Source: an optimization exercise on an open RTL-to-GDS flow (aim: small area and a short achievable clock period). Production flows keep margins and buffers that such runs may drop.
At most, simulation tests tie the RTL to the original design; equivalence was not proved.
Not every run is shown, and edits may drop behaviour that the tests do not exercise.
Function not checked in runs 2 to 9: the RTL went through the layout flow alone.

## design/flow/config.mk

```make
export PLATFORM = sky130hd
export DESIGN_NAME = fir_filter
export DESIGN_NICKNAME = fir_filter
export VERILOG_FILES = /design/flow/design.v
export SDC_FILE = /design/flow/constraint.sdc
export NUM_CORES = 4
export LEC_CHECK = 0
export CAP_MARGIN = 20
export CORE_MARGIN = 2
export CORE_UTILIZATION = 40
export SLEW_MARGIN = 20
```

## design/flow/run.sh

```bash
#!/bin/bash
# synth_recipe.tcl (not shown) runs the flow's synth.tcl, then flattens the netlist and writes it again
# the make line also repeats each setting of config.mk as NAME=value (left out here)
make -C /OpenROAD-flow-scripts/flow DESIGN_CONFIG=/design/flow/config.mk WORK_HOME=/design/flow/orfs CLKGATE_MAP_FILE= SYNTH_SCRIPT=/design/flow/synth_recipe.tcl finish
```

## design/flow/design.v

```verilog
`timescale 1ns / 1ps
module fir_filter (clk, reset, x, y);
    input clk, reset;
    input signed [31:0] x;
    output signed [31:0] y;
    reg signed [31:0] x_reg [9:0];
    reg signed [31:0] y_reg;
    reg signed [31:0] acc;
    integer i;
    localparam signed [31:0] C0 = -3;
    localparam signed [31:0] C1 = 4;
    localparam signed [31:0] C2 = 6;
    localparam signed [31:0] C3 = -2;
    localparam signed [31:0] C4 = -5;
    localparam signed [31:0] C5 = 3;
    localparam signed [31:0] C6 = 7;
    localparam signed [31:0] C7 = 2;
    localparam signed [31:0] C8 = -1;
    localparam signed [31:0] C9 = 4;
    always @(*) begin
        acc = x_reg[0] * C0 + x_reg[1] * C1 + x_reg[2] * C2 + x_reg[3] * C3
            + x_reg[4] * C4 + x_reg[5] * C5 + x_reg[6] * C6 + x_reg[7] * C7
            + x_reg[8] * C8 + x_reg[9] * C9;
    end
    always @(posedge clk or posedge reset) begin
        if (reset) begin
            y_reg <= 0;
            for (i = 0; i < 10; i = i + 1) begin
                x_reg[i] <= 0;
            end
        end else begin
            for (i = 9; i > 0; i = i - 1) begin
                x_reg[i] <= x_reg[i - 1];
            end
            x_reg[0] <= x;
            y_reg <= acc;
        end
    end
    assign y = y_reg;
endmodule
```

## design/flow/constraint.sdc

```tcl
create_clock -name core_clock -period 8.0 [get_ports {clk}]
set_input_delay 1.6000 -clock core_clock [delete_from_list [all_inputs] [get_ports {clk}]]
set_output_delay 1.6000 -clock core_clock [all_outputs]
set_load 0.01 [all_outputs]
```

==> results.json, run 1 <==
{
  "status": "timing/DRC/antenna clean",
  "inv_count": 497,
  "synthesis.nets": 2545,
  "cts_tree": "built",
  "post_drt_wl_per_cell_um": 17.6,
  "drc": 0,
  "layout_commonest_cell": "inv_1",
  "synth.distinct_cells": 52,
  "drt_wl_total_um": 49500,
  "cts_root_buf": "clkbuf_16",
  "cpPeakStageDelay_ns": 0.55,
  "timing.final.crit_period_ns": 7.59,
  "crit_type": "register to register",
  "rsz0062_at_grt": "yes",
  "grt.overflow.total": 0,
  "ff_latch_area_mm2": 0.00876,
  "synth_top_cell_by_area": "dfrtp_1",
  "grt_pass1_wl_um": 83900,
  "fin_hold_ws_ns": 0.347,
  "path_clk_slew_ns": 0.06,
  "synth_top_area_share_pct": 36.1,
  "synth.most_common_cell": "inv_1",
  "clkSinkCount": 350,
  "max_freq_mhz": 132,
  "place_inst": 2731,
  "largest_register_ffs": 318,
  "gr-usage-met1_pct": 22.4,
  "busiest_layer": "met2",
  "crit_end": "y_reg[25]$_DFF_PP0_",
  "antenna_cells": 0,
  "dieArea_mm2": 0.0627,
  "wl_met2_um": 25600,
  "core.rowCount": 90,
  "yosysSeqAreaShare_pct": 36.1,
  "multi_input_comb_cells": 1031,
  "crit_path_start_kind": "register",
  "grtUsageMet3_pct": 2.59,
  "crit_cells": 30,
  "fin_skew_ns": 0.0184
}
## run 1: cell families after synthesis
logic type | Yosys count
AOI/OAI and AO/OA | 137
xor gates and xnor gates | 119
adders and majority gates | 631
buffers and inverters | 499
DFF | 350
muxes | 2
and+or+nand+nor | 142
## run 1: worst min-delay path by stage
stage	startpoint	to	slack (ns)
floorplan	x_reg[1][30]$_DFF_PP0_	x_reg[2][30]$_DFF_PP0_	0.33
global placement	x_reg[3][31]$_DFF_PP0_	x_reg[4][31]$_DFF_PP0_	0.33
detailed placement	x_reg[1][31]$_DFF_PP0_	x_reg[2][31]$_DFF_PP0_	0.33
CTS	x_reg[1][31]$_DFF_PP0_	x_reg[2][31]$_DFF_PP0_	0.35
global route	x_reg[1][31]$_DFF_PP0_	x_reg[2][31]$_DFF_PP0_	0.35
finish	x_reg[1][31]$_DFF_PP0_	x_reg[2][31]$_DFF_PP0_	0.35
**Run 1: metal layers overlaid**

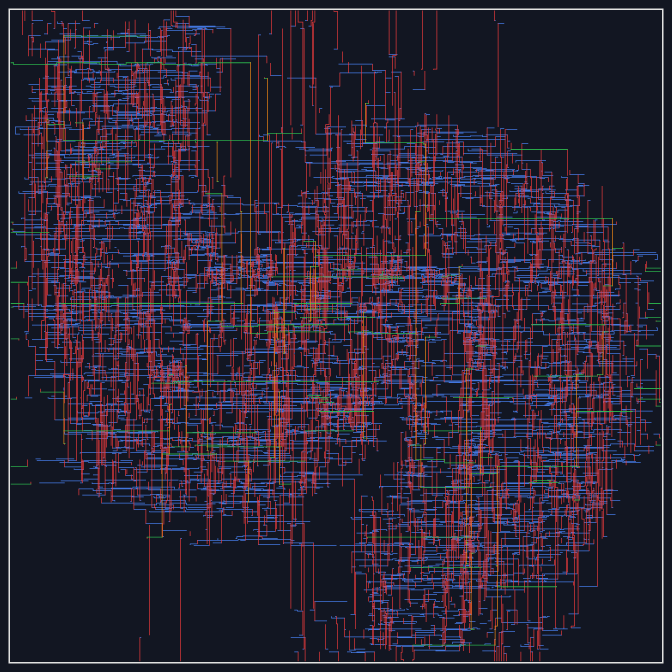
green -> metal 3  # wire length 1,640 µm
orange -> metal 4  # wire length 1,230 µm
red -> metal 2  # wire length 25.6 mm
blue -> metal 1  # wire length 21.0 mm

**Run 1: supply network**

Pins as bars on the die edge. Tap cells in grey.
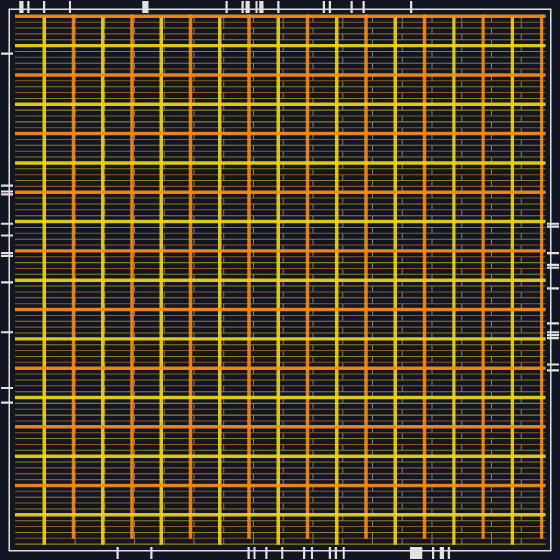
yellow -> VSS
orange -> VDD
signal pins = 66
met4 straps = 18
rows = 90

**Run 1: cells coloured by class**

The bar under the picture is 100 µm long.
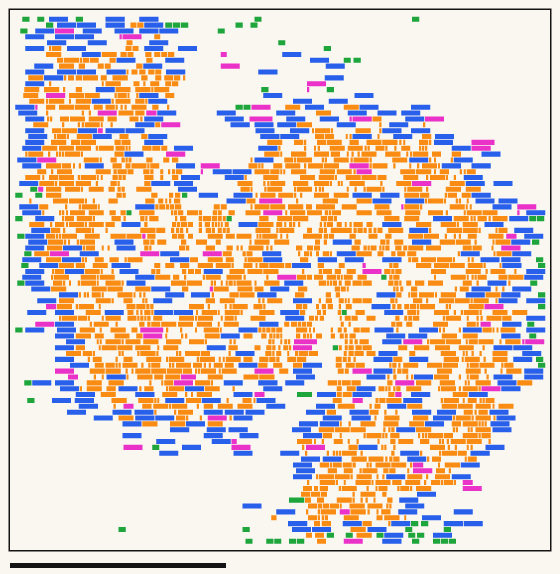
orange -> combinational and other logic  # cells 1,528, share of their area 59%
blue -> flops  # cells 350, share of their area 33%
green -> other buffers and delay cells  # cells 73, share of their area 2.8%
magenta -> clock drivers and dummy loads  # cells 77, share of their area 5.6%

## Run 2: files that changed since run 1, shown whole
==> design/flow/design.v <==
module fir_filter (clk, reset, x, y);
  input clk, reset;
  input signed [31:0] x;
  output signed [31:0] y;
  reg [31:0] h0, h1, h2, h3, h4, h5, h6, h7, h8;
  reg [31:0] q0, q1;
  reg [31:0] y_reg;
  wire qs1, qc2;
  fir_fa u_qs1 (.a(h3[0]), .b(h5[0]), .c(h7[0]), .s(qs1), .co(qc2));
  wire qs3, qc4;
  fir_fa u_qs3 (.a(h1[0]), .b(h4[0]), .c(h4[1]), .s(qs3), .co(qc4));
  wire qs5, qc6;
  fir_fa u_qs5 (.a(h2[0]), .b(h3[1]), .c(h5[1]), .s(qs5), .co(qc6));
  wire qs7, qc8;
  fir_fa u_qs7 (.a(~h6[0]), .b(h7[1]), .c(qc2), .s(qs7), .co(qc8));
  wire qs9, qc10;
  fir_fa u_qs9 (.a(~qs3), .b(qs5), .c(qs7), .s(qs9), .co(qc10));
  wire qs11, qc12;
  fir_fa u_qs11 (.a(h0[0]), .b(h1[0]), .c(h1[1]), .s(qs11), .co(qc12));
  wire qs13, qc14;
  fir_fa u_qs13 (.a(h4[1]), .b(h4[2]), .c(h6[1]), .s(qs13), .co(qc14));
  wire qs15, qc16;
  fir_fa u_qs15 (.a(h2[1]), .b(h3[0]), .c(h3[2]), .s(qs15), .co(qc16));
  wire qs17, qc18;
  fir_fa u_qs17 (.a(h5[2]), .b(h7[2]), .c(~h8[0]), .s(qs17), .co(qc18));
  wire qs19, qc20;
  fir_fa u_qs19 (.a(qc4), .b(qs11), .c(qs13), .s(qs19), .co(qc20));
  wire qs21, qc22;
  fir_fa u_qs21 (.a(qc6), .b(qs15), .c(qs17), .s(qs21), .co(qc22));
  wire qs23, qc24;
  fir_fa u_qs23 (.a(qc8), .b(~qs19), .c(qs21), .s(qs23), .co(qc24));
  wire qs25, qc26;
  fir_fa u_qs25 (.a(h0[1]), .b(h1[1]), .c(h1[2]), .s(qs25), .co(qc26));
  wire qs27, qc28;
  fir_fa u_qs27 (.a(h4[2]), .b(h4[3]), .c(h5[0]), .s(qs27), .co(qc28));
  wire qs29, qc30;
  fir_fa u_qs29 (.a(h2[2]), .b(h3[1]), .c(h3[3]), .s(qs29), .co(qc30));
  wire qs31, qc32;
  fir_fa u_qs31 (.a(h5[3]), .b(~h6[2]), .c(h7[3]), .s(qs31), .co(qc32));
  wire qs33, qc34;
  fir_fa u_qs33 (.a(h8[1]), .b(qc12), .c(qc14), .s(qs33), .co(qc34));
  wire qs35, qc36;
  fir_fa u_qs35 (.a(qc16), .b(qc18), .c(qs29), .s(qs35), .co(qc36));
  wire qs37, qc38;
  fir_fa u_qs37 (.a(qs25), .b(qs27), .c(~qs31), .s(qs37), .co(qc38));
  wire qs39, qc40;
  fir_fa u_qs39 (.a(qc20), .b(~qc22), .c(qs33), .s(qs39), .co(qc40));
  wire qs41, qc42;
  fir_fa u_qs41 (.a(qs35), .b(~qs37), .c(qc24), .s(qs41), .co(qc42));
  wire qs43, qc44;
  fir_fa u_qs43 (.a(h0[2]), .b(h1[2]), .c(h1[3]), .s(qs43), .co(qc44));
  wire qs45, qc46;
  fir_fa u_qs45 (.a(h4[3]), .b(h4[4]), .c(h5[1]), .s(qs45), .co(qc46));
  wire qs47, qc48;
  fir_fa u_qs47 (.a(h2[3]), .b(h3[2]), .c(h3[4]), .s(qs47), .co(qc48));
  wire qs49, qc50;
  fir_fa u_qs49 (.a(h5[4]), .b(~h6[3]), .c(h7[4]), .s(qs49), .co(qc50));
  wire qs51, qc52;
  fir_fa u_qs51 (.a(h8[2]), .b(qc26), .c(qc28), .s(qs51), .co(qc52));
  wire qs53, qc54;
  fir_fa u_qs53 (.a(qc30), .b(qc32), .c(qs47), .s(qs53), .co(qc54));
  wire qs55, qc56;
  fir_fa u_qs55 (.a(qs43), .b(qs45), .c(~qs49), .s(qs55), .co(qc56));
  wire qs57, qc58;
  fir_fa u_qs57 (.a(qc34), .b(qc38), .c(qs51), .s(qs57), .co(qc58));
  wire qs59, qc60;
  fir_fa u_qs59 (.a(qc36), .b(qs53), .c(~qs55), .s(qs59), .co(qc60));
  wire qs61, qc62;
  fir_fa u_qs61 (.a(qc40), .b(qs57), .c(~qs59), .s(qs61), .co(qc62));
  wire qs63, qc64;
  fir_fa u_qs63 (.a(h0[3]), .b(h1[3]), .c(h1[4]), .s(qs63), .co(qc64));
  wire qs65, qc66;
  fir_fa u_qs65 (.a(h4[4]), .b(h4[5]), .c(h5[2]), .s(qs65), .co(qc66));
  wire qs67, qc68;
  fir_fa u_qs67 (.a(h2[4]), .b(h3[3]), .c(h3[5]), .s(qs67), .co(qc68));
  wire qs69, qc70;
  fir_fa u_qs69 (.a(h5[5]), .b(~h6[4]), .c(h7[5]), .s(qs69), .co(qc70));
  wire qs71, qc72;
  fir_fa u_qs71 (.a(h8[3]), .b(qc44), .c(qc46), .s(qs71), .co(qc72));
  wire qs73, qc74;
  fir_fa u_qs73 (.a(qc48), .b(qc50), .c(qs67), .s(qs73), .co(qc74));
  wire qs75, qc76;
  fir_fa u_qs75 (.a(qs63), .b(qs65), .c(~qs69), .s(qs75), .co(qc76));
  wire qs77, qc78;
  fir_fa u_qs77 (.a(qc52), .b(qc56), .c(qs71), .s(qs77), .co(qc78));
  wire qs79, qc80;
  fir_fa u_qs79 (.a(qc54), .b(qs73), .c(~qs75), .s(qs79), .co(qc80));
  wire qs81, qc82;
  fir_fa u_qs81 (.a(qc58), .b(~qc60), .c(qs77), .s(qs81), .co(qc82));
  wire qs83, qc84;
  fir_fa u_qs83 (.a(~qs79), .b(qc62), .c(qs81), .s(qs83), .co(qc84));
  wire qs85, qc86;
  fir_fa u_qs85 (.a(h0[4]), .b(h1[4]), .c(h1[5]), .s(qs85), .co(qc86));
  wire qs87, qc88;
  fir_fa u_qs87 (.a(h4[5]), .b(h4[6]), .c(h5[3]), .s(qs87), .co(qc88));
  wire qs89, qc90;
  fir_fa u_qs89 (.a(h2[5]), .b(h3[4]), .c(h3[6]), .s(qs89), .co(qc90));
  wire qs91, qc92;
  fir_fa u_qs91 (.a(h5[6]), .b(~h6[5]), .c(h7[6]), .s(qs91), .co(qc92));
  wire qs93, qc94;
  fir_fa u_qs93 (.a(h8[4]), .b(qc64), .c(qc66), .s(qs93), .co(qc94));
  wire qs95, qc96;
  fir_fa u_qs95 (.a(qc68), .b(qc70), .c(qs89), .s(qs95), .co(qc96));
  wire qs97, qc98;
  fir_fa u_qs97 (.a(qs85), .b(qs87), .c(~qs91), .s(qs97), .co(qc98));
  wire qs99, qc100;
  fir_fa u_qs99 (.a(qc72), .b(qc76), .c(qs93), .s(qs99), .co(qc100));
  wire qs101, qc102;
  fir_fa u_qs101 (.a(qc74), .b(qs95), .c(~qs97), .s(qs101), .co(qc102));
  wire qs103, qc104;
  fir_fa u_qs103 (.a(qc78), .b(~qc80), .c(qs99), .s(qs103), .co(qc104));
  wire qs105, qc106;
  fir_fa u_qs105 (.a(~qs101), .b(qc82), .c(qs103), .s(qs105), .co(qc106));
  wire qs107, qc108;
  fir_fa u_qs107 (.a(h0[5]), .b(h1[5]), .c(h1[6]), .s(qs107), .co(qc108));
  wire qs109, qc110;
  fir_fa u_qs109 (.a(h4[6]), .b(h4[7]), .c(h5[4]), .s(qs109), .co(qc110));
  wire qs111, qc112;
  fir_fa u_qs111 (.a(h2[6]), .b(h3[5]), .c(h3[7]), .s(qs111), .co(qc112));
  wire qs113, qc114;
  fir_fa u_qs113 (.a(h5[7]), .b(~h6[6]), .c(h7[7]), .s(qs113), .co(qc114));
  wire qs115, qc116;
  fir_fa u_qs115 (.a(h8[5]), .b(qc86), .c(qc88), .s(qs115), .co(qc116));
  wire qs117, qc118;
  fir_fa u_qs117 (.a(qc90), .b(qc92), .c(qs111), .s(qs117), .co(qc118));
  wire qs119, qc120;
  fir_fa u_qs119 (.a(qs107), .b(qs109), .c(~qs113), .s(qs119), .co(qc120));
  wire qs121, qc122;
  fir_fa u_qs121 (.a(qc94), .b(qc98), .c(qs115), .s(qs121), .co(qc122));
  wire qs123, qc124;
  fir_fa u_qs123 (.a(qc96), .b(qs117), .c(~qs119), .s(qs123), .co(qc124));
  wire qs125, qc126;
  fir_fa u_qs125 (.a(qc100), .b(~qc102), .c(qs121), .s(qs125), .co(qc126));
  wire qs127, qc128;
  fir_fa u_qs127 (.a(~qs123), .b(qc104), .c(qs125), .s(qs127), .co(qc128));
  wire qs129, qc130;
  fir_fa u_qs129 (.a(h0[6]), .b(h1[6]), .c(h1[7]), .s(qs129), .co(qc130));
  wire qs131, qc132;
  fir_fa u_qs131 (.a(h4[7]), .b(h4[8]), .c(h5[5]), .s(qs131), .co(qc132));
  wire qs133, qc134;
  fir_fa u_qs133 (.a(h2[7]), .b(h3[6]), .c(h3[8]), .s(qs133), .co(qc134));
  wire qs135, qc136;
  fir_fa u_qs135 (.a(h5[8]), .b(~h6[7]), .c(h7[8]), .s(qs135), .co(qc136));
  wire qs137, qc138;
  fir_fa u_qs137 (.a(h8[6]), .b(qc108), .c(qc110), .s(qs137), .co(qc138));
  wire qs139, qc140;
  fir_fa u_qs139 (.a(qc112), .b(qc114), .c(qs133), .s(qs139), .co(qc140));
  wire qs141, qc142;
  fir_fa u_qs141 (.a(qs129), .b(qs131), .c(~qs135), .s(qs141), .co(qc142));
  wire qs143, qc144;
  fir_fa u_qs143 (.a(qc116), .b(qc120), .c(qs137), .s(qs143), .co(qc144));
  wire qs145, qc146;
  fir_fa u_qs145 (.a(qc118), .b(qs139), .c(~qs141), .s(qs145), .co(qc146));
  wire qs147, qc148;
  fir_fa u_qs147 (.a(qc122), .b(~qc124), .c(qs143), .s(qs147), .co(qc148));
  wire qs149, qc150;
  fir_fa u_qs149 (.a(~qs145), .b(qc126), .c(qs147), .s(qs149), .co(qc150));
  wire qs151, qc152;
  fir_fa u_qs151 (.a(h0[7]), .b(h1[7]), .c(h1[8]), .s(qs151), .co(qc152));
  wire qs153, qc154;
  fir_fa u_qs153 (.a(h4[8]), .b(h4[9]), .c(h5[6]), .s(qs153), .co(qc154));
  wire qs155, qc156;
  fir_fa u_qs155 (.a(h2[8]), .b(h3[7]), .c(h3[9]), .s(qs155), .co(qc156));
  wire qs157, qc158;
  fir_fa u_qs157 (.a(h5[9]), .b(~h6[8]), .c(h7[9]), .s(qs157), .co(qc158));
  wire qs159, qc160;
  fir_fa u_qs159 (.a(h8[7]), .b(qc130), .c(qc132), .s(qs159), .co(qc160));
  wire qs161, qc162;
  fir_fa u_qs161 (.a(qc134), .b(qc136), .c(qs155), .s(qs161), .co(qc162));
  wire qs163, qc164;
  fir_fa u_qs163 (.a(qs151), .b(qs153), .c(~qs157), .s(qs163), .co(qc164));
  wire qs165, qc166;
  fir_fa u_qs165 (.a(qc138), .b(qc142), .c(qs159), .s(qs165), .co(qc166));
  wire qs167, qc168;
  fir_fa u_qs167 (.a(qc140), .b(qs161), .c(~qs163), .s(qs167), .co(qc168));
  wire qs169, qc170;
  fir_fa u_qs169 (.a(qc144), .b(~qc146), .c(qs165), .s(qs169), .co(qc170));
  wire qs171, qc172;
  fir_fa u_qs171 (.a(~qs167), .b(qc148), .c(qs169), .s(qs171), .co(qc172));
  wire qs173, qc174;
  fir_fa u_qs173 (.a(h0[8]), .b(h1[8]), .c(h1[9]), .s(qs173), .co(qc174));
  wire qs175, qc176;
  fir_fa u_qs175 (.a(h4[9]), .b(h4[10]), .c(h5[7]), .s(qs175), .co(qc176));
  wire qs177, qc178;
  fir_fa u_qs177 (.a(h2[9]), .b(h3[8]), .c(h3[10]), .s(qs177), .co(qc178));
  wire qs179, qc180;
  fir_fa u_qs179 (.a(h5[10]), .b(~h6[9]), .c(h7[10]), .s(qs179), .co(qc180));
  wire qs181, qc182;
  fir_fa u_qs181 (.a(h8[8]), .b(qc152), .c(qc154), .s(qs181), .co(qc182));
  wire qs183, qc184;
  fir_fa u_qs183 (.a(qc156), .b(qc158), .c(qs177), .s(qs183), .co(qc184));
  wire qs185, qc186;
  fir_fa u_qs185 (.a(qs173), .b(qs175), .c(~qs179), .s(qs185), .co(qc186));
  wire qs187, qc188;
  fir_fa u_qs187 (.a(qc160), .b(qc164), .c(qs181), .s(qs187), .co(qc188));
  wire qs189, qc190;
  fir_fa u_qs189 (.a(qc162), .b(qs183), .c(~qs185), .s(qs189), .co(qc190));
  wire qs191, qc192;
  fir_fa u_qs191 (.a(qc166), .b(~qc168), .c(qs187), .s(qs191), .co(qc192));
  wire qs193, qc194;
  fir_fa u_qs193 (.a(~qs189), .b(qc170), .c(qs191), .s(qs193), .co(qc194));
  wire qs195, qc196;
  fir_fa u_qs195 (.a(h0[9]), .b(h1[9]), .c(h1[10]), .s(qs195), .co(qc196));
  wire qs197, qc198;
  fir_fa u_qs197 (.a(h4[10]), .b(h4[11]), .c(h5[8]), .s(qs197), .co(qc198));
  wire qs199, qc200;
  fir_fa u_qs199 (.a(h2[10]), .b(h3[9]), .c(h3[11]), .s(qs199), .co(qc200));
  wire qs201, qc202;
  fir_fa u_qs201 (.a(h5[11]), .b(~h6[10]), .c(h7[11]), .s(qs201), .co(qc202));
  wire qs203, qc204;
  fir_fa u_qs203 (.a(h8[9]), .b(qc174), .c(qc176), .s(qs203), .co(qc204));
  wire qs205, qc206;
  fir_fa u_qs205 (.a(qc178), .b(qc180), .c(qs199), .s(qs205), .co(qc206));
  wire qs207, qc208;
  fir_fa u_qs207 (.a(qs195), .b(qs197), .c(~qs201), .s(qs207), .co(qc208));
  wire qs209, qc210;
  fir_fa u_qs209 (.a(qc182), .b(qc186), .c(qs203), .s(qs209), .co(qc210));
  wire qs211, qc212;
  fir_fa u_qs211 (.a(qc184), .b(qs205), .c(~qs207), .s(qs211), .co(qc212));
  wire qs213, qc214;
  fir_fa u_qs213 (.a(qc188), .b(~qc190), .c(qs209), .s(qs213), .co(qc214));
  wire qs215, qc216;
  fir_fa u_qs215 (.a(~qs211), .b(qc192), .c(qs213), .s(qs215), .co(qc216));
  wire qs217, qc218;
  fir_fa u_qs217 (.a(h0[10]), .b(h1[10]), .c(h1[11]), .s(qs217), .co(qc218));
  wire qs219, qc220;
  fir_fa u_qs219 (.a(h4[11]), .b(h4[12]), .c(h5[9]), .s(qs219), .co(qc220));
  wire qs221, qc222;
  fir_fa u_qs221 (.a(h2[11]), .b(h3[10]), .c(h3[12]), .s(qs221), .co(qc222));
  wire qs223, qc224;
  fir_fa u_qs223 (.a(h5[12]), .b(~h6[11]), .c(h7[12]), .s(qs223), .co(qc224));
  wire qs225, qc226;
  fir_fa u_qs225 (.a(h8[10]), .b(qc196), .c(qc198), .s(qs225), .co(qc226));
  wire qs227, qc228;
  fir_fa u_qs227 (.a(qc200), .b(qc202), .c(qs221), .s(qs227), .co(qc228));
  wire qs229, qc230;
  fir_fa u_qs229 (.a(qs217), .b(qs219), .c(~qs223), .s(qs229), .co(qc230));
  wire qs231, qc232;
  fir_fa u_qs231 (.a(qc204), .b(qc208), .c(qs225), .s(qs231), .co(qc232));
  wire qs233, qc234;
  fir_fa u_qs233 (.a(qc206), .b(qs227), .c(~qs229), .s(qs233), .co(qc234));
  wire qs235, qc236;
  fir_fa u_qs235 (.a(qc210), .b(~qc212), .c(qs231), .s(qs235), .co(qc236));
  wire qs237, qc238;
  fir_fa u_qs237 (.a(~qs233), .b(qc214), .c(qs235), .s(qs237), .co(qc238));
  wire qs239, qc240;
  fir_fa u_qs239 (.a(h0[11]), .b(h1[11]), .c(h1[12]), .s(qs239), .co(qc240));
  wire qs241, qc242;
  fir_fa u_qs241 (.a(h4[12]), .b(h4[13]), .c(h5[10]), .s(qs241), .co(qc242));
  wire qs243, qc244;
  fir_fa u_qs243 (.a(h2[12]), .b(h3[11]), .c(h3[13]), .s(qs243), .co(qc244));
  wire qs245, qc246;
  fir_fa u_qs245 (.a(h5[13]), .b(~h6[12]), .c(h7[13]), .s(qs245), .co(qc246));
  wire qs247, qc248;
  fir_fa u_qs247 (.a(h8[11]), .b(qc218), .c(qc220), .s(qs247), .co(qc248));
  wire qs249, qc250;
  fir_fa u_qs249 (.a(qc222), .b(qc224), .c(qs243), .s(qs249), .co(qc250));
  wire qs251, qc252;
  fir_fa u_qs251 (.a(qs239), .b(qs241), .c(~qs245), .s(qs251), .co(qc252));
  wire qs253, qc254;
  fir_fa u_qs253 (.a(qc226), .b(qc230), .c(qs247), .s(qs253), .co(qc254));
  wire qs255, qc256;
  fir_fa u_qs255 (.a(qc228), .b(qs249), .c(~qs251), .s(qs255), .co(qc256));
  wire qs257, qc258;
  fir_fa u_qs257 (.a(qc232), .b(~qc234), .c(qs253), .s(qs257), .co(qc258));
  wire qs259, qc260;
  fir_fa u_qs259 (.a(~qs255), .b(qc236), .c(qs257), .s(qs259), .co(qc260));
  wire qs261, qc262;
  fir_fa u_qs261 (.a(h0[12]), .b(h1[12]), .c(h1[13]), .s(qs261), .co(qc262));
  wire qs263, qc264;
  fir_fa u_qs263 (.a(h4[13]), .b(h4[14]), .c(h5[11]), .s(qs263), .co(qc264));
  wire qs265, qc266;
  fir_fa u_qs265 (.a(h2[13]), .b(h3[12]), .c(h3[14]), .s(qs265), .co(qc266));
  wire qs267, qc268;
  fir_fa u_qs267 (.a(h5[14]), .b(~h6[13]), .c(h7[14]), .s(qs267), .co(qc268));
  wire qs269, qc270;
  fir_fa u_qs269 (.a(h8[12]), .b(qc240), .c(qc242), .s(qs269), .co(qc270));
  wire qs271, qc272;
  fir_fa u_qs271 (.a(qc244), .b(qc246), .c(qs265), .s(qs271), .co(qc272));
  wire qs273, qc274;
  fir_fa u_qs273 (.a(qs261), .b(qs263), .c(~qs267), .s(qs273), .co(qc274));
  wire qs275, qc276;
  fir_fa u_qs275 (.a(qc248), .b(qc252), .c(qs269), .s(qs275), .co(qc276));
  wire qs277, qc278;
  fir_fa u_qs277 (.a(qc250), .b(qs271), .c(~qs273), .s(qs277), .co(qc278));
  wire qs279, qc280;
  fir_fa u_qs279 (.a(qc254), .b(~qc256), .c(qs275), .s(qs279), .co(qc280));
  wire qs281, qc282;
  fir_fa u_qs281 (.a(~qs277), .b(qc258), .c(qs279), .s(qs281), .co(qc282));
  wire qs283, qc284;
  fir_fa u_qs283 (.a(h0[13]), .b(h1[13]), .c(h1[14]), .s(qs283), .co(qc284));
  wire qs285, qc286;
  fir_fa u_qs285 (.a(h4[14]), .b(h4[15]), .c(h5[12]), .s(qs285), .co(qc286));
  wire qs287, qc288;
  fir_fa u_qs287 (.a(h2[14]), .b(h3[13]), .c(h3[15]), .s(qs287), .co(qc288));
  wire qs289, qc290;
  fir_fa u_qs289 (.a(h5[15]), .b(~h6[14]), .c(h7[15]), .s(qs289), .co(qc290));
  wire qs291, qc292;
  fir_fa u_qs291 (.a(h8[13]), .b(qc262), .c(qc264), .s(qs291), .co(qc292));
  wire qs293, qc294;
  fir_fa u_qs293 (.a(qc266), .b(qc268), .c(qs287), .s(qs293), .co(qc294));
  wire qs295, qc296;
  fir_fa u_qs295 (.a(qs283), .b(qs285), .c(~qs289), .s(qs295), .co(qc296));
  wire qs297, qc298;
  fir_fa u_qs297 (.a(qc270), .b(qc274), .c(qs291), .s(qs297), .co(qc298));
  wire qs299, qc300;
  fir_fa u_qs299 (.a(qc272), .b(qs293), .c(~qs295), .s(qs299), .co(qc300));
  wire qs301, qc302;
  fir_fa u_qs301 (.a(qc276), .b(~qc278), .c(qs297), .s(qs301), .co(qc302));
  wire qs303, qc304;
  fir_fa u_qs303 (.a(~qs299), .b(qc280), .c(qs301), .s(qs303), .co(qc304));
  wire qs305, qc306;
  fir_fa u_qs305 (.a(h0[14]), .b(h1[14]), .c(h1[15]), .s(qs305), .co(qc306));
  wire qs307, qc308;
  fir_fa u_qs307 (.a(h4[15]), .b(h4[16]), .c(h5[13]), .s(qs307), .co(qc308));
  wire qs309, qc310;
  fir_fa u_qs309 (.a(h2[15]), .b(h3[14]), .c(h3[16]), .s(qs309), .co(qc310));
  wire qs311, qc312;
  fir_fa u_qs311 (.a(h5[16]), .b(~h6[15]), .c(h7[16]), .s(qs311), .co(qc312));
  wire qs313, qc314;
  fir_fa u_qs313 (.a(h8[14]), .b(qc284), .c(qc286), .s(qs313), .co(qc314));
  wire qs315, qc316;
  fir_fa u_qs315 (.a(qc288), .b(qc290), .c(qs309), .s(qs315), .co(qc316));
  wire qs317, qc318;
  fir_fa u_qs317 (.a(qs305), .b(qs307), .c(~qs311), .s(qs317), .co(qc318));
  wire qs319, qc320;
  fir_fa u_qs319 (.a(qc292), .b(qc296), .c(qs313), .s(qs319), .co(qc320));
  wire qs321, qc322;
  fir_fa u_qs321 (.a(qc294), .b(qs315), .c(~qs317), .s(qs321), .co(qc322));
  wire qs323, qc324;
  fir_fa u_qs323 (.a(qc298), .b(~qc300), .c(qs319), .s(qs323), .co(qc324));
  wire qs325, qc326;
  fir_fa u_qs325 (.a(~qs321), .b(qc302), .c(qs323), .s(qs325), .co(qc326));
  wire qs327, qc328;
  fir_fa u_qs327 (.a(h0[15]), .b(h1[15]), .c(h1[16]), .s(qs327), .co(qc328));
  wire qs329, qc330;
  fir_fa u_qs329 (.a(h4[16]), .b(h4[17]), .c(h5[14]), .s(qs329), .co(qc330));
  wire qs331, qc332;
  fir_fa u_qs331 (.a(h2[16]), .b(h3[15]), .c(h3[17]), .s(qs331), .co(qc332));
  wire qs333, qc334;
  fir_fa u_qs333 (.a(h5[17]), .b(~h6[16]), .c(h7[17]), .s(qs333), .co(qc334));
  wire qs335, qc336;
  fir_fa u_qs335 (.a(h8[15]), .b(qc306), .c(qc308), .s(qs335), .co(qc336));
  wire qs337, qc338;
  fir_fa u_qs337 (.a(qc310), .b(qc312), .c(qs331), .s(qs337), .co(qc338));
  wire qs339, qc340;
  fir_fa u_qs339 (.a(qs327), .b(qs329), .c(~qs333), .s(qs339), .co(qc340));
  wire qs341, qc342;
  fir_fa u_qs341 (.a(qc314), .b(qc318), .c(qs335), .s(qs341), .co(qc342));
  wire qs343, qc344;
  fir_fa u_qs343 (.a(qc316), .b(qs337), .c(~qs339), .s(qs343), .co(qc344));
  wire qs345, qc346;
  fir_fa u_qs345 (.a(qc320), .b(~qc322), .c(qs341), .s(qs345), .co(qc346));
  wire qs347, qc348;
  fir_fa u_qs347 (.a(~qs343), .b(qc324), .c(qs345), .s(qs347), .co(qc348));
  wire qs349, qc350;
  fir_fa u_qs349 (.a(h0[16]), .b(h1[16]), .c(h1[17]), .s(qs349), .co(qc350));
  wire qs351, qc352;
  fir_fa u_qs351 (.a(h4[17]), .b(h4[18]), .c(h5[15]), .s(qs351), .co(qc352));
  wire qs353, qc354;
  fir_fa u_qs353 (.a(h2[17]), .b(h3[16]), .c(h3[18]), .s(qs353), .co(qc354));
  wire qs355, qc356;
  fir_fa u_qs355 (.a(h5[18]), .b(~h6[17]), .c(h7[18]), .s(qs355), .co(qc356));
  wire qs357, qc358;
  fir_fa u_qs357 (.a(h8[16]), .b(qc328), .c(qc330), .s(qs357), .co(qc358));
  wire qs359, qc360;
  fir_fa u_qs359 (.a(qc332), .b(qc334), .c(qs353), .s(qs359), .co(qc360));
  wire qs361, qc362;
  fir_fa u_qs361 (.a(qs349), .b(qs351), .c(~qs355), .s(qs361), .co(qc362));
  wire qs363, qc364;
  fir_fa u_qs363 (.a(qc336), .b(qc340), .c(qs357), .s(qs363), .co(qc364));
  wire qs365, qc366;
  fir_fa u_qs365 (.a(qc338), .b(qs359), .c(~qs361), .s(qs365), .co(qc366));
  wire qs367, qc368;
  fir_fa u_qs367 (.a(qc342), .b(~qc344), .c(qs363), .s(qs367), .co(qc368));
  wire qs369, qc370;
  fir_fa u_qs369 (.a(~qs365), .b(qc346), .c(qs367), .s(qs369), .co(qc370));
  wire qs371, qc372;
  fir_fa u_qs371 (.a(h0[17]), .b(h1[17]), .c(h1[18]), .s(qs371), .co(qc372));
  wire qs373, qc374;
  fir_fa u_qs373 (.a(h4[18]), .b(h4[19]), .c(h5[16]), .s(qs373), .co(qc374));
  wire qs375, qc376;
  fir_fa u_qs375 (.a(h2[18]), .b(h3[17]), .c(h3[19]), .s(qs375), .co(qc376));
  wire qs377, qc378;
  fir_fa u_qs377 (.a(h5[19]), .b(~h6[18]), .c(h7[19]), .s(qs377), .co(qc378));
  wire qs379, qc380;
  fir_fa u_qs379 (.a(h8[17]), .b(qc350), .c(qc352), .s(qs379), .co(qc380));
  wire qs381, qc382;
  fir_fa u_qs381 (.a(qc354), .b(qc356), .c(qs375), .s(qs381), .co(qc382));
  wire qs383, qc384;
  fir_fa u_qs383 (.a(qs371), .b(qs373), .c(~qs377), .s(qs383), .co(qc384));
  wire qs385, qc386;
  fir_fa u_qs385 (.a(qc358), .b(qc362), .c(qs379), .s(qs385), .co(qc386));
  wire qs387, qc388;
  fir_fa u_qs387 (.a(qc360), .b(qs381), .c(~qs383), .s(qs387), .co(qc388));
  wire qs389, qc390;
  fir_fa u_qs389 (.a(qc364), .b(~qc366), .c(qs385), .s(qs389), .co(qc390));
  wire qs391, qc392;
  fir_fa u_qs391 (.a(~qs387), .b(qc368), .c(qs389), .s(qs391), .co(qc392));
  wire qs393, qc394;
  fir_fa u_qs393 (.a(h0[18]), .b(h1[18]), .c(h1[19]), .s(qs393), .co(qc394));
  wire qs395, qc396;
  fir_fa u_qs395 (.a(h4[19]), .b(h4[20]), .c(h5[17]), .s(qs395), .co(qc396));
  wire qs397, qc398;
  fir_fa u_qs397 (.a(h2[19]), .b(h3[18]), .c(h3[20]), .s(qs397), .co(qc398));
  wire qs399, qc400;
  fir_fa u_qs399 (.a(h5[20]), .b(~h6[19]), .c(h7[20]), .s(qs399), .co(qc400));
  wire qs401, qc402;
  fir_fa u_qs401 (.a(h8[18]), .b(qc372), .c(qc374), .s(qs401), .co(qc402));
  wire qs403, qc404;
  fir_fa u_qs403 (.a(qc376), .b(qc378), .c(qs397), .s(qs403), .co(qc404));
  wire qs405, qc406;
  fir_fa u_qs405 (.a(qs393), .b(qs395), .c(~qs399), .s(qs405), .co(qc406));
  wire qs407, qc408;
  fir_fa u_qs407 (.a(qc380), .b(qc384), .c(qs401), .s(qs407), .co(qc408));
  wire qs409, qc410;
  fir_fa u_qs409 (.a(qc382), .b(qs403), .c(~qs405), .s(qs409), .co(qc410));
  wire qs411, qc412;
  fir_fa u_qs411 (.a(qc386), .b(~qc388), .c(qs407), .s(qs411), .co(qc412));
  wire qs413, qc414;
  fir_fa u_qs413 (.a(~qs409), .b(qc390), .c(qs411), .s(qs413), .co(qc414));
  wire qs415, qc416;
  fir_fa u_qs415 (.a(h0[19]), .b(h1[19]), .c(h1[20]), .s(qs415), .co(qc416));
  wire qs417, qc418;
  fir_fa u_qs417 (.a(h4[20]), .b(h4[21]), .c(h5[18]), .s(qs417), .co(qc418));
  wire qs419, qc420;
  fir_fa u_qs419 (.a(h2[20]), .b(h3[19]), .c(h3[21]), .s(qs419), .co(qc420));
  wire qs421, qc422;
  fir_fa u_qs421 (.a(h5[21]), .b(~h6[20]), .c(h7[21]), .s(qs421), .co(qc422));
  wire qs423, qc424;
  fir_fa u_qs423 (.a(h8[19]), .b(qc394), .c(qc396), .s(qs423), .co(qc424));
  wire qs425, qc426;
  fir_fa u_qs425 (.a(qc398), .b(qc400), .c(qs419), .s(qs425), .co(qc426));
  wire qs427, qc428;
  fir_fa u_qs427 (.a(qs415), .b(qs417), .c(~qs421), .s(qs427), .co(qc428));
  wire qs429, qc430;
  fir_fa u_qs429 (.a(qc402), .b(qc406), .c(qs423), .s(qs429), .co(qc430));
  wire qs431, qc432;
  fir_fa u_qs431 (.a(qc404), .b(qs425), .c(~qs427), .s(qs431), .co(qc432));
  wire qs433, qc434;
  fir_fa u_qs433 (.a(qc408), .b(~qc410), .c(qs429), .s(qs433), .co(qc434));
  wire qs435, qc436;
  fir_fa u_qs435 (.a(~qs431), .b(qc412), .c(qs433), .s(qs435), .co(qc436));
  wire qs437, qc438;
  fir_fa u_qs437 (.a(h0[20]), .b(h1[20]), .c(h1[21]), .s(qs437), .co(qc438));
  wire qs439, qc440;
  fir_fa u_qs439 (.a(h4[21]), .b(h4[22]), .c(h5[19]), .s(qs439), .co(qc440));
  wire qs441, qc442;
  fir_fa u_qs441 (.a(h2[21]), .b(h3[20]), .c(h3[22]), .s(qs441), .co(qc442));
  wire qs443, qc444;
  fir_fa u_qs443 (.a(h5[22]), .b(~h6[21]), .c(h7[22]), .s(qs443), .co(qc444));
  wire qs445, qc446;
  fir_fa u_qs445 (.a(h8[20]), .b(qc416), .c(qc418), .s(qs445), .co(qc446));
  wire qs447, qc448;
  fir_fa u_qs447 (.a(qc420), .b(qc422), .c(qs441), .s(qs447), .co(qc448));
  wire qs449, qc450;
  fir_fa u_qs449 (.a(qs437), .b(qs439), .c(~qs443), .s(qs449), .co(qc450));
  wire qs451, qc452;
  fir_fa u_qs451 (.a(qc424), .b(qc428), .c(qs445), .s(qs451), .co(qc452));
  wire qs453, qc454;
  fir_fa u_qs453 (.a(qc426), .b(qs447), .c(~qs449), .s(qs453), .co(qc454));
  wire qs455, qc456;
  fir_fa u_qs455 (.a(qc430), .b(~qc432), .c(qs451), .s(qs455), .co(qc456));
  wire qs457, qc458;
  fir_fa u_qs457 (.a(~qs453), .b(qc434), .c(qs455), .s(qs457), .co(qc458));
  wire qs459, qc460;
  fir_fa u_qs459 (.a(h0[21]), .b(h1[21]), .c(h1[22]), .s(qs459), .co(qc460));
  wire qs461, qc462;
  fir_fa u_qs461 (.a(h4[22]), .b(h4[23]), .c(h5[20]), .s(qs461), .co(qc462));
  wire qs463, qc464;
  fir_fa u_qs463 (.a(h2[22]), .b(h3[21]), .c(h3[23]), .s(qs463), .co(qc464));
  wire qs465, qc466;
  fir_fa u_qs465 (.a(h5[23]), .b(~h6[22]), .c(h7[23]), .s(qs465), .co(qc466));
  wire qs467, qc468;
  fir_fa u_qs467 (.a(h8[21]), .b(qc438), .c(qc440), .s(qs467), .co(qc468));
  wire qs469, qc470;
  fir_fa u_qs469 (.a(qc442), .b(qc444), .c(qs463), .s(qs469), .co(qc470));
  wire qs471, qc472;
  fir_fa u_qs471 (.a(qs459), .b(qs461), .c(~qs465), .s(qs471), .co(qc472));
  wire qs473, qc474;
  fir_fa u_qs473 (.a(qc446), .b(qc450), .c(qs467), .s(qs473), .co(qc474));
  wire qs475, qc476;
  fir_fa u_qs475 (.a(qc448), .b(qs469), .c(~qs471), .s(qs475), .co(qc476));
  wire qs477, qc478;
  fir_fa u_qs477 (.a(qc452), .b(~qc454), .c(qs473), .s(qs477), .co(qc478));
  wire qs479, qc480;
  fir_fa u_qs479 (.a(~qs475), .b(qc456), .c(qs477), .s(qs479), .co(qc480));
  wire qs481, qc482;
  fir_fa u_qs481 (.a(h0[22]), .b(h1[22]), .c(h1[23]), .s(qs481), .co(qc482));
  wire qs483, qc484;
  fir_fa u_qs483 (.a(h4[23]), .b(h4[24]), .c(h5[21]), .s(qs483), .co(qc484));
  wire qs485, qc486;
  fir_fa u_qs485 (.a(h2[23]), .b(h3[22]), .c(h3[24]), .s(qs485), .co(qc486));
  wire qs487, qc488;
  fir_fa u_qs487 (.a(h5[24]), .b(~h6[23]), .c(h7[24]), .s(qs487), .co(qc488));
  wire qs489, qc490;
  fir_fa u_qs489 (.a(h8[22]), .b(qc460), .c(qc462), .s(qs489), .co(qc490));
  wire qs491, qc492;
  fir_fa u_qs491 (.a(qc464), .b(qc466), .c(qs485), .s(qs491), .co(qc492));
  wire qs493, qc494;
  fir_fa u_qs493 (.a(qs481), .b(qs483), .c(~qs487), .s(qs493), .co(qc494));
  wire qs495, qc496;
  fir_fa u_qs495 (.a(qc468), .b(qc472), .c(qs489), .s(qs495), .co(qc496));
  wire qs497, qc498;
  fir_fa u_qs497 (.a(qc470), .b(qs491), .c(~qs493), .s(qs497), .co(qc498));
  wire qs499, qc500;
  fir_fa u_qs499 (.a(qc474), .b(~qc476), .c(qs495), .s(qs499), .co(qc500));
  wire qs501, qc502;
  fir_fa u_qs501 (.a(~qs497), .b(qc478), .c(qs499), .s(qs501), .co(qc502));
  wire qs503, qc504;
  fir_fa u_qs503 (.a(h0[23]), .b(h1[23]), .c(h1[24]), .s(qs503), .co(qc504));
  wire qs505, qc506;
  fir_fa u_qs505 (.a(h4[24]), .b(h4[25]), .c(h5[22]), .s(qs505), .co(qc506));
  wire qs507, qc508;
  fir_fa u_qs507 (.a(h2[24]), .b(h3[23]), .c(h3[25]), .s(qs507), .co(qc508));
  wire qs509, qc510;
  fir_fa u_qs509 (.a(h5[25]), .b(~h6[24]), .c(h7[25]), .s(qs509), .co(qc510));
  wire qs511, qc512;
  fir_fa u_qs511 (.a(h8[23]), .b(qc482), .c(qc484), .s(qs511), .co(qc512));
  wire qs513, qc514;
  fir_fa u_qs513 (.a(qc486), .b(qc488), .c(qs507), .s(qs513), .co(qc514));
  wire qs515, qc516;
  fir_fa u_qs515 (.a(qs503), .b(qs505), .c(~qs509), .s(qs515), .co(qc516));
  wire qs517, qc518;
  fir_fa u_qs517 (.a(qc490), .b(qc494), .c(qs511), .s(qs517), .co(qc518));
  wire qs519, qc520;
  fir_fa u_qs519 (.a(qc492), .b(qs513), .c(~qs515), .s(qs519), .co(qc520));
  wire qs521, qc522;
  fir_fa u_qs521 (.a(qc496), .b(~qc498), .c(qs517), .s(qs521), .co(qc522));
  wire qs523, qc524;
  fir_fa u_qs523 (.a(~qs519), .b(qc500), .c(qs521), .s(qs523), .co(qc524));
  wire qs525, qc526;
  fir_fa u_qs525 (.a(h0[24]), .b(h1[24]), .c(h1[25]), .s(qs525), .co(qc526));
  wire qs527, qc528;
  fir_fa u_qs527 (.a(h4[25]), .b(h4[26]), .c(h5[23]), .s(qs527), .co(qc528));
  wire qs529, qc530;
  fir_fa u_qs529 (.a(h2[25]), .b(h3[24]), .c(h3[26]), .s(qs529), .co(qc530));
  wire qs531, qc532;
  fir_fa u_qs531 (.a(h5[26]), .b(~h6[25]), .c(h7[26]), .s(qs531), .co(qc532));
  wire qs533, qc534;
  fir_fa u_qs533 (.a(h8[24]), .b(qc504), .c(qc506), .s(qs533), .co(qc534));
  wire qs535, qc536;
  fir_fa u_qs535 (.a(qc508), .b(qc510), .c(qs529), .s(qs535), .co(qc536));
  wire qs537, qc538;
  fir_fa u_qs537 (.a(qs525), .b(qs527), .c(~qs531), .s(qs537), .co(qc538));
  wire qs539, qc540;
  fir_fa u_qs539 (.a(qc512), .b(qc516), .c(qs533), .s(qs539), .co(qc540));
  wire qs541, qc542;
  fir_fa u_qs541 (.a(qc514), .b(qs535), .c(~qs537), .s(qs541), .co(qc542));
  wire qs543, qc544;
  fir_fa u_qs543 (.a(qc518), .b(~qc520), .c(qs539), .s(qs543), .co(qc544));
  wire qs545, qc546;
  fir_fa u_qs545 (.a(~qs541), .b(qc522), .c(qs543), .s(qs545), .co(qc546));
  wire qs547, qc548;
  fir_fa u_qs547 (.a(h0[25]), .b(h1[25]), .c(h1[26]), .s(qs547), .co(qc548));
  wire qs549, qc550;
  fir_fa u_qs549 (.a(h4[26]), .b(h4[27]), .c(h5[24]), .s(qs549), .co(qc550));
  wire qs551, qc552;
  fir_fa u_qs551 (.a(h2[26]), .b(h3[25]), .c(h3[27]), .s(qs551), .co(qc552));
  wire qs553, qc554;
  fir_fa u_qs553 (.a(h5[27]), .b(~h6[26]), .c(h7[27]), .s(qs553), .co(qc554));
  wire qs555, qc556;
  fir_fa u_qs555 (.a(h8[25]), .b(qc526), .c(qc528), .s(qs555), .co(qc556));
  wire qs557, qc558;
  fir_fa u_qs557 (.a(qc530), .b(qc532), .c(qs551), .s(qs557), .co(qc558));
  wire qs559, qc560;
  fir_fa u_qs559 (.a(qs547), .b(qs549), .c(~qs553), .s(qs559), .co(qc560));
  wire qs561, qc562;
  fir_fa u_qs561 (.a(qc534), .b(qc538), .c(qs555), .s(qs561), .co(qc562));
  wire qs563, qc564;
  fir_fa u_qs563 (.a(qc536), .b(qs557), .c(~qs559), .s(qs563), .co(qc564));
  wire qs565, qc566;
  fir_fa u_qs565 (.a(qc540), .b(~qc542), .c(qs561), .s(qs565), .co(qc566));
  wire qs567, qc568;
  fir_fa u_qs567 (.a(~qs563), .b(qc544), .c(qs565), .s(qs567), .co(qc568));
  wire qs569, qc570;
  fir_fa u_qs569 (.a(h0[26]), .b(h1[26]), .c(h1[27]), .s(qs569), .co(qc570));
  wire qs571, qc572;
  fir_fa u_qs571 (.a(h4[27]), .b(h4[28]), .c(h5[25]), .s(qs571), .co(qc572));
  wire qs573, qc574;
  fir_fa u_qs573 (.a(h2[27]), .b(h3[26]), .c(h3[28]), .s(qs573), .co(qc574));
  wire qs575, qc576;
  fir_fa u_qs575 (.a(h5[28]), .b(~h6[27]), .c(h7[28]), .s(qs575), .co(qc576));
  wire qs577, qc578;
  fir_fa u_qs577 (.a(h8[26]), .b(qc548), .c(qc550), .s(qs577), .co(qc578));
  wire qs579, qc580;
  fir_fa u_qs579 (.a(qc552), .b(qc554), .c(qs573), .s(qs579), .co(qc580));
  wire qs581, qc582;
  fir_fa u_qs581 (.a(qs569), .b(qs571), .c(~qs575), .s(qs581), .co(qc582));
  wire qs583, qc584;
  fir_fa u_qs583 (.a(qc556), .b(qc560), .c(qs577), .s(qs583), .co(qc584));
  wire qs585, qc586;
  fir_fa u_qs585 (.a(qc558), .b(qs579), .c(~qs581), .s(qs585), .co(qc586));
  wire qs587, qc588;
  fir_fa u_qs587 (.a(qc562), .b(~qc564), .c(qs583), .s(qs587), .co(qc588));
  wire qs589, qc590;
  fir_fa u_qs589 (.a(~qs585), .b(qc566), .c(qs587), .s(qs589), .co(qc590));
  wire qs591, qc592;
  fir_fa u_qs591 (.a(h0[27]), .b(h1[27]), .c(h1[28]), .s(qs591), .co(qc592));
  wire qs593, qc594;
  fir_fa u_qs593 (.a(h4[28]), .b(h4[29]), .c(h5[26]), .s(qs593), .co(qc594));
  wire qs595, qc596;
  fir_fa u_qs595 (.a(h2[28]), .b(h3[27]), .c(h3[29]), .s(qs595), .co(qc596));
  wire qs597, qc598;
  fir_fa u_qs597 (.a(h5[29]), .b(~h6[28]), .c(h7[29]), .s(qs597), .co(qc598));
  wire qs599, qc600;
  fir_fa u_qs599 (.a(h8[27]), .b(qc570), .c(qc572), .s(qs599), .co(qc600));
  wire qs601, qc602;
  fir_fa u_qs601 (.a(qc574), .b(qc576), .c(qs595), .s(qs601), .co(qc602));
  wire qs603, qc604;
  fir_fa u_qs603 (.a(qs591), .b(qs593), .c(~qs597), .s(qs603), .co(qc604));
  wire qs605, qc606;
  fir_fa u_qs605 (.a(qc578), .b(qc582), .c(qs599), .s(qs605), .co(qc606));
  wire qs607, qc608;
  fir_fa u_qs607 (.a(qc580), .b(qs601), .c(~qs603), .s(qs607), .co(qc608));
  wire qs609, qc610;
  fir_fa u_qs609 (.a(qc584), .b(~qc586), .c(qs605), .s(qs609), .co(qc610));
  wire qs611, qc612;
  fir_fa u_qs611 (.a(~qs607), .b(qc588), .c(qs609), .s(qs611), .co(qc612));
  wire qs613, qc614;
  fir_fa u_qs613 (.a(h0[28]), .b(h1[28]), .c(h1[29]), .s(qs613), .co(qc614));
  wire qs615, qc616;
  fir_fa u_qs615 (.a(h4[29]), .b(h4[30]), .c(h5[27]), .s(qs615), .co(qc616));
  wire qs617, qc618;
  fir_fa u_qs617 (.a(h2[29]), .b(h3[28]), .c(h3[30]), .s(qs617), .co(qc618));
  wire qs619, qc620;
  fir_fa u_qs619 (.a(h5[30]), .b(~h6[29]), .c(h7[30]), .s(qs619), .co(qc620));
  wire qs621, qc622;
  fir_fa u_qs621 (.a(h8[28]), .b(qc592), .c(qc594), .s(qs621), .co(qc622));
  wire qs623, qc624;
  fir_fa u_qs623 (.a(qc596), .b(qc598), .c(qs617), .s(qs623), .co(qc624));
  wire qs625, qc626;
  fir_fa u_qs625 (.a(qs613), .b(qs615), .c(~qs619), .s(qs625), .co(qc626));
  wire qs627, qc628;
  fir_fa u_qs627 (.a(qc600), .b(qc604), .c(qs621), .s(qs627), .co(qc628));
  wire qs629, qc630;
  fir_fa u_qs629 (.a(qc602), .b(qs623), .c(~qs625), .s(qs629), .co(qc630));
  wire qs631, qc632;
  fir_fa u_qs631 (.a(qc606), .b(~qc608), .c(qs627), .s(qs631), .co(qc632));
  wire qs633, qc634;
  fir_fa u_qs633 (.a(~qs629), .b(qc610), .c(qs631), .s(qs633), .co(qc634));
  wire qs635, qc636;
  fir_fa u_qs635 (.a(h0[29]), .b(h1[29]), .c(h1[30]), .s(qs635), .co(qc636));
  wire qs637, qc638;
  fir_fa u_qs637 (.a(h4[30]), .b(h4[31]), .c(h5[28]), .s(qs637), .co(qc638));
  wire qs639, qc640;
  fir_fa u_qs639 (.a(h2[30]), .b(h3[29]), .c(h3[31]), .s(qs639), .co(qc640));
  wire qs641, qc642;
  fir_fa u_qs641 (.a(h5[31]), .b(~h6[30]), .c(h7[31]), .s(qs641), .co(qc642));
  wire qs643, qc644;
  fir_fa u_qs643 (.a(h8[29]), .b(qc614), .c(qc616), .s(qs643), .co(qc644));
  wire qs645, qc646;
  fir_fa u_qs645 (.a(qc618), .b(qc620), .c(qs639), .s(qs645), .co(qc646));
  wire qs647, qc648;
  fir_fa u_qs647 (.a(qs635), .b(qs637), .c(~qs641), .s(qs647), .co(qc648));
  wire qs649, qc650;
  fir_fa u_qs649 (.a(qc622), .b(qc626), .c(qs643), .s(qs649), .co(qc650));
  wire qs651, qc652;
  fir_fa u_qs651 (.a(qc624), .b(qs645), .c(~qs647), .s(qs651), .co(qc652));
  wire qs653, qc654;
  fir_fa u_qs653 (.a(qc628), .b(~qc630), .c(qs649), .s(qs653), .co(qc654));
  wire qs655, qc656;
  fir_fa u_qs655 (.a(~qs651), .b(qc632), .c(qs653), .s(qs655), .co(qc656));
  wire [31:0] q0_d = {qc634, qc612, qc590, qc568, qc546, qc524, qc502, qc480, qc458, qc436, qc414, qc392, qc370, qc348, qc326, qc304, qc282, qc260, qc238, qc216, qc194, qc172, qc150, qc128, qc106, qc84, qs83, qc42, qs39, qc10, qs9, h4[0]};
  wire [31:0] q1_d = {qs655, qs633, qs611, qs589, qs567, qs545, qs523, qs501, qs479, qs457, qs435, qs413, qs391, qs369, qs347, qs325, qs303, qs281, qs259, qs237, qs215, qs193, qs171, qs149, qs127, qs105, 1'b0, qs61, qs41, qs23, 1'b0, qs1};
  wire ys657, yc658;
  fir_fa u_ys657 (.a(~q0[0]), .b(q1[0]), .c(h0[0]), .s(ys657), .co(yc658));
  wire ys659, yc660;
  fir_fa u_ys659 (.a(q0[1]), .b(h0[0]), .c(h0[1]), .s(ys659), .co(yc660));
  wire ys661, yc662;
  fir_fa u_ys661 (.a(q0[2]), .b(q1[2]), .c(h0[1]), .s(ys661), .co(yc662));
  wire ys663 = h0[2] ^ yc660;
  wire yc664 = h0[2] & yc660;
  wire ys665, yc666;
  fir_fa u_ys665 (.a(q1[3]), .b(h0[2]), .c(h0[3]), .s(ys665), .co(yc666));
  wire ys667 = ~(q0[3] ^ ~yc662);
  wire yc668 = q0[3] | ~yc662;
  wire ys669, yc670;
  fir_fa u_ys669 (.a(ys665), .b(yc664), .c(~ys667), .s(ys669), .co(yc670));
  wire ys671, yc672;
  fir_fa u_ys671 (.a(q0[4]), .b(h0[3]), .c(h0[4]), .s(ys671), .co(yc672));
  wire ys673, yc674;
  fir_fa u_ys673 (.a(~q1[4]), .b(yc666), .c(ys671), .s(ys673), .co(yc674));
  wire ys675, yc676;
  fir_fa u_ys675 (.a(~yc668), .b(ys673), .c(yc670), .s(ys675), .co(yc676));
  wire ys677, yc678;
  fir_fa u_ys677 (.a(~q0[5]), .b(h0[4]), .c(h0[5]), .s(ys677), .co(yc678));
  wire ys679, yc680;
  fir_fa u_ys679 (.a(yc672), .b(ys677), .c(yc674), .s(ys679), .co(yc680));
  wire ys681, yc682;
  fir_fa u_ys681 (.a(q0[6]), .b(q1[6]), .c(~h0[5]), .s(ys681), .co(yc682));
  wire ys683, yc684;
  fir_fa u_ys683 (.a(h0[6]), .b(yc678), .c(~ys681), .s(ys683), .co(yc684));
  wire ys685, yc686;
  fir_fa u_ys685 (.a(q0[7]), .b(q1[7]), .c(~h0[6]), .s(ys685), .co(yc686));
  wire ys687, yc688;
  fir_fa u_ys687 (.a(~h0[7]), .b(yc682), .c(ys685), .s(ys687), .co(yc688));
  wire ys689, yc690;
  fir_fa u_ys689 (.a(q0[8]), .b(q1[8]), .c(~h0[7]), .s(ys689), .co(yc690));
  wire ys691, yc692;
  fir_fa u_ys691 (.a(~h0[8]), .b(yc686), .c(ys689), .s(ys691), .co(yc692));
  wire ys693, yc694;
  fir_fa u_ys693 (.a(q0[9]), .b(q1[9]), .c(~h0[8]), .s(ys693), .co(yc694));
  wire ys695, yc696;
  fir_fa u_ys695 (.a(~h0[9]), .b(yc690), .c(ys693), .s(ys695), .co(yc696));
  wire ys697, yc698;
  fir_fa u_ys697 (.a(q0[10]), .b(q1[10]), .c(~h0[9]), .s(ys697), .co(yc698));
  wire ys699, yc700;
  fir_fa u_ys699 (.a(~h0[10]), .b(yc694), .c(ys697), .s(ys699), .co(yc700));
  wire ys701, yc702;
  fir_fa u_ys701 (.a(q0[11]), .b(q1[11]), .c(~h0[10]), .s(ys701), .co(yc702));
  wire ys703, yc704;
  fir_fa u_ys703 (.a(~h0[11]), .b(yc698), .c(ys701), .s(ys703), .co(yc704));
  wire ys705, yc706;
  fir_fa u_ys705 (.a(q0[12]), .b(q1[12]), .c(~h0[11]), .s(ys705), .co(yc706));
  wire ys707, yc708;
  fir_fa u_ys707 (.a(~h0[12]), .b(yc702), .c(ys705), .s(ys707), .co(yc708));
  wire ys709, yc710;
  fir_fa u_ys709 (.a(q0[13]), .b(q1[13]), .c(~h0[12]), .s(ys709), .co(yc710));
  wire ys711, yc712;
  fir_fa u_ys711 (.a(~h0[13]), .b(yc706), .c(ys709), .s(ys711), .co(yc712));
  wire ys713, yc714;
  fir_fa u_ys713 (.a(q0[14]), .b(q1[14]), .c(~h0[13]), .s(ys713), .co(yc714));
  wire ys715, yc716;
  fir_fa u_ys715 (.a(~h0[14]), .b(yc710), .c(ys713), .s(ys715), .co(yc716));
  wire ys717, yc718;
  fir_fa u_ys717 (.a(q0[15]), .b(q1[15]), .c(~h0[14]), .s(ys717), .co(yc718));
  wire ys719, yc720;
  fir_fa u_ys719 (.a(~h0[15]), .b(yc714), .c(ys717), .s(ys719), .co(yc720));
  wire ys721, yc722;
  fir_fa u_ys721 (.a(q0[16]), .b(q1[16]), .c(~h0[15]), .s(ys721), .co(yc722));
  wire ys723, yc724;
  fir_fa u_ys723 (.a(~h0[16]), .b(yc718), .c(ys721), .s(ys723), .co(yc724));
  wire ys725, yc726;
  fir_fa u_ys725 (.a(q0[17]), .b(q1[17]), .c(~h0[16]), .s(ys725), .co(yc726));
  wire ys727, yc728;
  fir_fa u_ys727 (.a(~h0[17]), .b(yc722), .c(ys725), .s(ys727), .co(yc728));
  wire ys729, yc730;
  fir_fa u_ys729 (.a(q0[18]), .b(q1[18]), .c(~h0[17]), .s(ys729), .co(yc730));
  wire ys731, yc732;
  fir_fa u_ys731 (.a(~h0[18]), .b(yc726), .c(ys729), .s(ys731), .co(yc732));
  wire ys733, yc734;
  fir_fa u_ys733 (.a(q0[19]), .b(q1[19]), .c(~h0[18]), .s(ys733), .co(yc734));
  wire ys735, yc736;
  fir_fa u_ys735 (.a(~h0[19]), .b(yc730), .c(ys733), .s(ys735), .co(yc736));
  wire ys737, yc738;
  fir_fa u_ys737 (.a(q0[20]), .b(q1[20]), .c(~h0[19]), .s(ys737), .co(yc738));
  wire ys739, yc740;
  fir_fa u_ys739 (.a(~h0[20]), .b(yc734), .c(ys737), .s(ys739), .co(yc740));
  wire ys741, yc742;
  fir_fa u_ys741 (.a(q0[21]), .b(q1[21]), .c(~h0[20]), .s(ys741), .co(yc742));
  wire ys743, yc744;
  fir_fa u_ys743 (.a(~h0[21]), .b(yc738), .c(ys741), .s(ys743), .co(yc744));
  wire ys745, yc746;
  fir_fa u_ys745 (.a(q0[22]), .b(q1[22]), .c(~h0[21]), .s(ys745), .co(yc746));
  wire ys747, yc748;
  fir_fa u_ys747 (.a(~h0[22]), .b(yc742), .c(ys745), .s(ys747), .co(yc748));
  wire ys749, yc750;
  fir_fa u_ys749 (.a(q0[23]), .b(q1[23]), .c(~h0[22]), .s(ys749), .co(yc750));
  wire ys751, yc752;
  fir_fa u_ys751 (.a(~h0[23]), .b(yc746), .c(ys749), .s(ys751), .co(yc752));
  wire ys753, yc754;
  fir_fa u_ys753 (.a(q0[24]), .b(q1[24]), .c(~h0[23]), .s(ys753), .co(yc754));
  wire ys755, yc756;
  fir_fa u_ys755 (.a(~h0[24]), .b(yc750), .c(ys753), .s(ys755), .co(yc756));
  wire ys757, yc758;
  fir_fa u_ys757 (.a(q0[25]), .b(q1[25]), .c(~h0[24]), .s(ys757), .co(yc758));
  wire ys759, yc760;
  fir_fa u_ys759 (.a(~h0[25]), .b(yc754), .c(ys757), .s(ys759), .co(yc760));
  wire ys761, yc762;
  fir_fa u_ys761 (.a(q0[26]), .b(q1[26]), .c(~h0[25]), .s(ys761), .co(yc762));
  wire ys763, yc764;
  fir_fa u_ys763 (.a(~h0[26]), .b(yc758), .c(ys761), .s(ys763), .co(yc764));
  wire ys765, yc766;
  fir_fa u_ys765 (.a(q0[27]), .b(q1[27]), .c(~h0[26]), .s(ys765), .co(yc766));
  wire ys767, yc768;
  fir_fa u_ys767 (.a(~h0[27]), .b(yc762), .c(ys765), .s(ys767), .co(yc768));
  wire ys769, yc770;
  fir_fa u_ys769 (.a(q0[28]), .b(q1[28]), .c(~h0[27]), .s(ys769), .co(yc770));
  wire ys771, yc772;
  fir_fa u_ys771 (.a(~h0[28]), .b(yc766), .c(ys769), .s(ys771), .co(yc772));
  wire ys773, yc774;
  fir_fa u_ys773 (.a(q0[29]), .b(q1[29]), .c(~h0[28]), .s(ys773), .co(yc774));
  wire ys775, yc776;
  fir_fa u_ys775 (.a(~h0[29]), .b(yc770), .c(ys773), .s(ys775), .co(yc776));
  wire ys777, yc778;
  fir_fa u_ys777 (.a(q0[30]), .b(q1[30]), .c(~h0[29]), .s(ys777), .co(yc778));
  wire ys779, yc780;
  fir_fa u_ys779 (.a(~h0[30]), .b(yc774), .c(ys777), .s(ys779), .co(yc780));
  wire ys781, yc782;
  fir_fa u_ys781 (.a(q0[31]), .b(q1[31]), .c(~h0[30]), .s(ys781), .co(yc782));
  wire ys783, yc784;
  fir_fa u_ys783 (.a(~h0[31]), .b(yc778), .c(ys781), .s(ys783), .co(yc784));
  wire [31:0] ya = {yc780, yc776, yc772, yc768, yc764, yc760, yc756, yc752, yc748, yc744, yc740, yc736, yc732, yc728, yc724, yc720, yc716, yc712, yc708, yc704, yc700, yc696, yc692, yc688, ~yc684, ~yc680, ~yc676, ~ys675, ~ys669, ~ys661, ~yc658, ~ys657};
  wire [31:0] yb = {ys783, ys779, ys775, ys771, ys767, ys763, ys759, ys755, ys751, ys747, ys743, ys739, ys735, ys731, ys727, ys723, ys719, ys715, ys711, ys707, ys703, ys699, ys695, ys691, ys687, ~ys683, ~ys679, 1'b0, 1'b0, ~ys663, ~ys659, 1'b0};
  wire [31:0] y_d = ya + yb;
  always @(posedge clk or posedge reset) begin
    if (reset) begin
      h0 <= 32'd0; h1 <= 32'd0; h2 <= 32'd0; h3 <= 32'd0; h4 <= 32'd0;
      h5 <= 32'd0; h6 <= 32'd0; h7 <= 32'd0; h8 <= 32'd0;
      q0 <= 32'h0000003c;
      q1 <= 32'hffffffc0;
      y_reg <= 32'd0;
    end else begin
      h0 <= x; h1 <= h0; h2 <= h1; h3 <= h2; h4 <= h3;
      h5 <= h4; h6 <= h5; h7 <= h6; h8 <= h7;
      q0 <= q0_d;
      q1 <= q1_d;
      y_reg <= y_d;
    end
  end
  assign y = y_reg;
endmodule
module fir_fa (a, b, c, s, co);
  input a, b, c;
  output s, co;
  assign s = a ^ b ^ c;
  assign co = (a & b) | (a & c) | (b & c);
endmodule
==> design/flow/config.mk <==
export PLATFORM = sky130hd
export DESIGN_NAME = fir_filter
export DESIGN_NICKNAME = fir_filter
export VERILOG_FILES = /design/flow/design.v
export SDC_FILE = /design/flow/constraint.sdc
export NUM_CORES = 4
export LEC_CHECK = 0
export ABC_CLOCK_PERIOD_IN_PS = 2500
export CAP_MARGIN = 20
export CORE_MARGIN = 2
export CORE_UTILIZATION = 40
export SLEW_MARGIN = 20
export SYNTH_HIERARCHICAL = 1
export SYNTH_MINIMUM_KEEP_SIZE = 0
**Run 2: cells coloured by class**

The bar under the picture is 50 µm long.
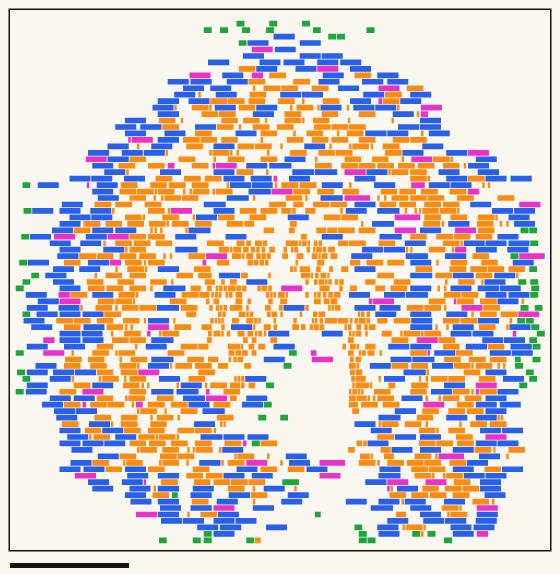
blue -> flops  # cells 379, share of their area 43%
orange -> combinational and other logic  # cells 843, share of their area 47%
green -> other buffers and delay cells  # cells 69, share of their area 3.1%
magenta -> clock drivers and dummy loads  # cells 76, share of their area 6.5%

**Run 2: metal layers overlaid**

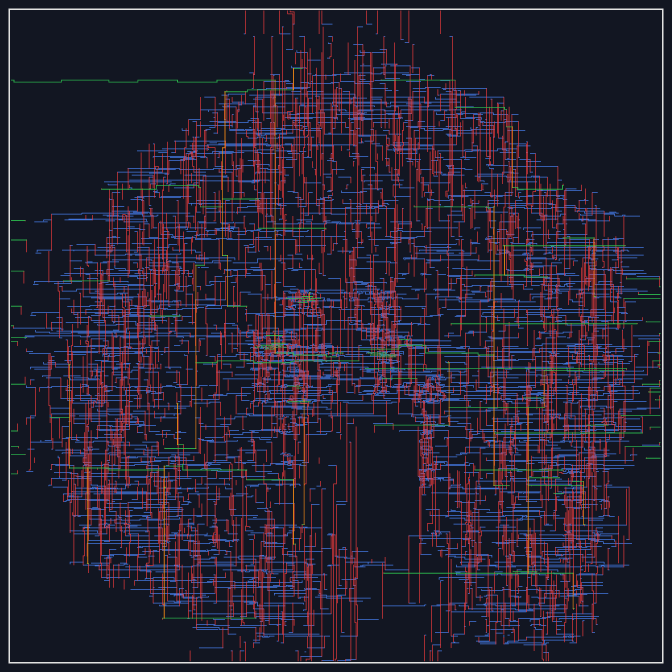
orange -> metal 4  # wire length 716 µm
red -> metal 2  # wire length 18,000 µm
blue -> metal 1  # wire length 16,000 µm
green -> metal 3  # wire length 1,390 µm

==> results.json, run 2 <==
{
  "post-route-util_pct": 46.5,
  "crit_end": "y_reg[24]$_DFF_PP0_",
  "path_clk_slew_ns": 0.06,
  "coreArea_mm2": 0.0492,
  "max_freq_mhz": 267,
  "rsz0062_at_grt": "no",
  "place_inst": 1955,
  "synth.most_common_cell": "fa_1",
  "pin_count": 66,
  "grt_pass1_wl_um": 62400,
  "cts_root_buf": "clkbuf_16",
  "synth_top_cell_by_area": "dfrtp_1",
  "portBuffers": 65,
  "synthesis.nets": 1689,
  "timing.final.crit_period_ns": 3.75,
  "grt.overflow.total": 0,
  "drive_gt1_share_pct": 8.92,
  "gp_congestion": 0.811,
  "status": "timing/DRC/antenna clean",
  "post_drt_wl_per_cell_um": 17.7,
  "hold_path_end": "h3[31]$_DFF_PP0_",
  "multi_input_comb_cells": 651,
  "yosysSeqAreaShare_pct": 47.7,
  "dieArea_mm2": 0.0517,
  "ff_latch_area_mm2": 0.00952,
  "min-delay-start": "h2[31]$_DFF_PP0_",
  "antenna_cells": 0,
  "synth_top_area_share_pct": 43.7,
  "cts_tree": "built",
  "yosys-top-cells-area": "dfrtp_1, fa_1, dfstp_2",
  "crit_cells": 11,
  "core.rowCount": 81,
  "crit_path_start_kind": "register",
  "clkSinkCount": 379,
  "cpPeakStageDelay_ns": 0.49,
  "drt_wl_total_um": 36100,
  "fin_skew_ns": 0.0191,
  "synth.distinct_cells": 56
}
**Run 2: clock wires, drivers and flops**

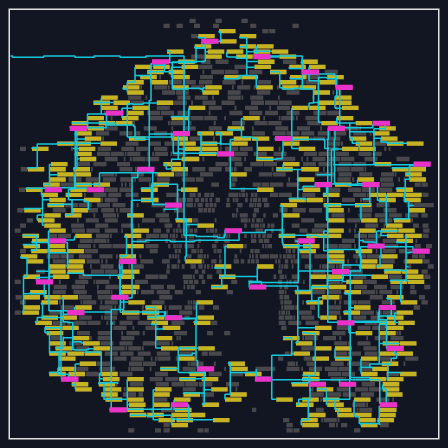
magenta -> clock drivers  # count 42
cyan -> clock wires  # length 5,090 µm
yellow -> flip-flops  # count 379
flops lie = spread over the die
routed clock nets = 43

[run 2: cell count changes in the layout (fill, tap and decap cells not counted), moves of 17 or more]
cell	change
fa_1	-18
a21oi_1	-17
xnor2_1	-84
ha_1	-188
nor2_1	-19
dfstp_2	+30
inv_1	-305
[run 2: per-stage QoR]
step	worst slack (ns)	instance area [µm²]	hold slack [ns]
3_5_place_dp	4.08	21400	0.336
6_report	4.25	22900	0.345
4_1_cts	4.26	22900	0.349
3_3_place_gp	4.11	21400	0.332
5_1_grt	4.02	22900	0.367
2_1_floorplan	1.33	20000	0.331
[run 2: worst reg2reg max path: cells and delay by family, from the launching register on]
| family | cells | cell delay (ns) |
|---|---|---|
| AO/OA/AOI/OAI | 3 | 0.99 |
| flip-flops | 1 | 0.48 |
| adder cells (fa/ha/maj) | 4 | 1.71 |
| buffers and inverters | 1 | 0.04 |
| AND/OR/NAND/NOR | 3 | 0.41 |
[run 2: layer usage]
layer	share of wire, %	wire length, µm	vias up	track usage (%)
li1	-	-	4011	-
met5	0	0	-	0
met1	44	16000	5229	22.4
met2	50	18000	160	25.3
met3	3.8	1390	52	2.93
met4	2.0	716	0	4.26
==> run 2 -> run 3 <==
--- a/design/flow/config.mk
+++ b/design/flow/config.mk
@@ -9,6 +9,7 @@
 export CAP_MARGIN = 20
 export CORE_MARGIN = 2
 export CORE_UTILIZATION = 40
+export SETUP_SLACK_MARGIN = 5.0
 export SLEW_MARGIN = 20
 export SYNTH_HIERARCHICAL = 1
 export SYNTH_MINIMUM_KEEP_SIZE = 0
**Run 3: clock wires, drivers and flops**

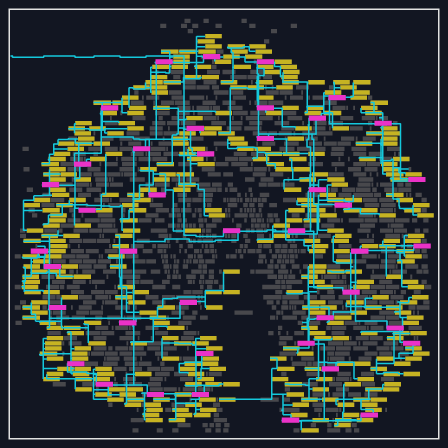
magenta -> clock drivers  # count 42
yellow -> flip-flops  # count 379
cyan -> clock wires  # length 4,880 µm
flops lie = spread over the die
routed clock nets = 43

**Run 3: metal layers overlaid**

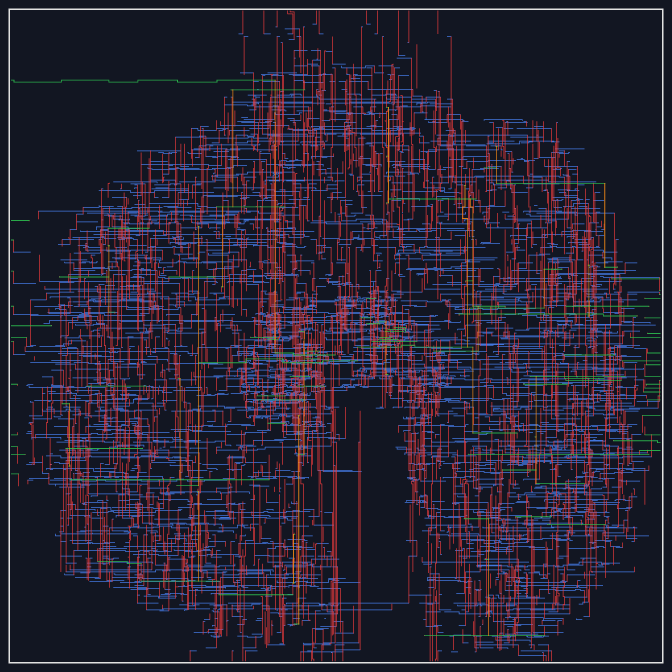
blue -> metal 1  # wire length 17,100 µm
orange -> metal 4  # wire length 845 µm
red -> metal 2  # wire length 18,800 µm
green -> metal 3  # wire length 1,340 µm

==> results.json, run 3 <==
{
  "design_area_mm2": 0.0242,
  "grt.overflow.total": 0,
  "grt_pass1_wl_um": 64100,
  "place_inst": 1954,
  "yosys-top-cells-area": "dfrtp_1, fa_1, dfstp_2",
  "hold_path_end": "h2[31]$_DFF_PP0_",
  "fin_skew_ns": 0.0158,
  "pin_count": 66,
  "clkSinkCount": 379,
  "crit_end": "y_reg[25]$_DFF_PP0_",
  "layout_commonest_cell": "fa_1",
  "cts_root_buf": "clkbuf_16",
  "synth.distinct_cells": 56,
  "max_freq_mhz": 296,
  "portBuffers": 65,
  "crit_cells": 10,
  "cpPeakStageDelay_ns": 0.56,
  "coreArea_mm2": 0.0492,
  "min-delay-start": "h1[31]$_DFF_PP0_",
  "status": "timing/DRC/antenna clean",
  "drt_wl_total_um": 38100,
  "pre_cts_ws_ns": 4.34,
  "dieArea_mm2": 0.0517,
  "path_clk_slew_ns": 0.06,
  "post_drt_wl_per_cell_um": 18.2
}
**Run 3: supply network**

Pins as bars on the die edge. Tap cells in grey.
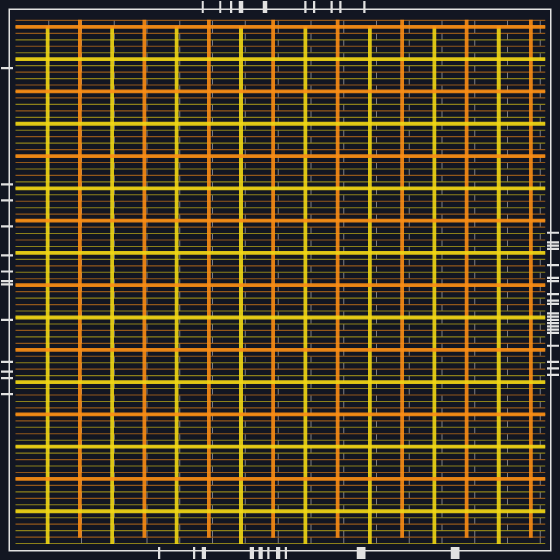
yellow -> VSS
orange -> VDD
signal pins = 66
met5 straps = 16

[run 3: cell counts after synthesis]
Identical to the previous run, type by type.
[run 3: final cells by class]
| type | count | area (µm²) |
|---|---|---|
| well taps | 664 | 831 |
| multi-input cells | 651 | 10200 |
| flip-flops and latches | 379 | 9600 |
| clock buffers | 59 | 1260 |
| clock inverters | 19 | 231 |
| repair buffers | 133 | 1310 |
| fillers | 4117 | 25000 |
| inverters | 192 | 724 |
| diodes | 1 | 2.50 |
[run 3: kinds of logic (layout without fill, tap and decap cells)]
logic type               Yosys count  after routing  synth area share (%)
AO/OA/AOI/OAI                    103            103                  3.67
XOR/XNOR                          24             24                  1.05
adder cells (fa/ha/maj)          421            421                  41.1
buffers and inverters            204            403                  3.89
flip-flops                       379            379                  47.7
multiplexers                       1              1                0.0564
other                              0              1                     0
AND/OR/NAND/NOR                  102            102                  2.58
[run 3: per-layer routing]
metal  track usage, %  wire length (µm)
met5                0                 0
met4             4.76               844
met3             2.72              1340
met2             26.1             18800
met1             23.5             17100
==> run 3 -> run 4 <==
--- a/design/flow/config.mk
+++ b/design/flow/config.mk
@@ -8,7 +8,9 @@
 export ABC_CLOCK_PERIOD_IN_PS = 2500
 export CAP_MARGIN = 20
 export CORE_MARGIN = 2
-export CORE_UTILIZATION = 40
+export CORE_UTILIZATION = 60
+export CTS_BUF_LIST = sky130_fd_sc_hd__clkbuf_8
+export CTS_CLUSTER_SIZE = 20
 export SETUP_SLACK_MARGIN = 5.0
 export SLEW_MARGIN = 20
 export SYNTH_HIERARCHICAL = 1
**Run 4: supply network**

Pins as bars on the die edge. Tap cells in grey.
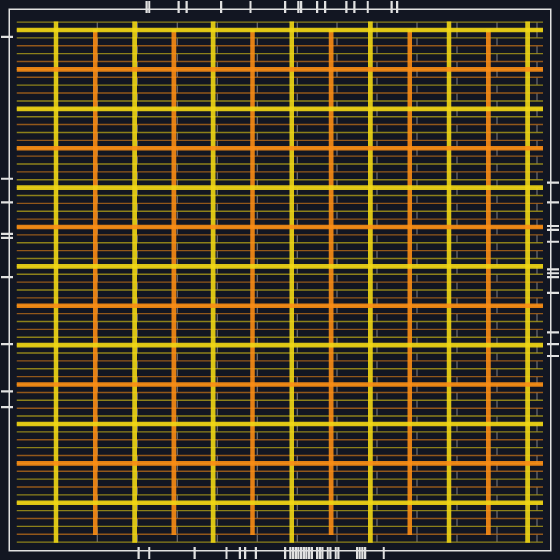
yellow -> VSS
orange -> VDD
met4 straps = 13
met5 straps = 13
tap cells = 442

**Run 4: cells coloured by class**

The bar under the picture is 50 µm long.
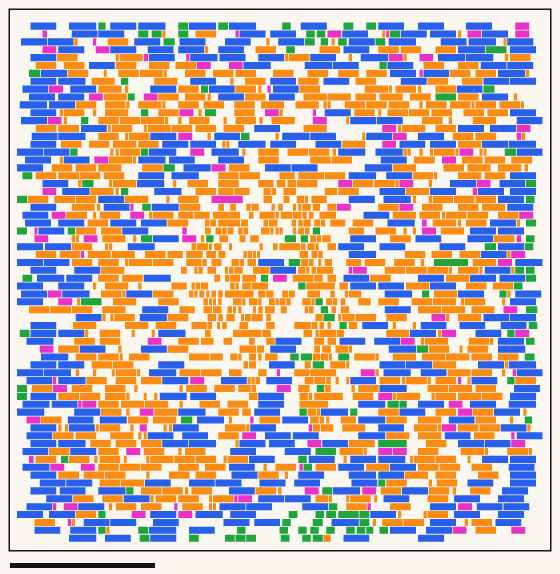
green -> other buffers and delay cells  # cells 126, share of their area 5.4%
blue -> flops  # cells 379, share of their area 42%
magenta -> clock drivers and dummy loads  # cells 116, share of their area 5.6%
orange -> combinational and other logic  # cells 843, share of their area 47%

==> results.json, run 4 <==
{
  "timing.final.ws_setup_ns": 4.56,
  "coreArea_mm2": 0.0326,
  "area_dominant_class": "multi-input combinational cells",
  "dieArea_mm2": 0.0348,
  "clock_area_share_pct": 5.45,
  "rsz0062_at_grt": "yes",
  "synth_top_family_by_area": "adder cells",
  "synthXorXnorAreaFrac_pct": 1.05,
  "timing.final.crit_period_ns": 3.44,
  "crit_path_start_kind": "register",
  "core.rowCount": 66,
  "fin_skew_ns": 0.0268,
  "synthMuxAreaShare_pct": 0.0564,
  "crit_type": "register to register",
  "layout_commonest_cell": "fa_1",
  "portBuffers": 65,
  "gp_congestion": 0.819,
  "drt_wl_total_um": 36700,
  "post_drt_wl_per_cell_um": 19.3,
  "multi_input_area_share_pct": 43.3,
  "pin_count": 66,
  "clkSinkCount": 379,
  "nFillCells": 2110,
  "seq_share_pct": 40.6,
  "fin_hold_ws_ns": 0.350,
  "synth_fa_ha_area_share_pct": 41.1,
  "synth-simple-area-share_pct": 2.58,
  "max_freq_mhz": 291,
  "synth.most_common_cell": "fa_1",
  "synth_compound_gate_area_share_pct": 3.67,
  "ff_latch_area_mm2": 0.00958,
  "clkbuf_count": 81,
  "yosys-top-cells-area": "dfrtp_1, fa_1, dfstp_2",
  "path_clk_slew_ns": 0.07,
  "busiest_layer": "met2",
  "n_all_buffers": 126,
  "pre_cts_ws_ns": 4.31,
  "postPlaceCellArea_mm2": 0.0213,
  "cts_tree": "built",
  "status": "timing/DRC/antenna clean",
  "drc": 0,
  "synth_top_area_share_pct": 43.7
}
**Run 4: metal layers overlaid**

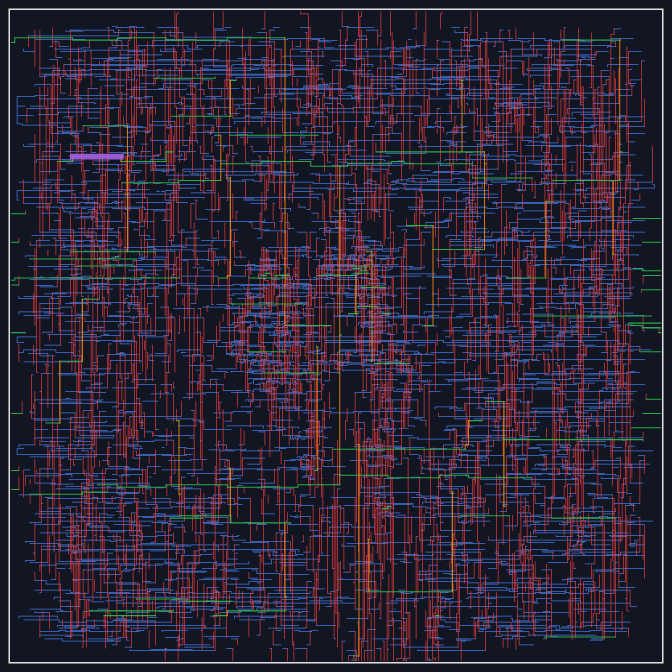
green -> metal 3  # wire length 1,260 µm
orange -> metal 4  # wire length 738 µm
blue -> metal 1  # wire length 16,100 µm
purple -> metal 5  # wire length 13.8 µm
red -> metal 2  # wire length 18,500 µm

run 4: cell counts after synthesis:
Identical to the previous run, type by type.
run 4: worst paths after layout:
kind | startpoint | to | slack [ns]
worst min-delay path | h1[31]$_DFF_PP0_ | h2[31]$_DFF_PP0_ | 0.35
worst min register to register | h1[31]$_DFF_PP0_ | h2[31]$_DFF_PP0_ | 0.35
max in group asynchronous | reset | h1[18]$_DFF_PP0_ | 5.42
min in group asynchronous | reset | y_reg[1]$_DFF_PP0_ | 1.37
worst max-delay path | q0[4]$_DFF_PP1_ | y_reg[24]$_DFF_PP0_ | 4.56
worst max register to register | q0[4]$_DFF_PP1_ | y_reg[24]$_DFF_PP0_ | 4.56
run 4: worst max-delay path, cell delays in order, from the launching register on:
cell      delay, ns
dfstp_2        0.53
fa_1           0.40
fa_2           0.36
fa_1           0.51
inv_2          0.05
ha_4           0.30
nand2_4        0.06
o41ai_4        0.27
nand3_2        0.17
a211oi_4       0.34
nor4b_1        0.10
a311oi_1       0.24
==> run 4 -> run 5 <==
--- a/design/flow/config.mk
+++ b/design/flow/config.mk
@@ -8,9 +8,10 @@
 export ABC_CLOCK_PERIOD_IN_PS = 2500
 export CAP_MARGIN = 20
 export CORE_MARGIN = 2
-export CORE_UTILIZATION = 60
-export CTS_BUF_LIST = sky130_fd_sc_hd__clkbuf_8
-export CTS_CLUSTER_SIZE = 20
+export CORE_UTILIZATION = 40
+export CTS_BUF_LIST = sky130_fd_sc_hd__clkbuf_8 sky130_fd_sc_hd__clkbuf_16
+export CTS_CLUSTER_DIAMETER = 60
+export CTS_CLUSTER_SIZE = 24
 export SETUP_SLACK_MARGIN = 5.0
 export SLEW_MARGIN = 20
 export SYNTH_HIERARCHICAL = 1
**Run 5: cells coloured by class**

The bar under the picture is 50 µm long.
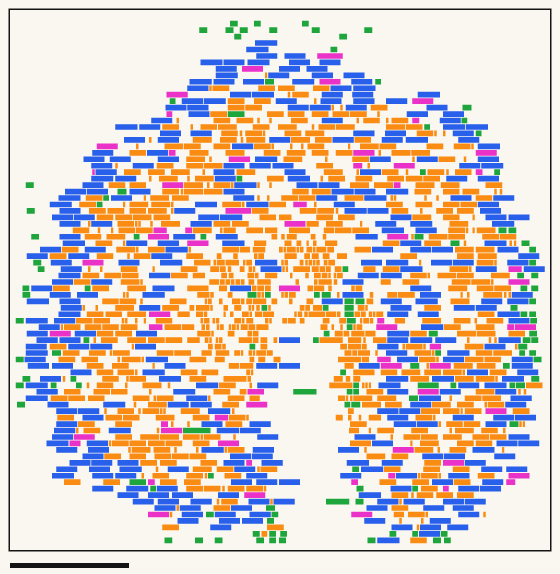
green -> other buffers and delay cells  # cells 131, share of their area 5.6%
blue -> flops  # cells 379, share of their area 41%
magenta -> clock drivers and dummy loads  # cells 63, share of their area 5.3%
orange -> combinational and other logic  # cells 843, share of their area 48%

**Run 5: metal layers overlaid**

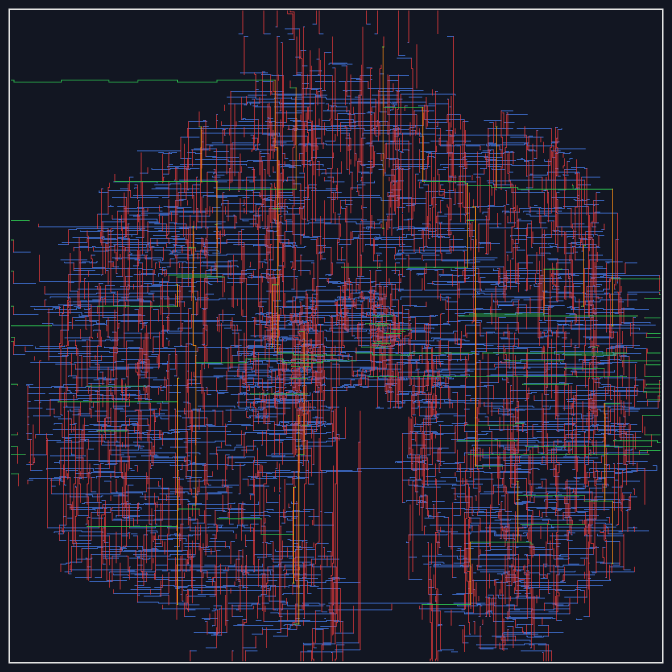
green -> metal 3  # wire length 1,440 µm
red -> metal 2  # wire length 18,900 µm
blue -> metal 1  # wire length 17,200 µm
orange -> metal 4  # wire length 953 µm

==> results.json, run 5 <==
{
  "status": "timing/DRC/antenna clean",
  "postPlaceCellArea_mm2": 0.0215,
  "dieArea_mm2": 0.0517,
  "synthesis.nets": 1689,
  "area_dominant_class": "multi-input combinational cells",
  "pin_count": 66,
  "reg2reg_slack_ns": 4.56,
  "crit_cells": 11,
  "synth_top_cell_by_area": "dfrtp_1",
  "timing.rr.end": "y_reg[24]$_DFF_PP0_",
  "yosys-top-cells-area": "dfrtp_1, fa_1, dfstp_2",
  "yosysSeqAreaShare_pct": 47.7,
  "reg2reg_from": "q0[4]$_DFF_PP1_",
  "gp_congestion": 0.846,
  "timing.critical_path.from": "q0[4]$_DFF_PP1_",
  "core.rowCount": 81,
  "cpPeakStageDelay_ns": 0.54,
  "seq_share_pct": 40.0,
  "cp_num_buf_inv": 1,
  "coreArea_mm2": 0.0492,
  "place_inst": 1954,
  "synthXorXnorAreaFrac_pct": 1.05,
  "grt_pass1_wl_um": 64100,
  "crit_end": "y_reg[24]$_DFF_PP0_",
  "critPathMostFrequentCell": "fa_1",
  "n_tap_cell": 664
}
**Run 5: clock wires, drivers and flops**

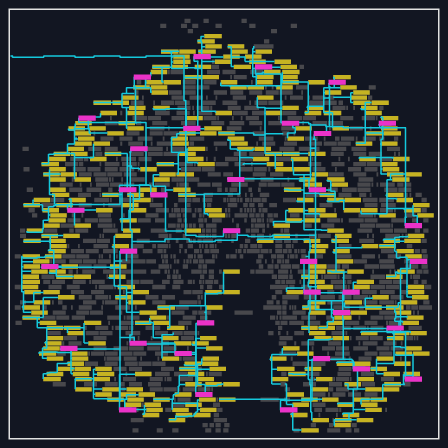
cyan -> clock wires  # length 4,770 µm
magenta -> clock drivers  # count 35
yellow -> flip-flops  # count 379
routed clock nets = 36
flops lie = spread over the die

-- run 5: cell types whose count changed in the layout (fill, tap and decap cells not counted), sizes merged --
cell / delta
bufinv: +1
diode: +1
clkbuf: -43
inv: -12
clkinvlp: +2
buf: +4
-- run 5: modules after synthesis, one instance, submodules excluded --
module,copies in the design,flip-flops and latches
fir_fa,390,0
fir_filter,1,379
-- run 5: worst register-to-register path, cell delays in order, from the launching register on --
cell and delay [ns]:
dfstp_2 0.54, fa_1 0.41, fa_2 0.35, fa_1 0.50, inv_2 0.05, ha_4 0.30
nand2_4 0.06, o41ai_4 0.26, nand3_2 0.15, a211oi_4 0.29, nor4b_1 0.08, a311oi_1 0.33
-- run 5: timing repair --
item	4_1_cts	5_1_grt
endpoints found under the setup margin	241	230
gates cloned	1	1
resized for setup	131	171
buffers inserted	37	24
pin swaps	59	83
==> run 5 -> run 6 <==
--- a/design/flow/config.mk
+++ b/design/flow/config.mk
@@ -9,9 +9,9 @@
 export CAP_MARGIN = 20
 export CORE_MARGIN = 2
 export CORE_UTILIZATION = 40
-export CTS_BUF_LIST = sky130_fd_sc_hd__clkbuf_8 sky130_fd_sc_hd__clkbuf_16
-export CTS_CLUSTER_DIAMETER = 60
-export CTS_CLUSTER_SIZE = 24
+export CTS_BUF_LIST = sky130_fd_sc_hd__clkbuf_4 sky130_fd_sc_hd__clkbuf_8
+export CTS_CLUSTER_DIAMETER = 50
+export CTS_CLUSTER_SIZE = 16
 export SETUP_SLACK_MARGIN = 5.0
 export SLEW_MARGIN = 20
 export SYNTH_HIERARCHICAL = 1
**Run 6: cells coloured by class**

The bar under the picture is 50 µm long.
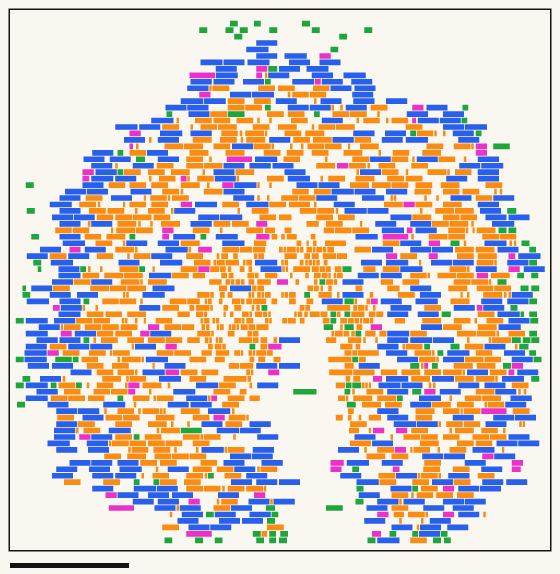
blue -> flops  # cells 379, share of their area 42%
magenta -> clock drivers and dummy loads  # cells 77, share of their area 4.6%
orange -> combinational and other logic  # cells 843, share of their area 48%
green -> other buffers and delay cells  # cells 130, share of their area 5.5%

**Run 6: clock wires, drivers and flops**

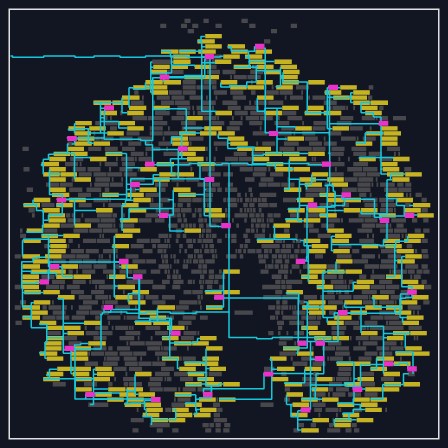
magenta -> clock drivers  # count 42
cyan -> clock wires  # length 4,870 µm
yellow -> flip-flops  # count 379
routed clock nets = 43

==> results.json, run 6 <==
{
  "post-route-util_pct": 48.2,
  "grtUsageMet3_pct": 3.70,
  "crit_path_start_kind": "register",
  "synth_top_cell_by_area": "dfrtp_1",
  "post_drt_wl_per_cell_um": 18.1,
  "max_freq_mhz": 294,
  "met1_length_um": 16900,
  "drive_gt1_share_pct": 30.4,
  "fin_skew_ns": 0.0384,
  "yosys-top-cells-area": "dfrtp_1, fa_1, dfstp_2",
  "pre_cts_ws_ns": 4.34,
  "yosysSeqAreaShare_pct": 47.7,
  "synth_compound_gate_area_share_pct": 3.67,
  "core.rowCount": 81,
  "timing.rr.end": "y_reg[25]$_DFF_PP0_",
  "timing.critical_path.from": "h0[3]$_DFF_PP0_",
  "path_clk_slew_ns": 0.09,
  "fin_hold_ws_ns": 0.330,
  "crit_end": "y_reg[25]$_DFF_PP0_",
  "synth_top_area_share_pct": 43.7,
  "grt.overflow.total": 0,
  "cts_tree": "built",
  "clkSinkCount": 379,
  "synth.distinct_cells": 56,
  "nFillCells": 4188,
  "hold_path_end": "h2[31]$_DFF_PP0_",
  "portBuffers": 65,
  "reg2reg_from": "h0[3]$_DFF_PP0_",
  "min-delay-start": "h1[31]$_DFF_PP0_",
  "synth-simple-area-share_pct": 2.58,
  "design_area_mm2": 0.0237,
  "dieArea_mm2": 0.0517,
  "rsz0062_at_grt": "yes",
  "gp_congestion": 0.846,
  "busiest_layer": "met2",
  "place_inst": 1954,
  "synth.most_common_cell": "fa_1",
  "cts_root_buf": "clkbuf_8",
  "drc": 0,
  "ff_latch_area_mm2": 0.00959,
  "timing.final.ws_setup_ns": 4.59,
  "crit_type": "register to register",
  "status": "timing/DRC/antenna clean",
  "coreArea_mm2": 0.0492,
  "synth_top_family_by_area": "adder cells",
  "synthMuxAreaShare_pct": 0.0564,
  "layout_commonest_cell": "fa_1",
  "pin_count": 66,
  "drt_wl_total_um": 37900
}
**Run 6: metal layers overlaid**

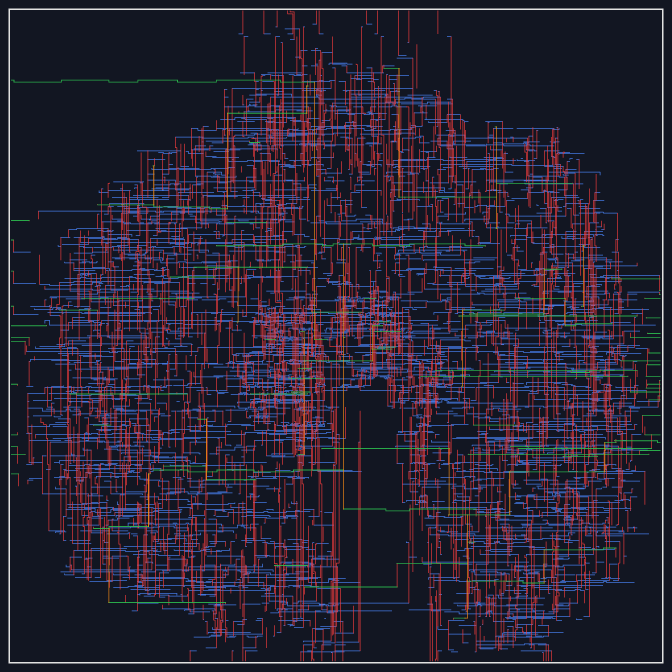
orange -> metal 4  # wire length 628 µm
red -> metal 2  # wire length 18,700 µm
green -> metal 3  # wire length 1,710 µm
blue -> metal 1  # wire length 16,900 µm

[run 6: worst max-delay path, cell delays in order, from the launching register on]
cell       delay [ns]
dfrtp_2          0.45
fa_1             0.54
fa_2             0.45
fa_2             0.62
nand4bb_4        0.18
a21oi_4          0.08
a2111oi_4        0.37
buf_4            0.20
o21ai_4          0.07
a21oi_2          0.19
xnor2_2          0.16
[run 6: cell type report]
type / instances / area share [%]
Timing Repair Buffer: 130 / 5.32
Clock buffer: 45 / 2.59
Sequential cell: 379 / 40.4
Inverter: 192 / 3.06
Clock inverter: 32 / 1.85
Antenna cell: 1 / 0.0106
Multi-Input combinational cell: 651 / 43.2
Tap cell: 664 / 3.50
[run 6: repair_timing]
| item | CTS | global route |
|---|---|---|
| pin swaps | 84 | 77 |
| endpoints found under the setup margin | 93 | 368 |
| resized for setup | 183 | 129 |
| cloned | 0 | 1 |
| buffers inserted | 42 | 19 |
| hold endpoints to repair | 0 | 0 |
| hold buffers | 0 | 0 |
[run 6: per-module statistics from Yosys, one instance, submodules excluded]
module / cells inside / flops+latches / area (µm²) / copies in the design
fir_filter: 844 / 379 / 12200 / 1
fir_fa: 1 / 0 / 20.0 / 390
--- run 7: outline of the changes from run 6 ---
design/flow/design.v: 819 -> 826 lines; modules unchanged: 1
  fir_filter: edited, 813 -> 820 lines
**Run 7: clock wires, drivers and flops**

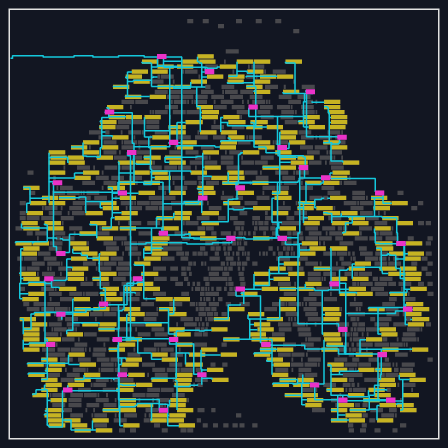
cyan -> clock wires  # length 5,240 µm
yellow -> flip-flops  # count 407
magenta -> clock drivers  # count 41
routed clock nets = 42
flops lie = spread over the die

**Run 7: metal layers overlaid**

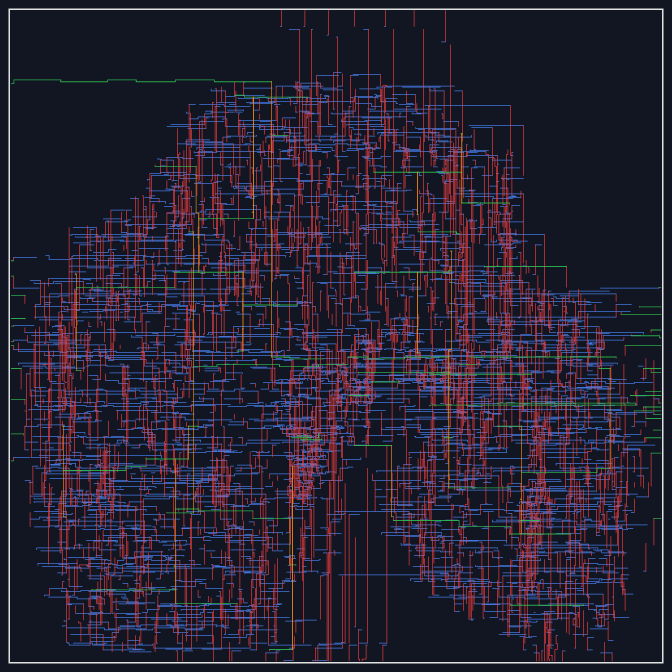
green -> metal 3  # wire length 1,250 µm
red -> metal 2  # wire length 18,400 µm
blue -> metal 1  # wire length 16,300 µm
orange -> metal 4  # wire length 766 µm

==> results.json, run 7 <==
{
  "yosys-top-cells-area": "dfrtp_1, fa_1, dfstp_2",
  "portBuffers": 65,
  "nFlopsAndLatches": 407,
  "synth.distinct_cells": 47,
  "slowest_stage": "fa_1",
  "cp_num_buf_inv": 2,
  "timing.rr.end": "y_reg[13]$_DFF_PP0_",
  "antenna_cells": 0,
  "n_tap_cell": 672,
  "fin_skew_ns": 0.0340,
  "max_freq_mhz": 314,
  "hold_path_end": "h1[31]$_DFF_PP0_",
  "seq_share_pct": 43.9,
  "buffer_area_share_pct": 3.52,
  "clkbuf_count": 47,
  "postPlaceCellArea_mm2": 0.0220,
  "cts_tree": "built",
  "drc": 0,
  "n_all_buffers": 86,
  "design_area_mm2": 0.0234,
  "place_inst": 1970,
  "status": "timing/DRC/antenna clean",
  "fin_hold_ws_ns": 0.360,
  "area_dominant_class": "registers",
  "post-route-util_pct": 46.4,
  "reg2reg_slack_ns": 4.81,
  "crit_chain": "fa_1, ha_2, fa_2, inv_2, ha_4, or3b_4, o221ai_4, buf_6, a31oi_4, o21bai_1, a21oi_2, xnor2_2",
  "inv_count": 223,
  "reg2reg_from": "q1[3]$_DFF_PP0_",
  "nFillCells": 4334,
  "synth_compound_gate_area_share_pct": 3.09,
  "drt_wl_total_um": 36700,
  "yosysSeqAreaShare_pct": 50.1,
  "grt.overflow.total": 0
}
**Run 7: supply network**

Pins as bars on the die edge. Tap cells in grey.
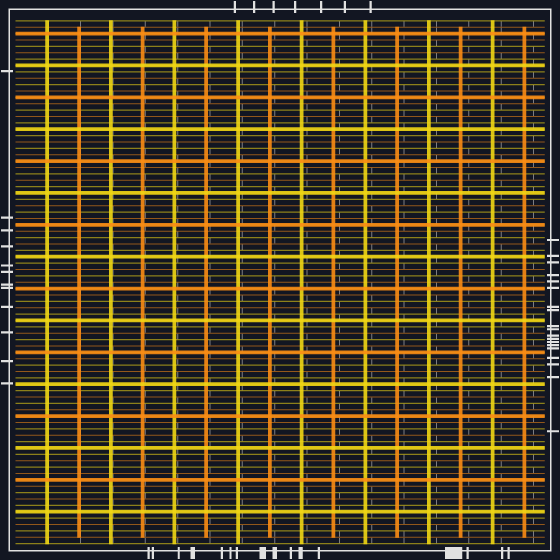
yellow -> VSS
orange -> VDD
met1 rails = 83
met5 straps = 16
signal pins = 66
met4 straps = 16

==> run 7: changes by cell type after synthesis, sizes merged, moves of 4 or more <==
cell / previous run / this run
a211o: 0 / 4
nand2b: 6 / 2
inv: 192 / 223
o21ai: 22 / 14
nand2: 31 / 18
nor2: 23 / 11
dfstp: 30 / 60
xor2: 7 / 12
a21o: 7 / 12
nand3: 8 / 3
==> run 7: worst max path at each step <==
stage                    startpoint             endpoint  cells past startpoint
floorplan                     reset      h0[0]$_DFF_PP0_                      1
detailed placement            reset      h0[7]$_DFF_PP0_                      4
global placement              reset      h0[8]$_DFF_PP0_                      4
global route        q1[3]$_DFF_PP0_  y_reg[13]$_DFF_PP0_                     12
finish              q1[3]$_DFF_PP0_  y_reg[13]$_DFF_PP0_                     12
CTS                 q1[3]$_DFF_PP0_  y_reg[31]$_DFF_PP0_                     11
==> run 7: what timing repair did <==
action	4_1_cts	5_1_grt
pin swaps	18	15
setup buffers	12	4
resized for setup	72	20
setup endpoints to repair	179	97
==> run 7: cell families after synthesis <==
logic type | Yosys count
AOI/OAI and AO/OA | 93
xor gates and xnor gates | 28
adders and majority gates | 420
buffers and inverters | 233
DFF | 407
and+or+nand+nor | 57
==> run 7 -> run 8 <==
--- a/design/flow/design.v
+++ b/design/flow/design.v
@@ -798,7 +798,82 @@
   wire [31:0] q1_d = {qs719, qs709, qs699, qs689, qs679, qs669, qs659, qs649, qs639, qs629, qs619, qs609, qs599, qs589, qs579, qs569, qs559, qs549, qs539, qs529, qs519, qs509, qs499, qs489, qs479, qs469, 1'b0, qs449, qs441, qs433, 1'b0, 1'b0};
   wire [31:0] ya = {yc782, yc780, yc778, yc776, yc774, yc772, yc770, yc768, yc766, yc764, yc762, yc760, yc758, yc756, yc754, yc752, yc750, yc748, yc746, yc744, yc742, yc740, yc738, yc736, yc734, ~yc732, ~yc730, ~ys729, ys725, 1'b1, ~h0[0], ~q0[0]};
   wire [31:0] yb = {ys783, ys781, ys779, ys777, ys775, ys773, ys771, ys769, ys767, ys765, ys763, ys761, ys759, ys757, ys755, ys753, ys751, ys749, ys747, ys745, ys743, ys741, ys739, ys737, ys735, ys733, ~ys731, 1'b0, 1'b0, ~ys721, ~q0[1], 1'b0};
-  wire [31:0] y_d = ya + yb;
+  wire [31:0] y_d_p = ya ^ yb, y_d_g = ya & yb;
+  wire y_dG1 = y_d_g[1] | (y_d_p[1] & y_d_g[0]);
+  wire y_dG2 = y_d_g[3] | (y_d_p[3] & y_d_g[2]);
+  wire y_dP2 = y_d_p[3] & y_d_p[2];
+  wire y_dG3 = y_d_g[5] | (y_d_p[5] & y_d_g[4]);
+  wire y_dP3 = y_d_p[5] & y_d_p[4];
+  wire y_dG4 = y_d_g[7] | (y_d_p[7] & y_d_g[6]);
+  wire y_dP4 = y_d_p[7] & y_d_p[6];
+  wire y_dG5 = y_d_g[9] | (y_d_p[9] & y_d_g[8]);
+  wire y_dP5 = y_d_p[9] & y_d_p[8];
+  wire y_dG6 = y_d_g[11] | (y_d_p[11] & y_d_g[10]);
+  wire y_dP6 = y_d_p[11] & y_d_p[10];
+  wire y_dG7 = y_d_g[13] | (y_d_p[13] & y_d_g[12]);
+  wire y_dP7 = y_d_p[13] & y_d_p[12];
+  wire y_dG8 = y_d_g[15] | (y_d_p[15] & y_d_g[14]);
+  wire y_dP8 = y_d_p[15] & y_d_p[14];
+  wire y_dG9 = y_d_g[17] | (y_d_p[17] & y_d_g[16]);
+  wire y_dP9 = y_d_p[17] & y_d_p[16];
+  wire y_dG10 = y_d_g[19] | (y_d_p[19] & y_d_g[18]);
+  wire y_dP10 = y_d_p[19] & y_d_p[18];
+  wire y_dG11 = y_d_g[21] | (y_d_p[21] & y_d_g[20]);
+  wire y_dP11 = y_d_p[21] & y_d_p[20];
+  wire y_dG12 = y_d_g[23] | (y_d_p[23] & y_d_g[22]);
+  wire y_dP12 = y_d_p[23] & y_d_p[22];
+  wire y_dG13 = y_d_g[25] | (y_d_p[25] & y_d_g[24]);
+  wire y_dP13 = y_d_p[25] & y_d_p[24];
+  wire y_dG14 = y_d_g[27] | (y_d_p[27] & y_d_g[26]);
+  wire y_dP14 = y_d_p[27] & y_d_p[26];
+  wire y_dG15 = y_d_g[29] | (y_d_p[29] & y_d_g[28]);
+  wire y_dP15 = y_d_p[29] & y_d_p[28];
+  wire y_dG16 = y_dG2 | (y_dP2 & y_dG1);
+  wire y_dG17 = y_dG4 | (y_dP4 & y_dG3);
+  wire y_dP17 = y_dP4 & y_dP3;
+  wire y_dG18 = y_dG6 | (y_dP6 & y_dG5);
+  wire y_dP18 = y_dP6 & y_dP5;
+  wire y_dG19 = y_dG8 | (y_dP8 & y_dG7);
+  wire y_dP19 = y_dP8 & y_dP7;
+  wire y_dG20 = y_dG10 | (y_dP10 & y_dG9);
+  wire y_dP20 = y_dP10 & y_dP9;
+  wire y_dG21 = y_dG12 | (y_dP12 & y_dG11);
+  wire y_dP21 = y_dP12 & y_dP11;
+  wire y_dG22 = y_dG14 | (y_dP14 & y_dG13);
+  wire y_dP22 = y_dP14 & y_dP13;
+  wire y_dG23 = y_dG17 | (y_dP17 & y_dG16);
+  wire y_dG24 = y_dG19 | (y_dP19 & y_dG18);
+  wire y_dP24 = y_dP19 & y_dP18;
+  wire y_dG25 = y_dG21 | (y_dP21 & y_dG20);
+  wire y_dP25 = y_dP21 & y_dP20;
+  wire y_dG26 = y_dG24 | (y_dP24 & y_dG23);
+  wire y_dG27 = y_dG25 | (y_dP25 & y_dG26);
+  wire y_dG28 = y_dG18 | (y_dP18 & y_dG23);
+  wire y_dG29 = y_dG20 | (y_dP20 & y_dG26);
+  wire y_dG30 = y_dG22 | (y_dP22 & y_dG27);
+  wire y_dG31 = y_dG3 | (y_dP3 & y_dG16);
+  wire y_dG32 = y_dG5 | (y_dP5 & y_dG23);
+  wire y_dG33 = y_dG7 | (y_dP7 & y_dG28);
+  wire y_dG34 = y_dG9 | (y_dP9 & y_dG26);
+  wire y_dG35 = y_dG11 | (y_dP11 & y_dG29);
+  wire y_dG36 = y_dG13 | (y_dP13 & y_dG27);
+  wire y_dG37 = y_dG15 | (y_dP15 & y_dG30);
+  wire y_dG38 = y_d_g[2] | (y_d_p[2] & y_dG1);
+  wire y_dG39 = y_d_g[4] | (y_d_p[4] & y_dG16);
+  wire y_dG40 = y_d_g[6] | (y_d_p[6] & y_dG31);
+  wire y_dG41 = y_d_g[8] | (y_d_p[8] & y_dG23);
+  wire y_dG42 = y_d_g[10] | (y_d_p[10] & y_dG32);
+  wire y_dG43 = y_d_g[12] | (y_d_p[12] & y_dG28);
+  wire y_dG44 = y_d_g[14] | (y_d_p[14] & y_dG33);
+  wire y_dG45 = y_d_g[16] | (y_d_p[16] & y_dG26);
+  wire y_dG46 = y_d_g[18] | (y_d_p[18] & y_dG34);
+  wire y_dG47 = y_d_g[20] | (y_d_p[20] & y_dG29);
+  wire y_dG48 = y_d_g[22] | (y_d_p[22] & y_dG35);
+  wire y_dG49 = y_d_g[24] | (y_d_p[24] & y_dG27);
+  wire y_dG50 = y_d_g[26] | (y_d_p[26] & y_dG36);
+  wire y_dG51 = y_d_g[28] | (y_d_p[28] & y_dG30);
+  wire y_dG52 = y_d_g[30] | (y_d_p[30] & y_dG37);
+  wire [31:0] y_d = {y_d_p[31] ^ y_dG52, y_d_p[30] ^ y_dG37, y_d_p[29] ^ y_dG51, y_d_p[28] ^ y_dG30, y_d_p[27] ^ y_dG50, y_d_p[26] ^ y_dG36, y_d_p[25] ^ y_dG49, y_d_p[24] ^ y_dG27, y_d_p[23] ^ y_dG48, y_d_p[22] ^ y_dG35, y_d_p[21] ^ y_dG47, y_d_p[20] ^ y_dG29, y_d_p[19] ^ y_dG46, y_d_p[18] ^ y_dG34, y_d_p[17] ^ y_dG45, y_d_p[16] ^ y_dG26, y_d_p[15] ^ y_dG44, y_d_p[14] ^ y_dG33, y_d_p[13] ^ y_dG43, y_d_p[12] ^ y_dG28, y_d_p[11] ^ y_dG42, y_d_p[10] ^ y_dG32, y_d_p[9] ^ y_dG41, y_d_p[8] ^ y_dG23, y_d_p[7] ^ y_dG40, y_d_p[6] ^ y_dG31, y_d_p[5] ^ y_dG39, y_d_p[4] ^ y_dG16, y_d_p[3] ^ y_dG38, y_d_p[2] ^ y_dG1, y_d_p[1] ^ y_d_g[0], y_d_p[0]};
   always @(posedge clk or posedge reset) begin
     if (reset) begin
       h0 <= 32'd0; h1 <= 32'd0; h2 <= 32'd0; h3 <= 32'd0; h4 <= 32'd0; h5 <= 32'd0; h6 <= 32'd0; h7 <= 32'd0;
**Run 8: cells coloured by class**

The bar under the picture is 50 µm long.
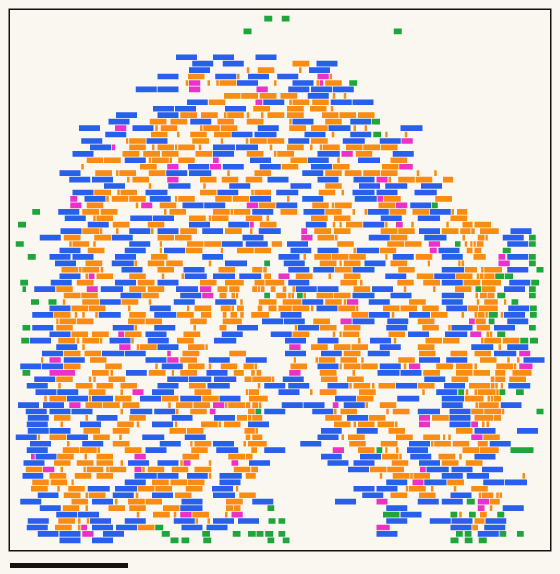
blue -> flops  # cells 407, share of their area 47%
green -> other buffers and delay cells  # cells 80, share of their area 3.5%
orange -> combinational and other logic  # cells 742, share of their area 46%
magenta -> clock drivers and dummy loads  # cells 76, share of their area 4.2%

**Run 8: metal layers overlaid**

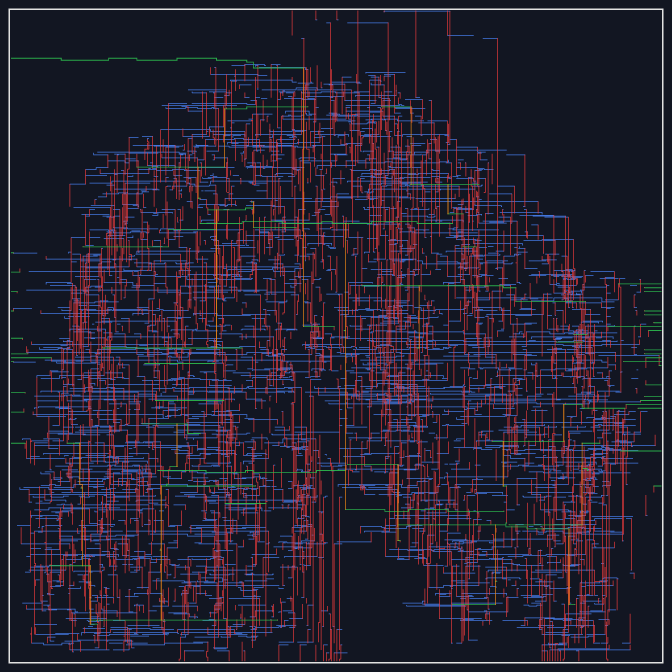
red -> metal 2  # wire length 16,900 µm
orange -> metal 4  # wire length 602 µm
green -> metal 3  # wire length 1,250 µm
blue -> metal 1  # wire length 14,500 µm

==> results.json, run 8 <==
{
  "status": "timing/DRC/antenna clean",
  "synthXorXnorAreaFrac_pct": 0.698,
  "core.rowCount": 82,
  "reg2reg_slack_ns": 4.60,
  "pre_cts_ws_ns": 4.43,
  "synth_compound_gate_area_share_pct": 0.929,
  "drive_gt1_share_pct": 15.2,
  "grt_pass1_wl_um": 57300,
  "n_tap_cell": 672,
  "coreArea_mm2": 0.0499,
  "wl_met3_um": 1250,
  "cpPeakStageDelay_ns": 0.56,
  "cts_root_buf": "clkbuf_8",
  "synth-simple-area-share_pct": 0.711,
  "place_inst": 1889,
  "path_clk_slew_ns": 0.09,
  "post_drt_wl_per_cell_um": 16.8,
  "gr-usage-met1_pct": 19.7,
  "cts_tree": "built",
  "drc": 0,
  "cts_resized": 53,
  "area_dominant_class": "registers",
  "buffer_area_share_pct": 3.36,
  "reg2reg_from": "q0[3]$_DFF_PP0_",
  "hold_path_end": "h6[31]$_DFF_PP0_",
  "grt.overflow.total": 0,
  "pin_count": 66,
  "portBuffers": 65,
  "crit_path_start_kind": "register",
  "post-route-util_pct": 45.7,
  "synth.most_common_cell": "fa_1",
  "yosys-top-cells-area": "dfrtp_1, fa_1, dfstp_2",
  "met1_length_um": 14500,
  "n_all_buffers": 80,
  "inv_count": 238,
  "fin_skew_ns": 0.0288,
  "timing.final.crit_period_ns": 3.40,
  "yosysSeqAreaShare_pct": 51.1,
  "highest_layer": "met4",
  "multi_input_area_share_pct": 39.9,
  "synth.distinct_cells": 28,
  "crit_type": "register to register",
  "clkSinkCount": 407,
  "synth_fa_ha_area_share_pct": 42.1,
  "multi_input_area_mm2": 0.00910,
  "antenna_cells": 0,
  "crit_chain": "fa_1, ha_2, fa_2, nor4b_4, a31oi_4, o21ai_4, a31oi_4, or2_1, fa_2, inv_2",
  "wl_met2_um": 16900,
  "busiest_layer": "met2",
  "nFlopsAndLatches": 407,
  "synthMuxAreaShare_pct": 0
}
**Run 8: supply network**

Pins as bars on the die edge. Tap cells in grey.
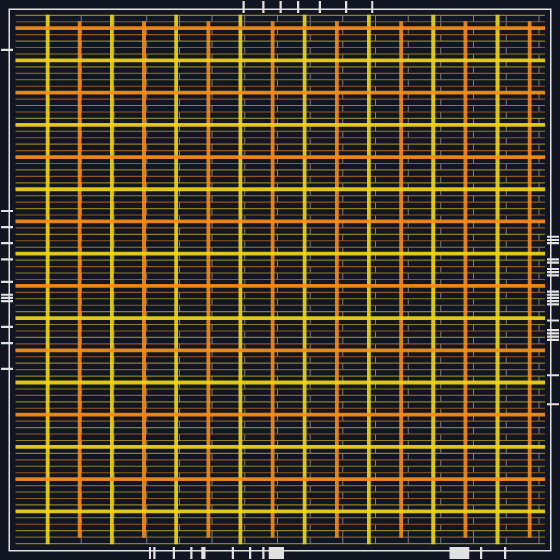
yellow -> VSS
orange -> VDD
signal pins = 66
met1 rails = 83

## run 8: cell count changes after synthesis, moves of 9 or more
cell	previous run	this run
a21oi_1	28	10
inv_1	223	238
fa_1	391	404
a21o_1	12	0
xnor2_1	16	6
clkbuf_1	9	0
o21ai_0	10	1
## run 8: critical path, delay by kind of cell (launching register included)
family          cells  cell delay [ns]
compound gates      3             0.59
fa+ha+maj           4             1.73
buf+inv             1             0.03
flops               1             0.40
simple gates        2             0.58
## run 8: how the worst max path moves through the flow
| stage | slack (ns) | start | to |
|---|---|---|---|
| 3_5_place_dp | 4.43 | q1[3]$_DFF_PP0_ | y_reg[24]$_DFF_PP0_ |
| 5_1_grt | 4.50 | q0[3]$_DFF_PP0_ | y_reg[24]$_DFF_PP0_ |
| 2_1_floorplan | 0.97 | reset | h0[0]$_DFF_PP0_ |
| 3_3_place_gp | 4.50 | q1[3]$_DFF_PP0_ | y_reg[24]$_DFF_PP0_ |
| 6_report | 4.60 | q0[3]$_DFF_PP0_ | y_reg[24]$_DFF_PP0_ |
| 4_1_cts | 4.59 | q0[3]$_DFF_PP0_ | y_reg[24]$_DFF_PP0_ |
## Run 9: large edit since run 8, in outline
design/flow/design.v: 901 -> 947 lines; modules unchanged: 1
  fir_filter: edited, 895 -> 941 lines
**Run 9: supply network**

Pins as bars on the die edge. Tap cells in grey.
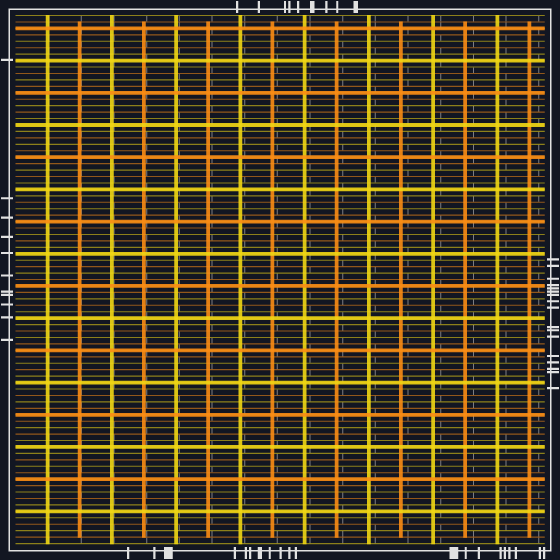
orange -> VDD
yellow -> VSS
signal pins = 66
met4 straps = 16

**Run 9: clock wires, drivers and flops**

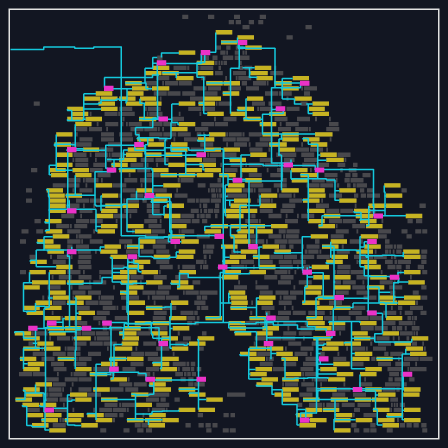
magenta -> clock drivers  # count 44
yellow -> flip-flops  # count 407
cyan -> clock wires  # length 5,280 µm
routed clock nets = 45

==> results.json, run 9 <==
{
  "fp.dieW_um": 228,
  "cts_resized": 57,
  "gr-usage-met2_pct": 22.6,
  "synth_top_family_by_area": "adder cells",
  "busiest_layer": "met2",
  "grt.overflow.total": 0,
  "synthesis.nets": 1622,
  "crit_chain": "fa_1, ha_2, fa_2, nor4b_4, a31oi_4, o21ai_4, a21oi_4, fa_2, inv_1",
  "timing.critical_path.from": "q1[3]$_DFF_PP0_",
  "timing.rr.end": "y_reg[16]$_DFF_PP0_",
  "crit_type": "register to register",
  "crit_family": "adder cells",
  "met1_length_um": 15300,
  "path_clk_slew_ns": 0.10,
  "grt_pass1_wl_um": 57200,
  "synth.distinct_cells": 32,
  "min-delay-start": "h5[31]$_DFF_PP0_",
  "cts_root_buf": "clkbuf_8",
  "drive_gt1_share_pct": 15.6,
  "crit_end": "y_reg[16]$_DFF_PP0_",
  "synth_top_cell_by_area": "dfrtp_1",
  "pin_count": 66,
  "drc": 0,
  "synth.most_common_cell": "fa_1",
  "timing.final.crit_period_ns": 3.36,
  "postCtsHoldBufs": 0,
  "gp_congestion": 0.756,
  "coreArea_mm2": 0.0499,
  "yosysSeqAreaShare_pct": 51.1,
  "crit_cells": 9,
  "reg2reg_from": "q1[3]$_DFF_PP0_",
  "post-cts-setup-buffers": 13,
  "reg2reg_slack_ns": 4.64,
  "critPathMostFrequentCell": "fa_2",
  "wl_met2_um": 16700,
  "yosys-top-cells-area": "dfrtp_1, fa_1, dfstp_2",
  "gr-usage-met1_pct": 20.0,
  "slowest_stage": "fa_1",
  "ff_latch_area_mm2": 0.0103,
  "synth_fa_ha_area_share_pct": 41.0,
  "dieArea_mm2": 0.0520,
  "clkSinkCount": 407,
  "post_drt_wl_per_cell_um": 16.9,
  "cts_tree": "built",
  "portBuffers": 65,
  "antenna_cells": 0,
  "max_freq_mhz": 298,
  "rsz0062_at_grt": "yes",
  "highest_layer": "met4",
  "fin_skew_ns": 0.0259,
  "wl_met3_um": 1180,
  "status": "timing/DRC/antenna clean",
  "synthXorXnorAreaFrac_pct": 1.13
}
**Run 9: cells coloured by class**

The bar under the picture is 50 µm long.
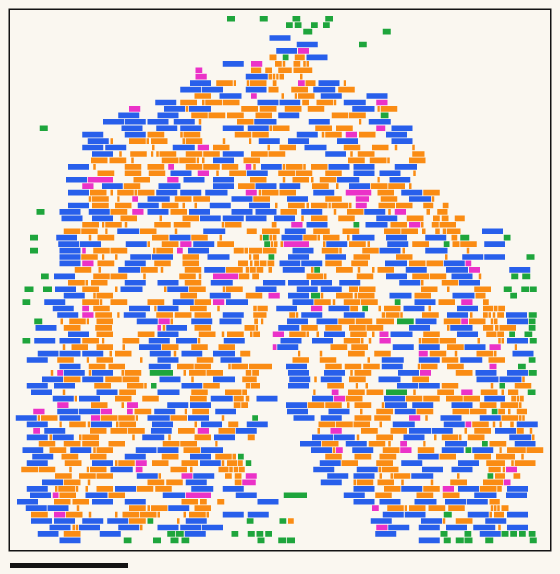
blue -> flops  # cells 407, share of their area 46%
orange -> combinational and other logic  # cells 758, share of their area 45%
magenta -> clock drivers and dummy loads  # cells 82, share of their area 4.8%
green -> other buffers and delay cells  # cells 92, share of their area 4.1%

==> run 9: changes by cell type after synthesis, sizes merged, moves of 3 or more <==
cell    change
nor3        +5
xnor2       +9
a21oi       +8
nand4       +3
nand2       -3
o211ai      +3
fa         -11
nor2        +8
inv         -9
a21o        +6
==> run 9: layout make-up <==
type	count	area share, %
sequential	407	44.5
timing repair buffer	92	3.92
clock buffer	50	2.88
tap	672	3.65
clock inverter	32	1.70
multi-input combinational	529	39.6
inverter	229	3.75
==> run 9: metrics by stage <==
step	setup WS [ns]	util (%)	area, µm²	hold slack (ns)	instances
floorplan	0.965	-	20100	0.331	1165
global placement	4.38	43.4	21600	0.334	1906
detailed placement	4.33	43.4	21600	0.336	1906
CTS	4.62	45.8	22900	0.360	2001
global route	4.53	46.2	23000	0.365	2011
finish	4.64	46.2	23000	0.357	2011
==> run 9: Yosys stat by module (local to each module, per instance) <==
| module | cells | times used | cell area [µm²] |
|---|---|---|---|
| fir_fa | 1 | 391 | 20.0 |
| fir_filter | 774 | 1 | 12300 |

==> layout pictures side by side <==
Clock wires, drivers and flops.
(a)
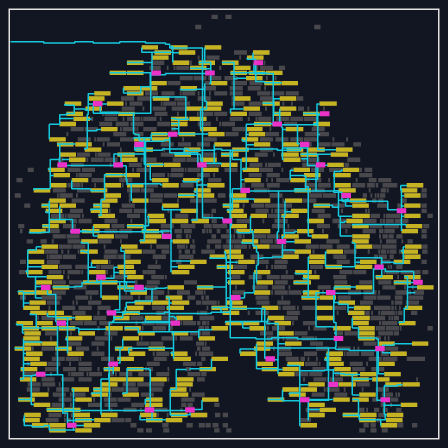
(b)
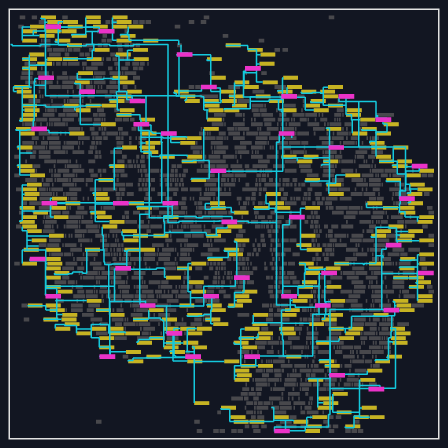
(c)
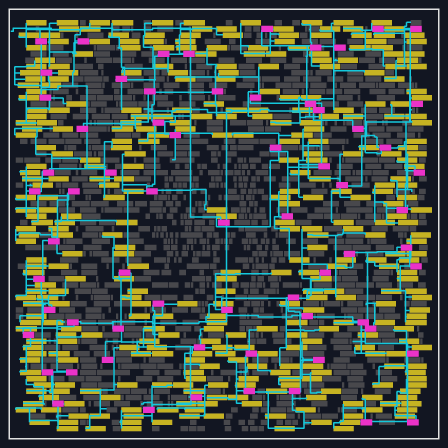
| picture | from |
|---|---|
| (b) | run 1 |
| (c) | run 4 |
| (a) | run 8 |

Key to (c):
yellow -> flip-flops  # count 379
magenta -> clock drivers  # count 66
cyan -> clock wires  # length 5,120 µm
flops lie = spread over the die
routed clock nets = 67

## static timing again, ports no longer ideal
How much do the figures lean on ideal ports? The routed layouts below were timed once more, with nothing changed but the port constraints.
Step 1 (the two cells are an assumption about what drives the block):
set clk [get_ports {clk}]
set_driving_cell -lib_cell sky130_fd_sc_hd__clkbuf_16 $clk
set_driving_cell -lib_cell sky130_fd_sc_hd__buf_2 [delete_from_list [all_inputs] $clk]
Step 2, shift: input delay + t, output delay - t, t = (earliest + latest rising clock arrival at the registers) / 2. This alone moves slack from input paths to output paths.
Three values: ideal, step 1, step 2; two values: the first two.
run | t, ns | setup WS [ns] | hold slack, ns
run 1 | 0.635 | 0.412 / 0.412 / 0.412 | 0.347 / 0.347 / 0.347
run 2 | 0.613 | 4.248 / 4.248 / 4.189 | 0.345 / 0.345 / 0.345
run 3 | 0.607 | 4.622 / 4.622 / 4.622 | 0.347 / 0.347 / 0.347
run 4 | 0.629 | 4.558 / 4.558 / 4.558 | 0.350 / 0.350 / 0.350
run 5 | 0.605 | 4.564 / 4.564 / 4.564 | 0.350 / 0.350 / 0.350
run 6 | 0.659 | 4.594 / 4.594 / 4.594 | 0.330 / 0.330 / 0.330
run 7 | 0.664 | 4.814 / 4.814 / 4.507 | 0.360 / 0.360 / 0.360
run 8 | 0.654 | 4.598 / 4.598 / 4.490 | 0.353 / 0.353 / 0.353
run 9 | 0.676 | 4.640 / 4.640 / 4.505 | 0.357 / 0.357 / 0.357
After both steps setup and hold are still met in every run listed. The setup slack of run 7, which loses most, moves by 0.000 ns with the drivers and by -0.307 ns with both steps. Setup slack includes reset recovery checks.
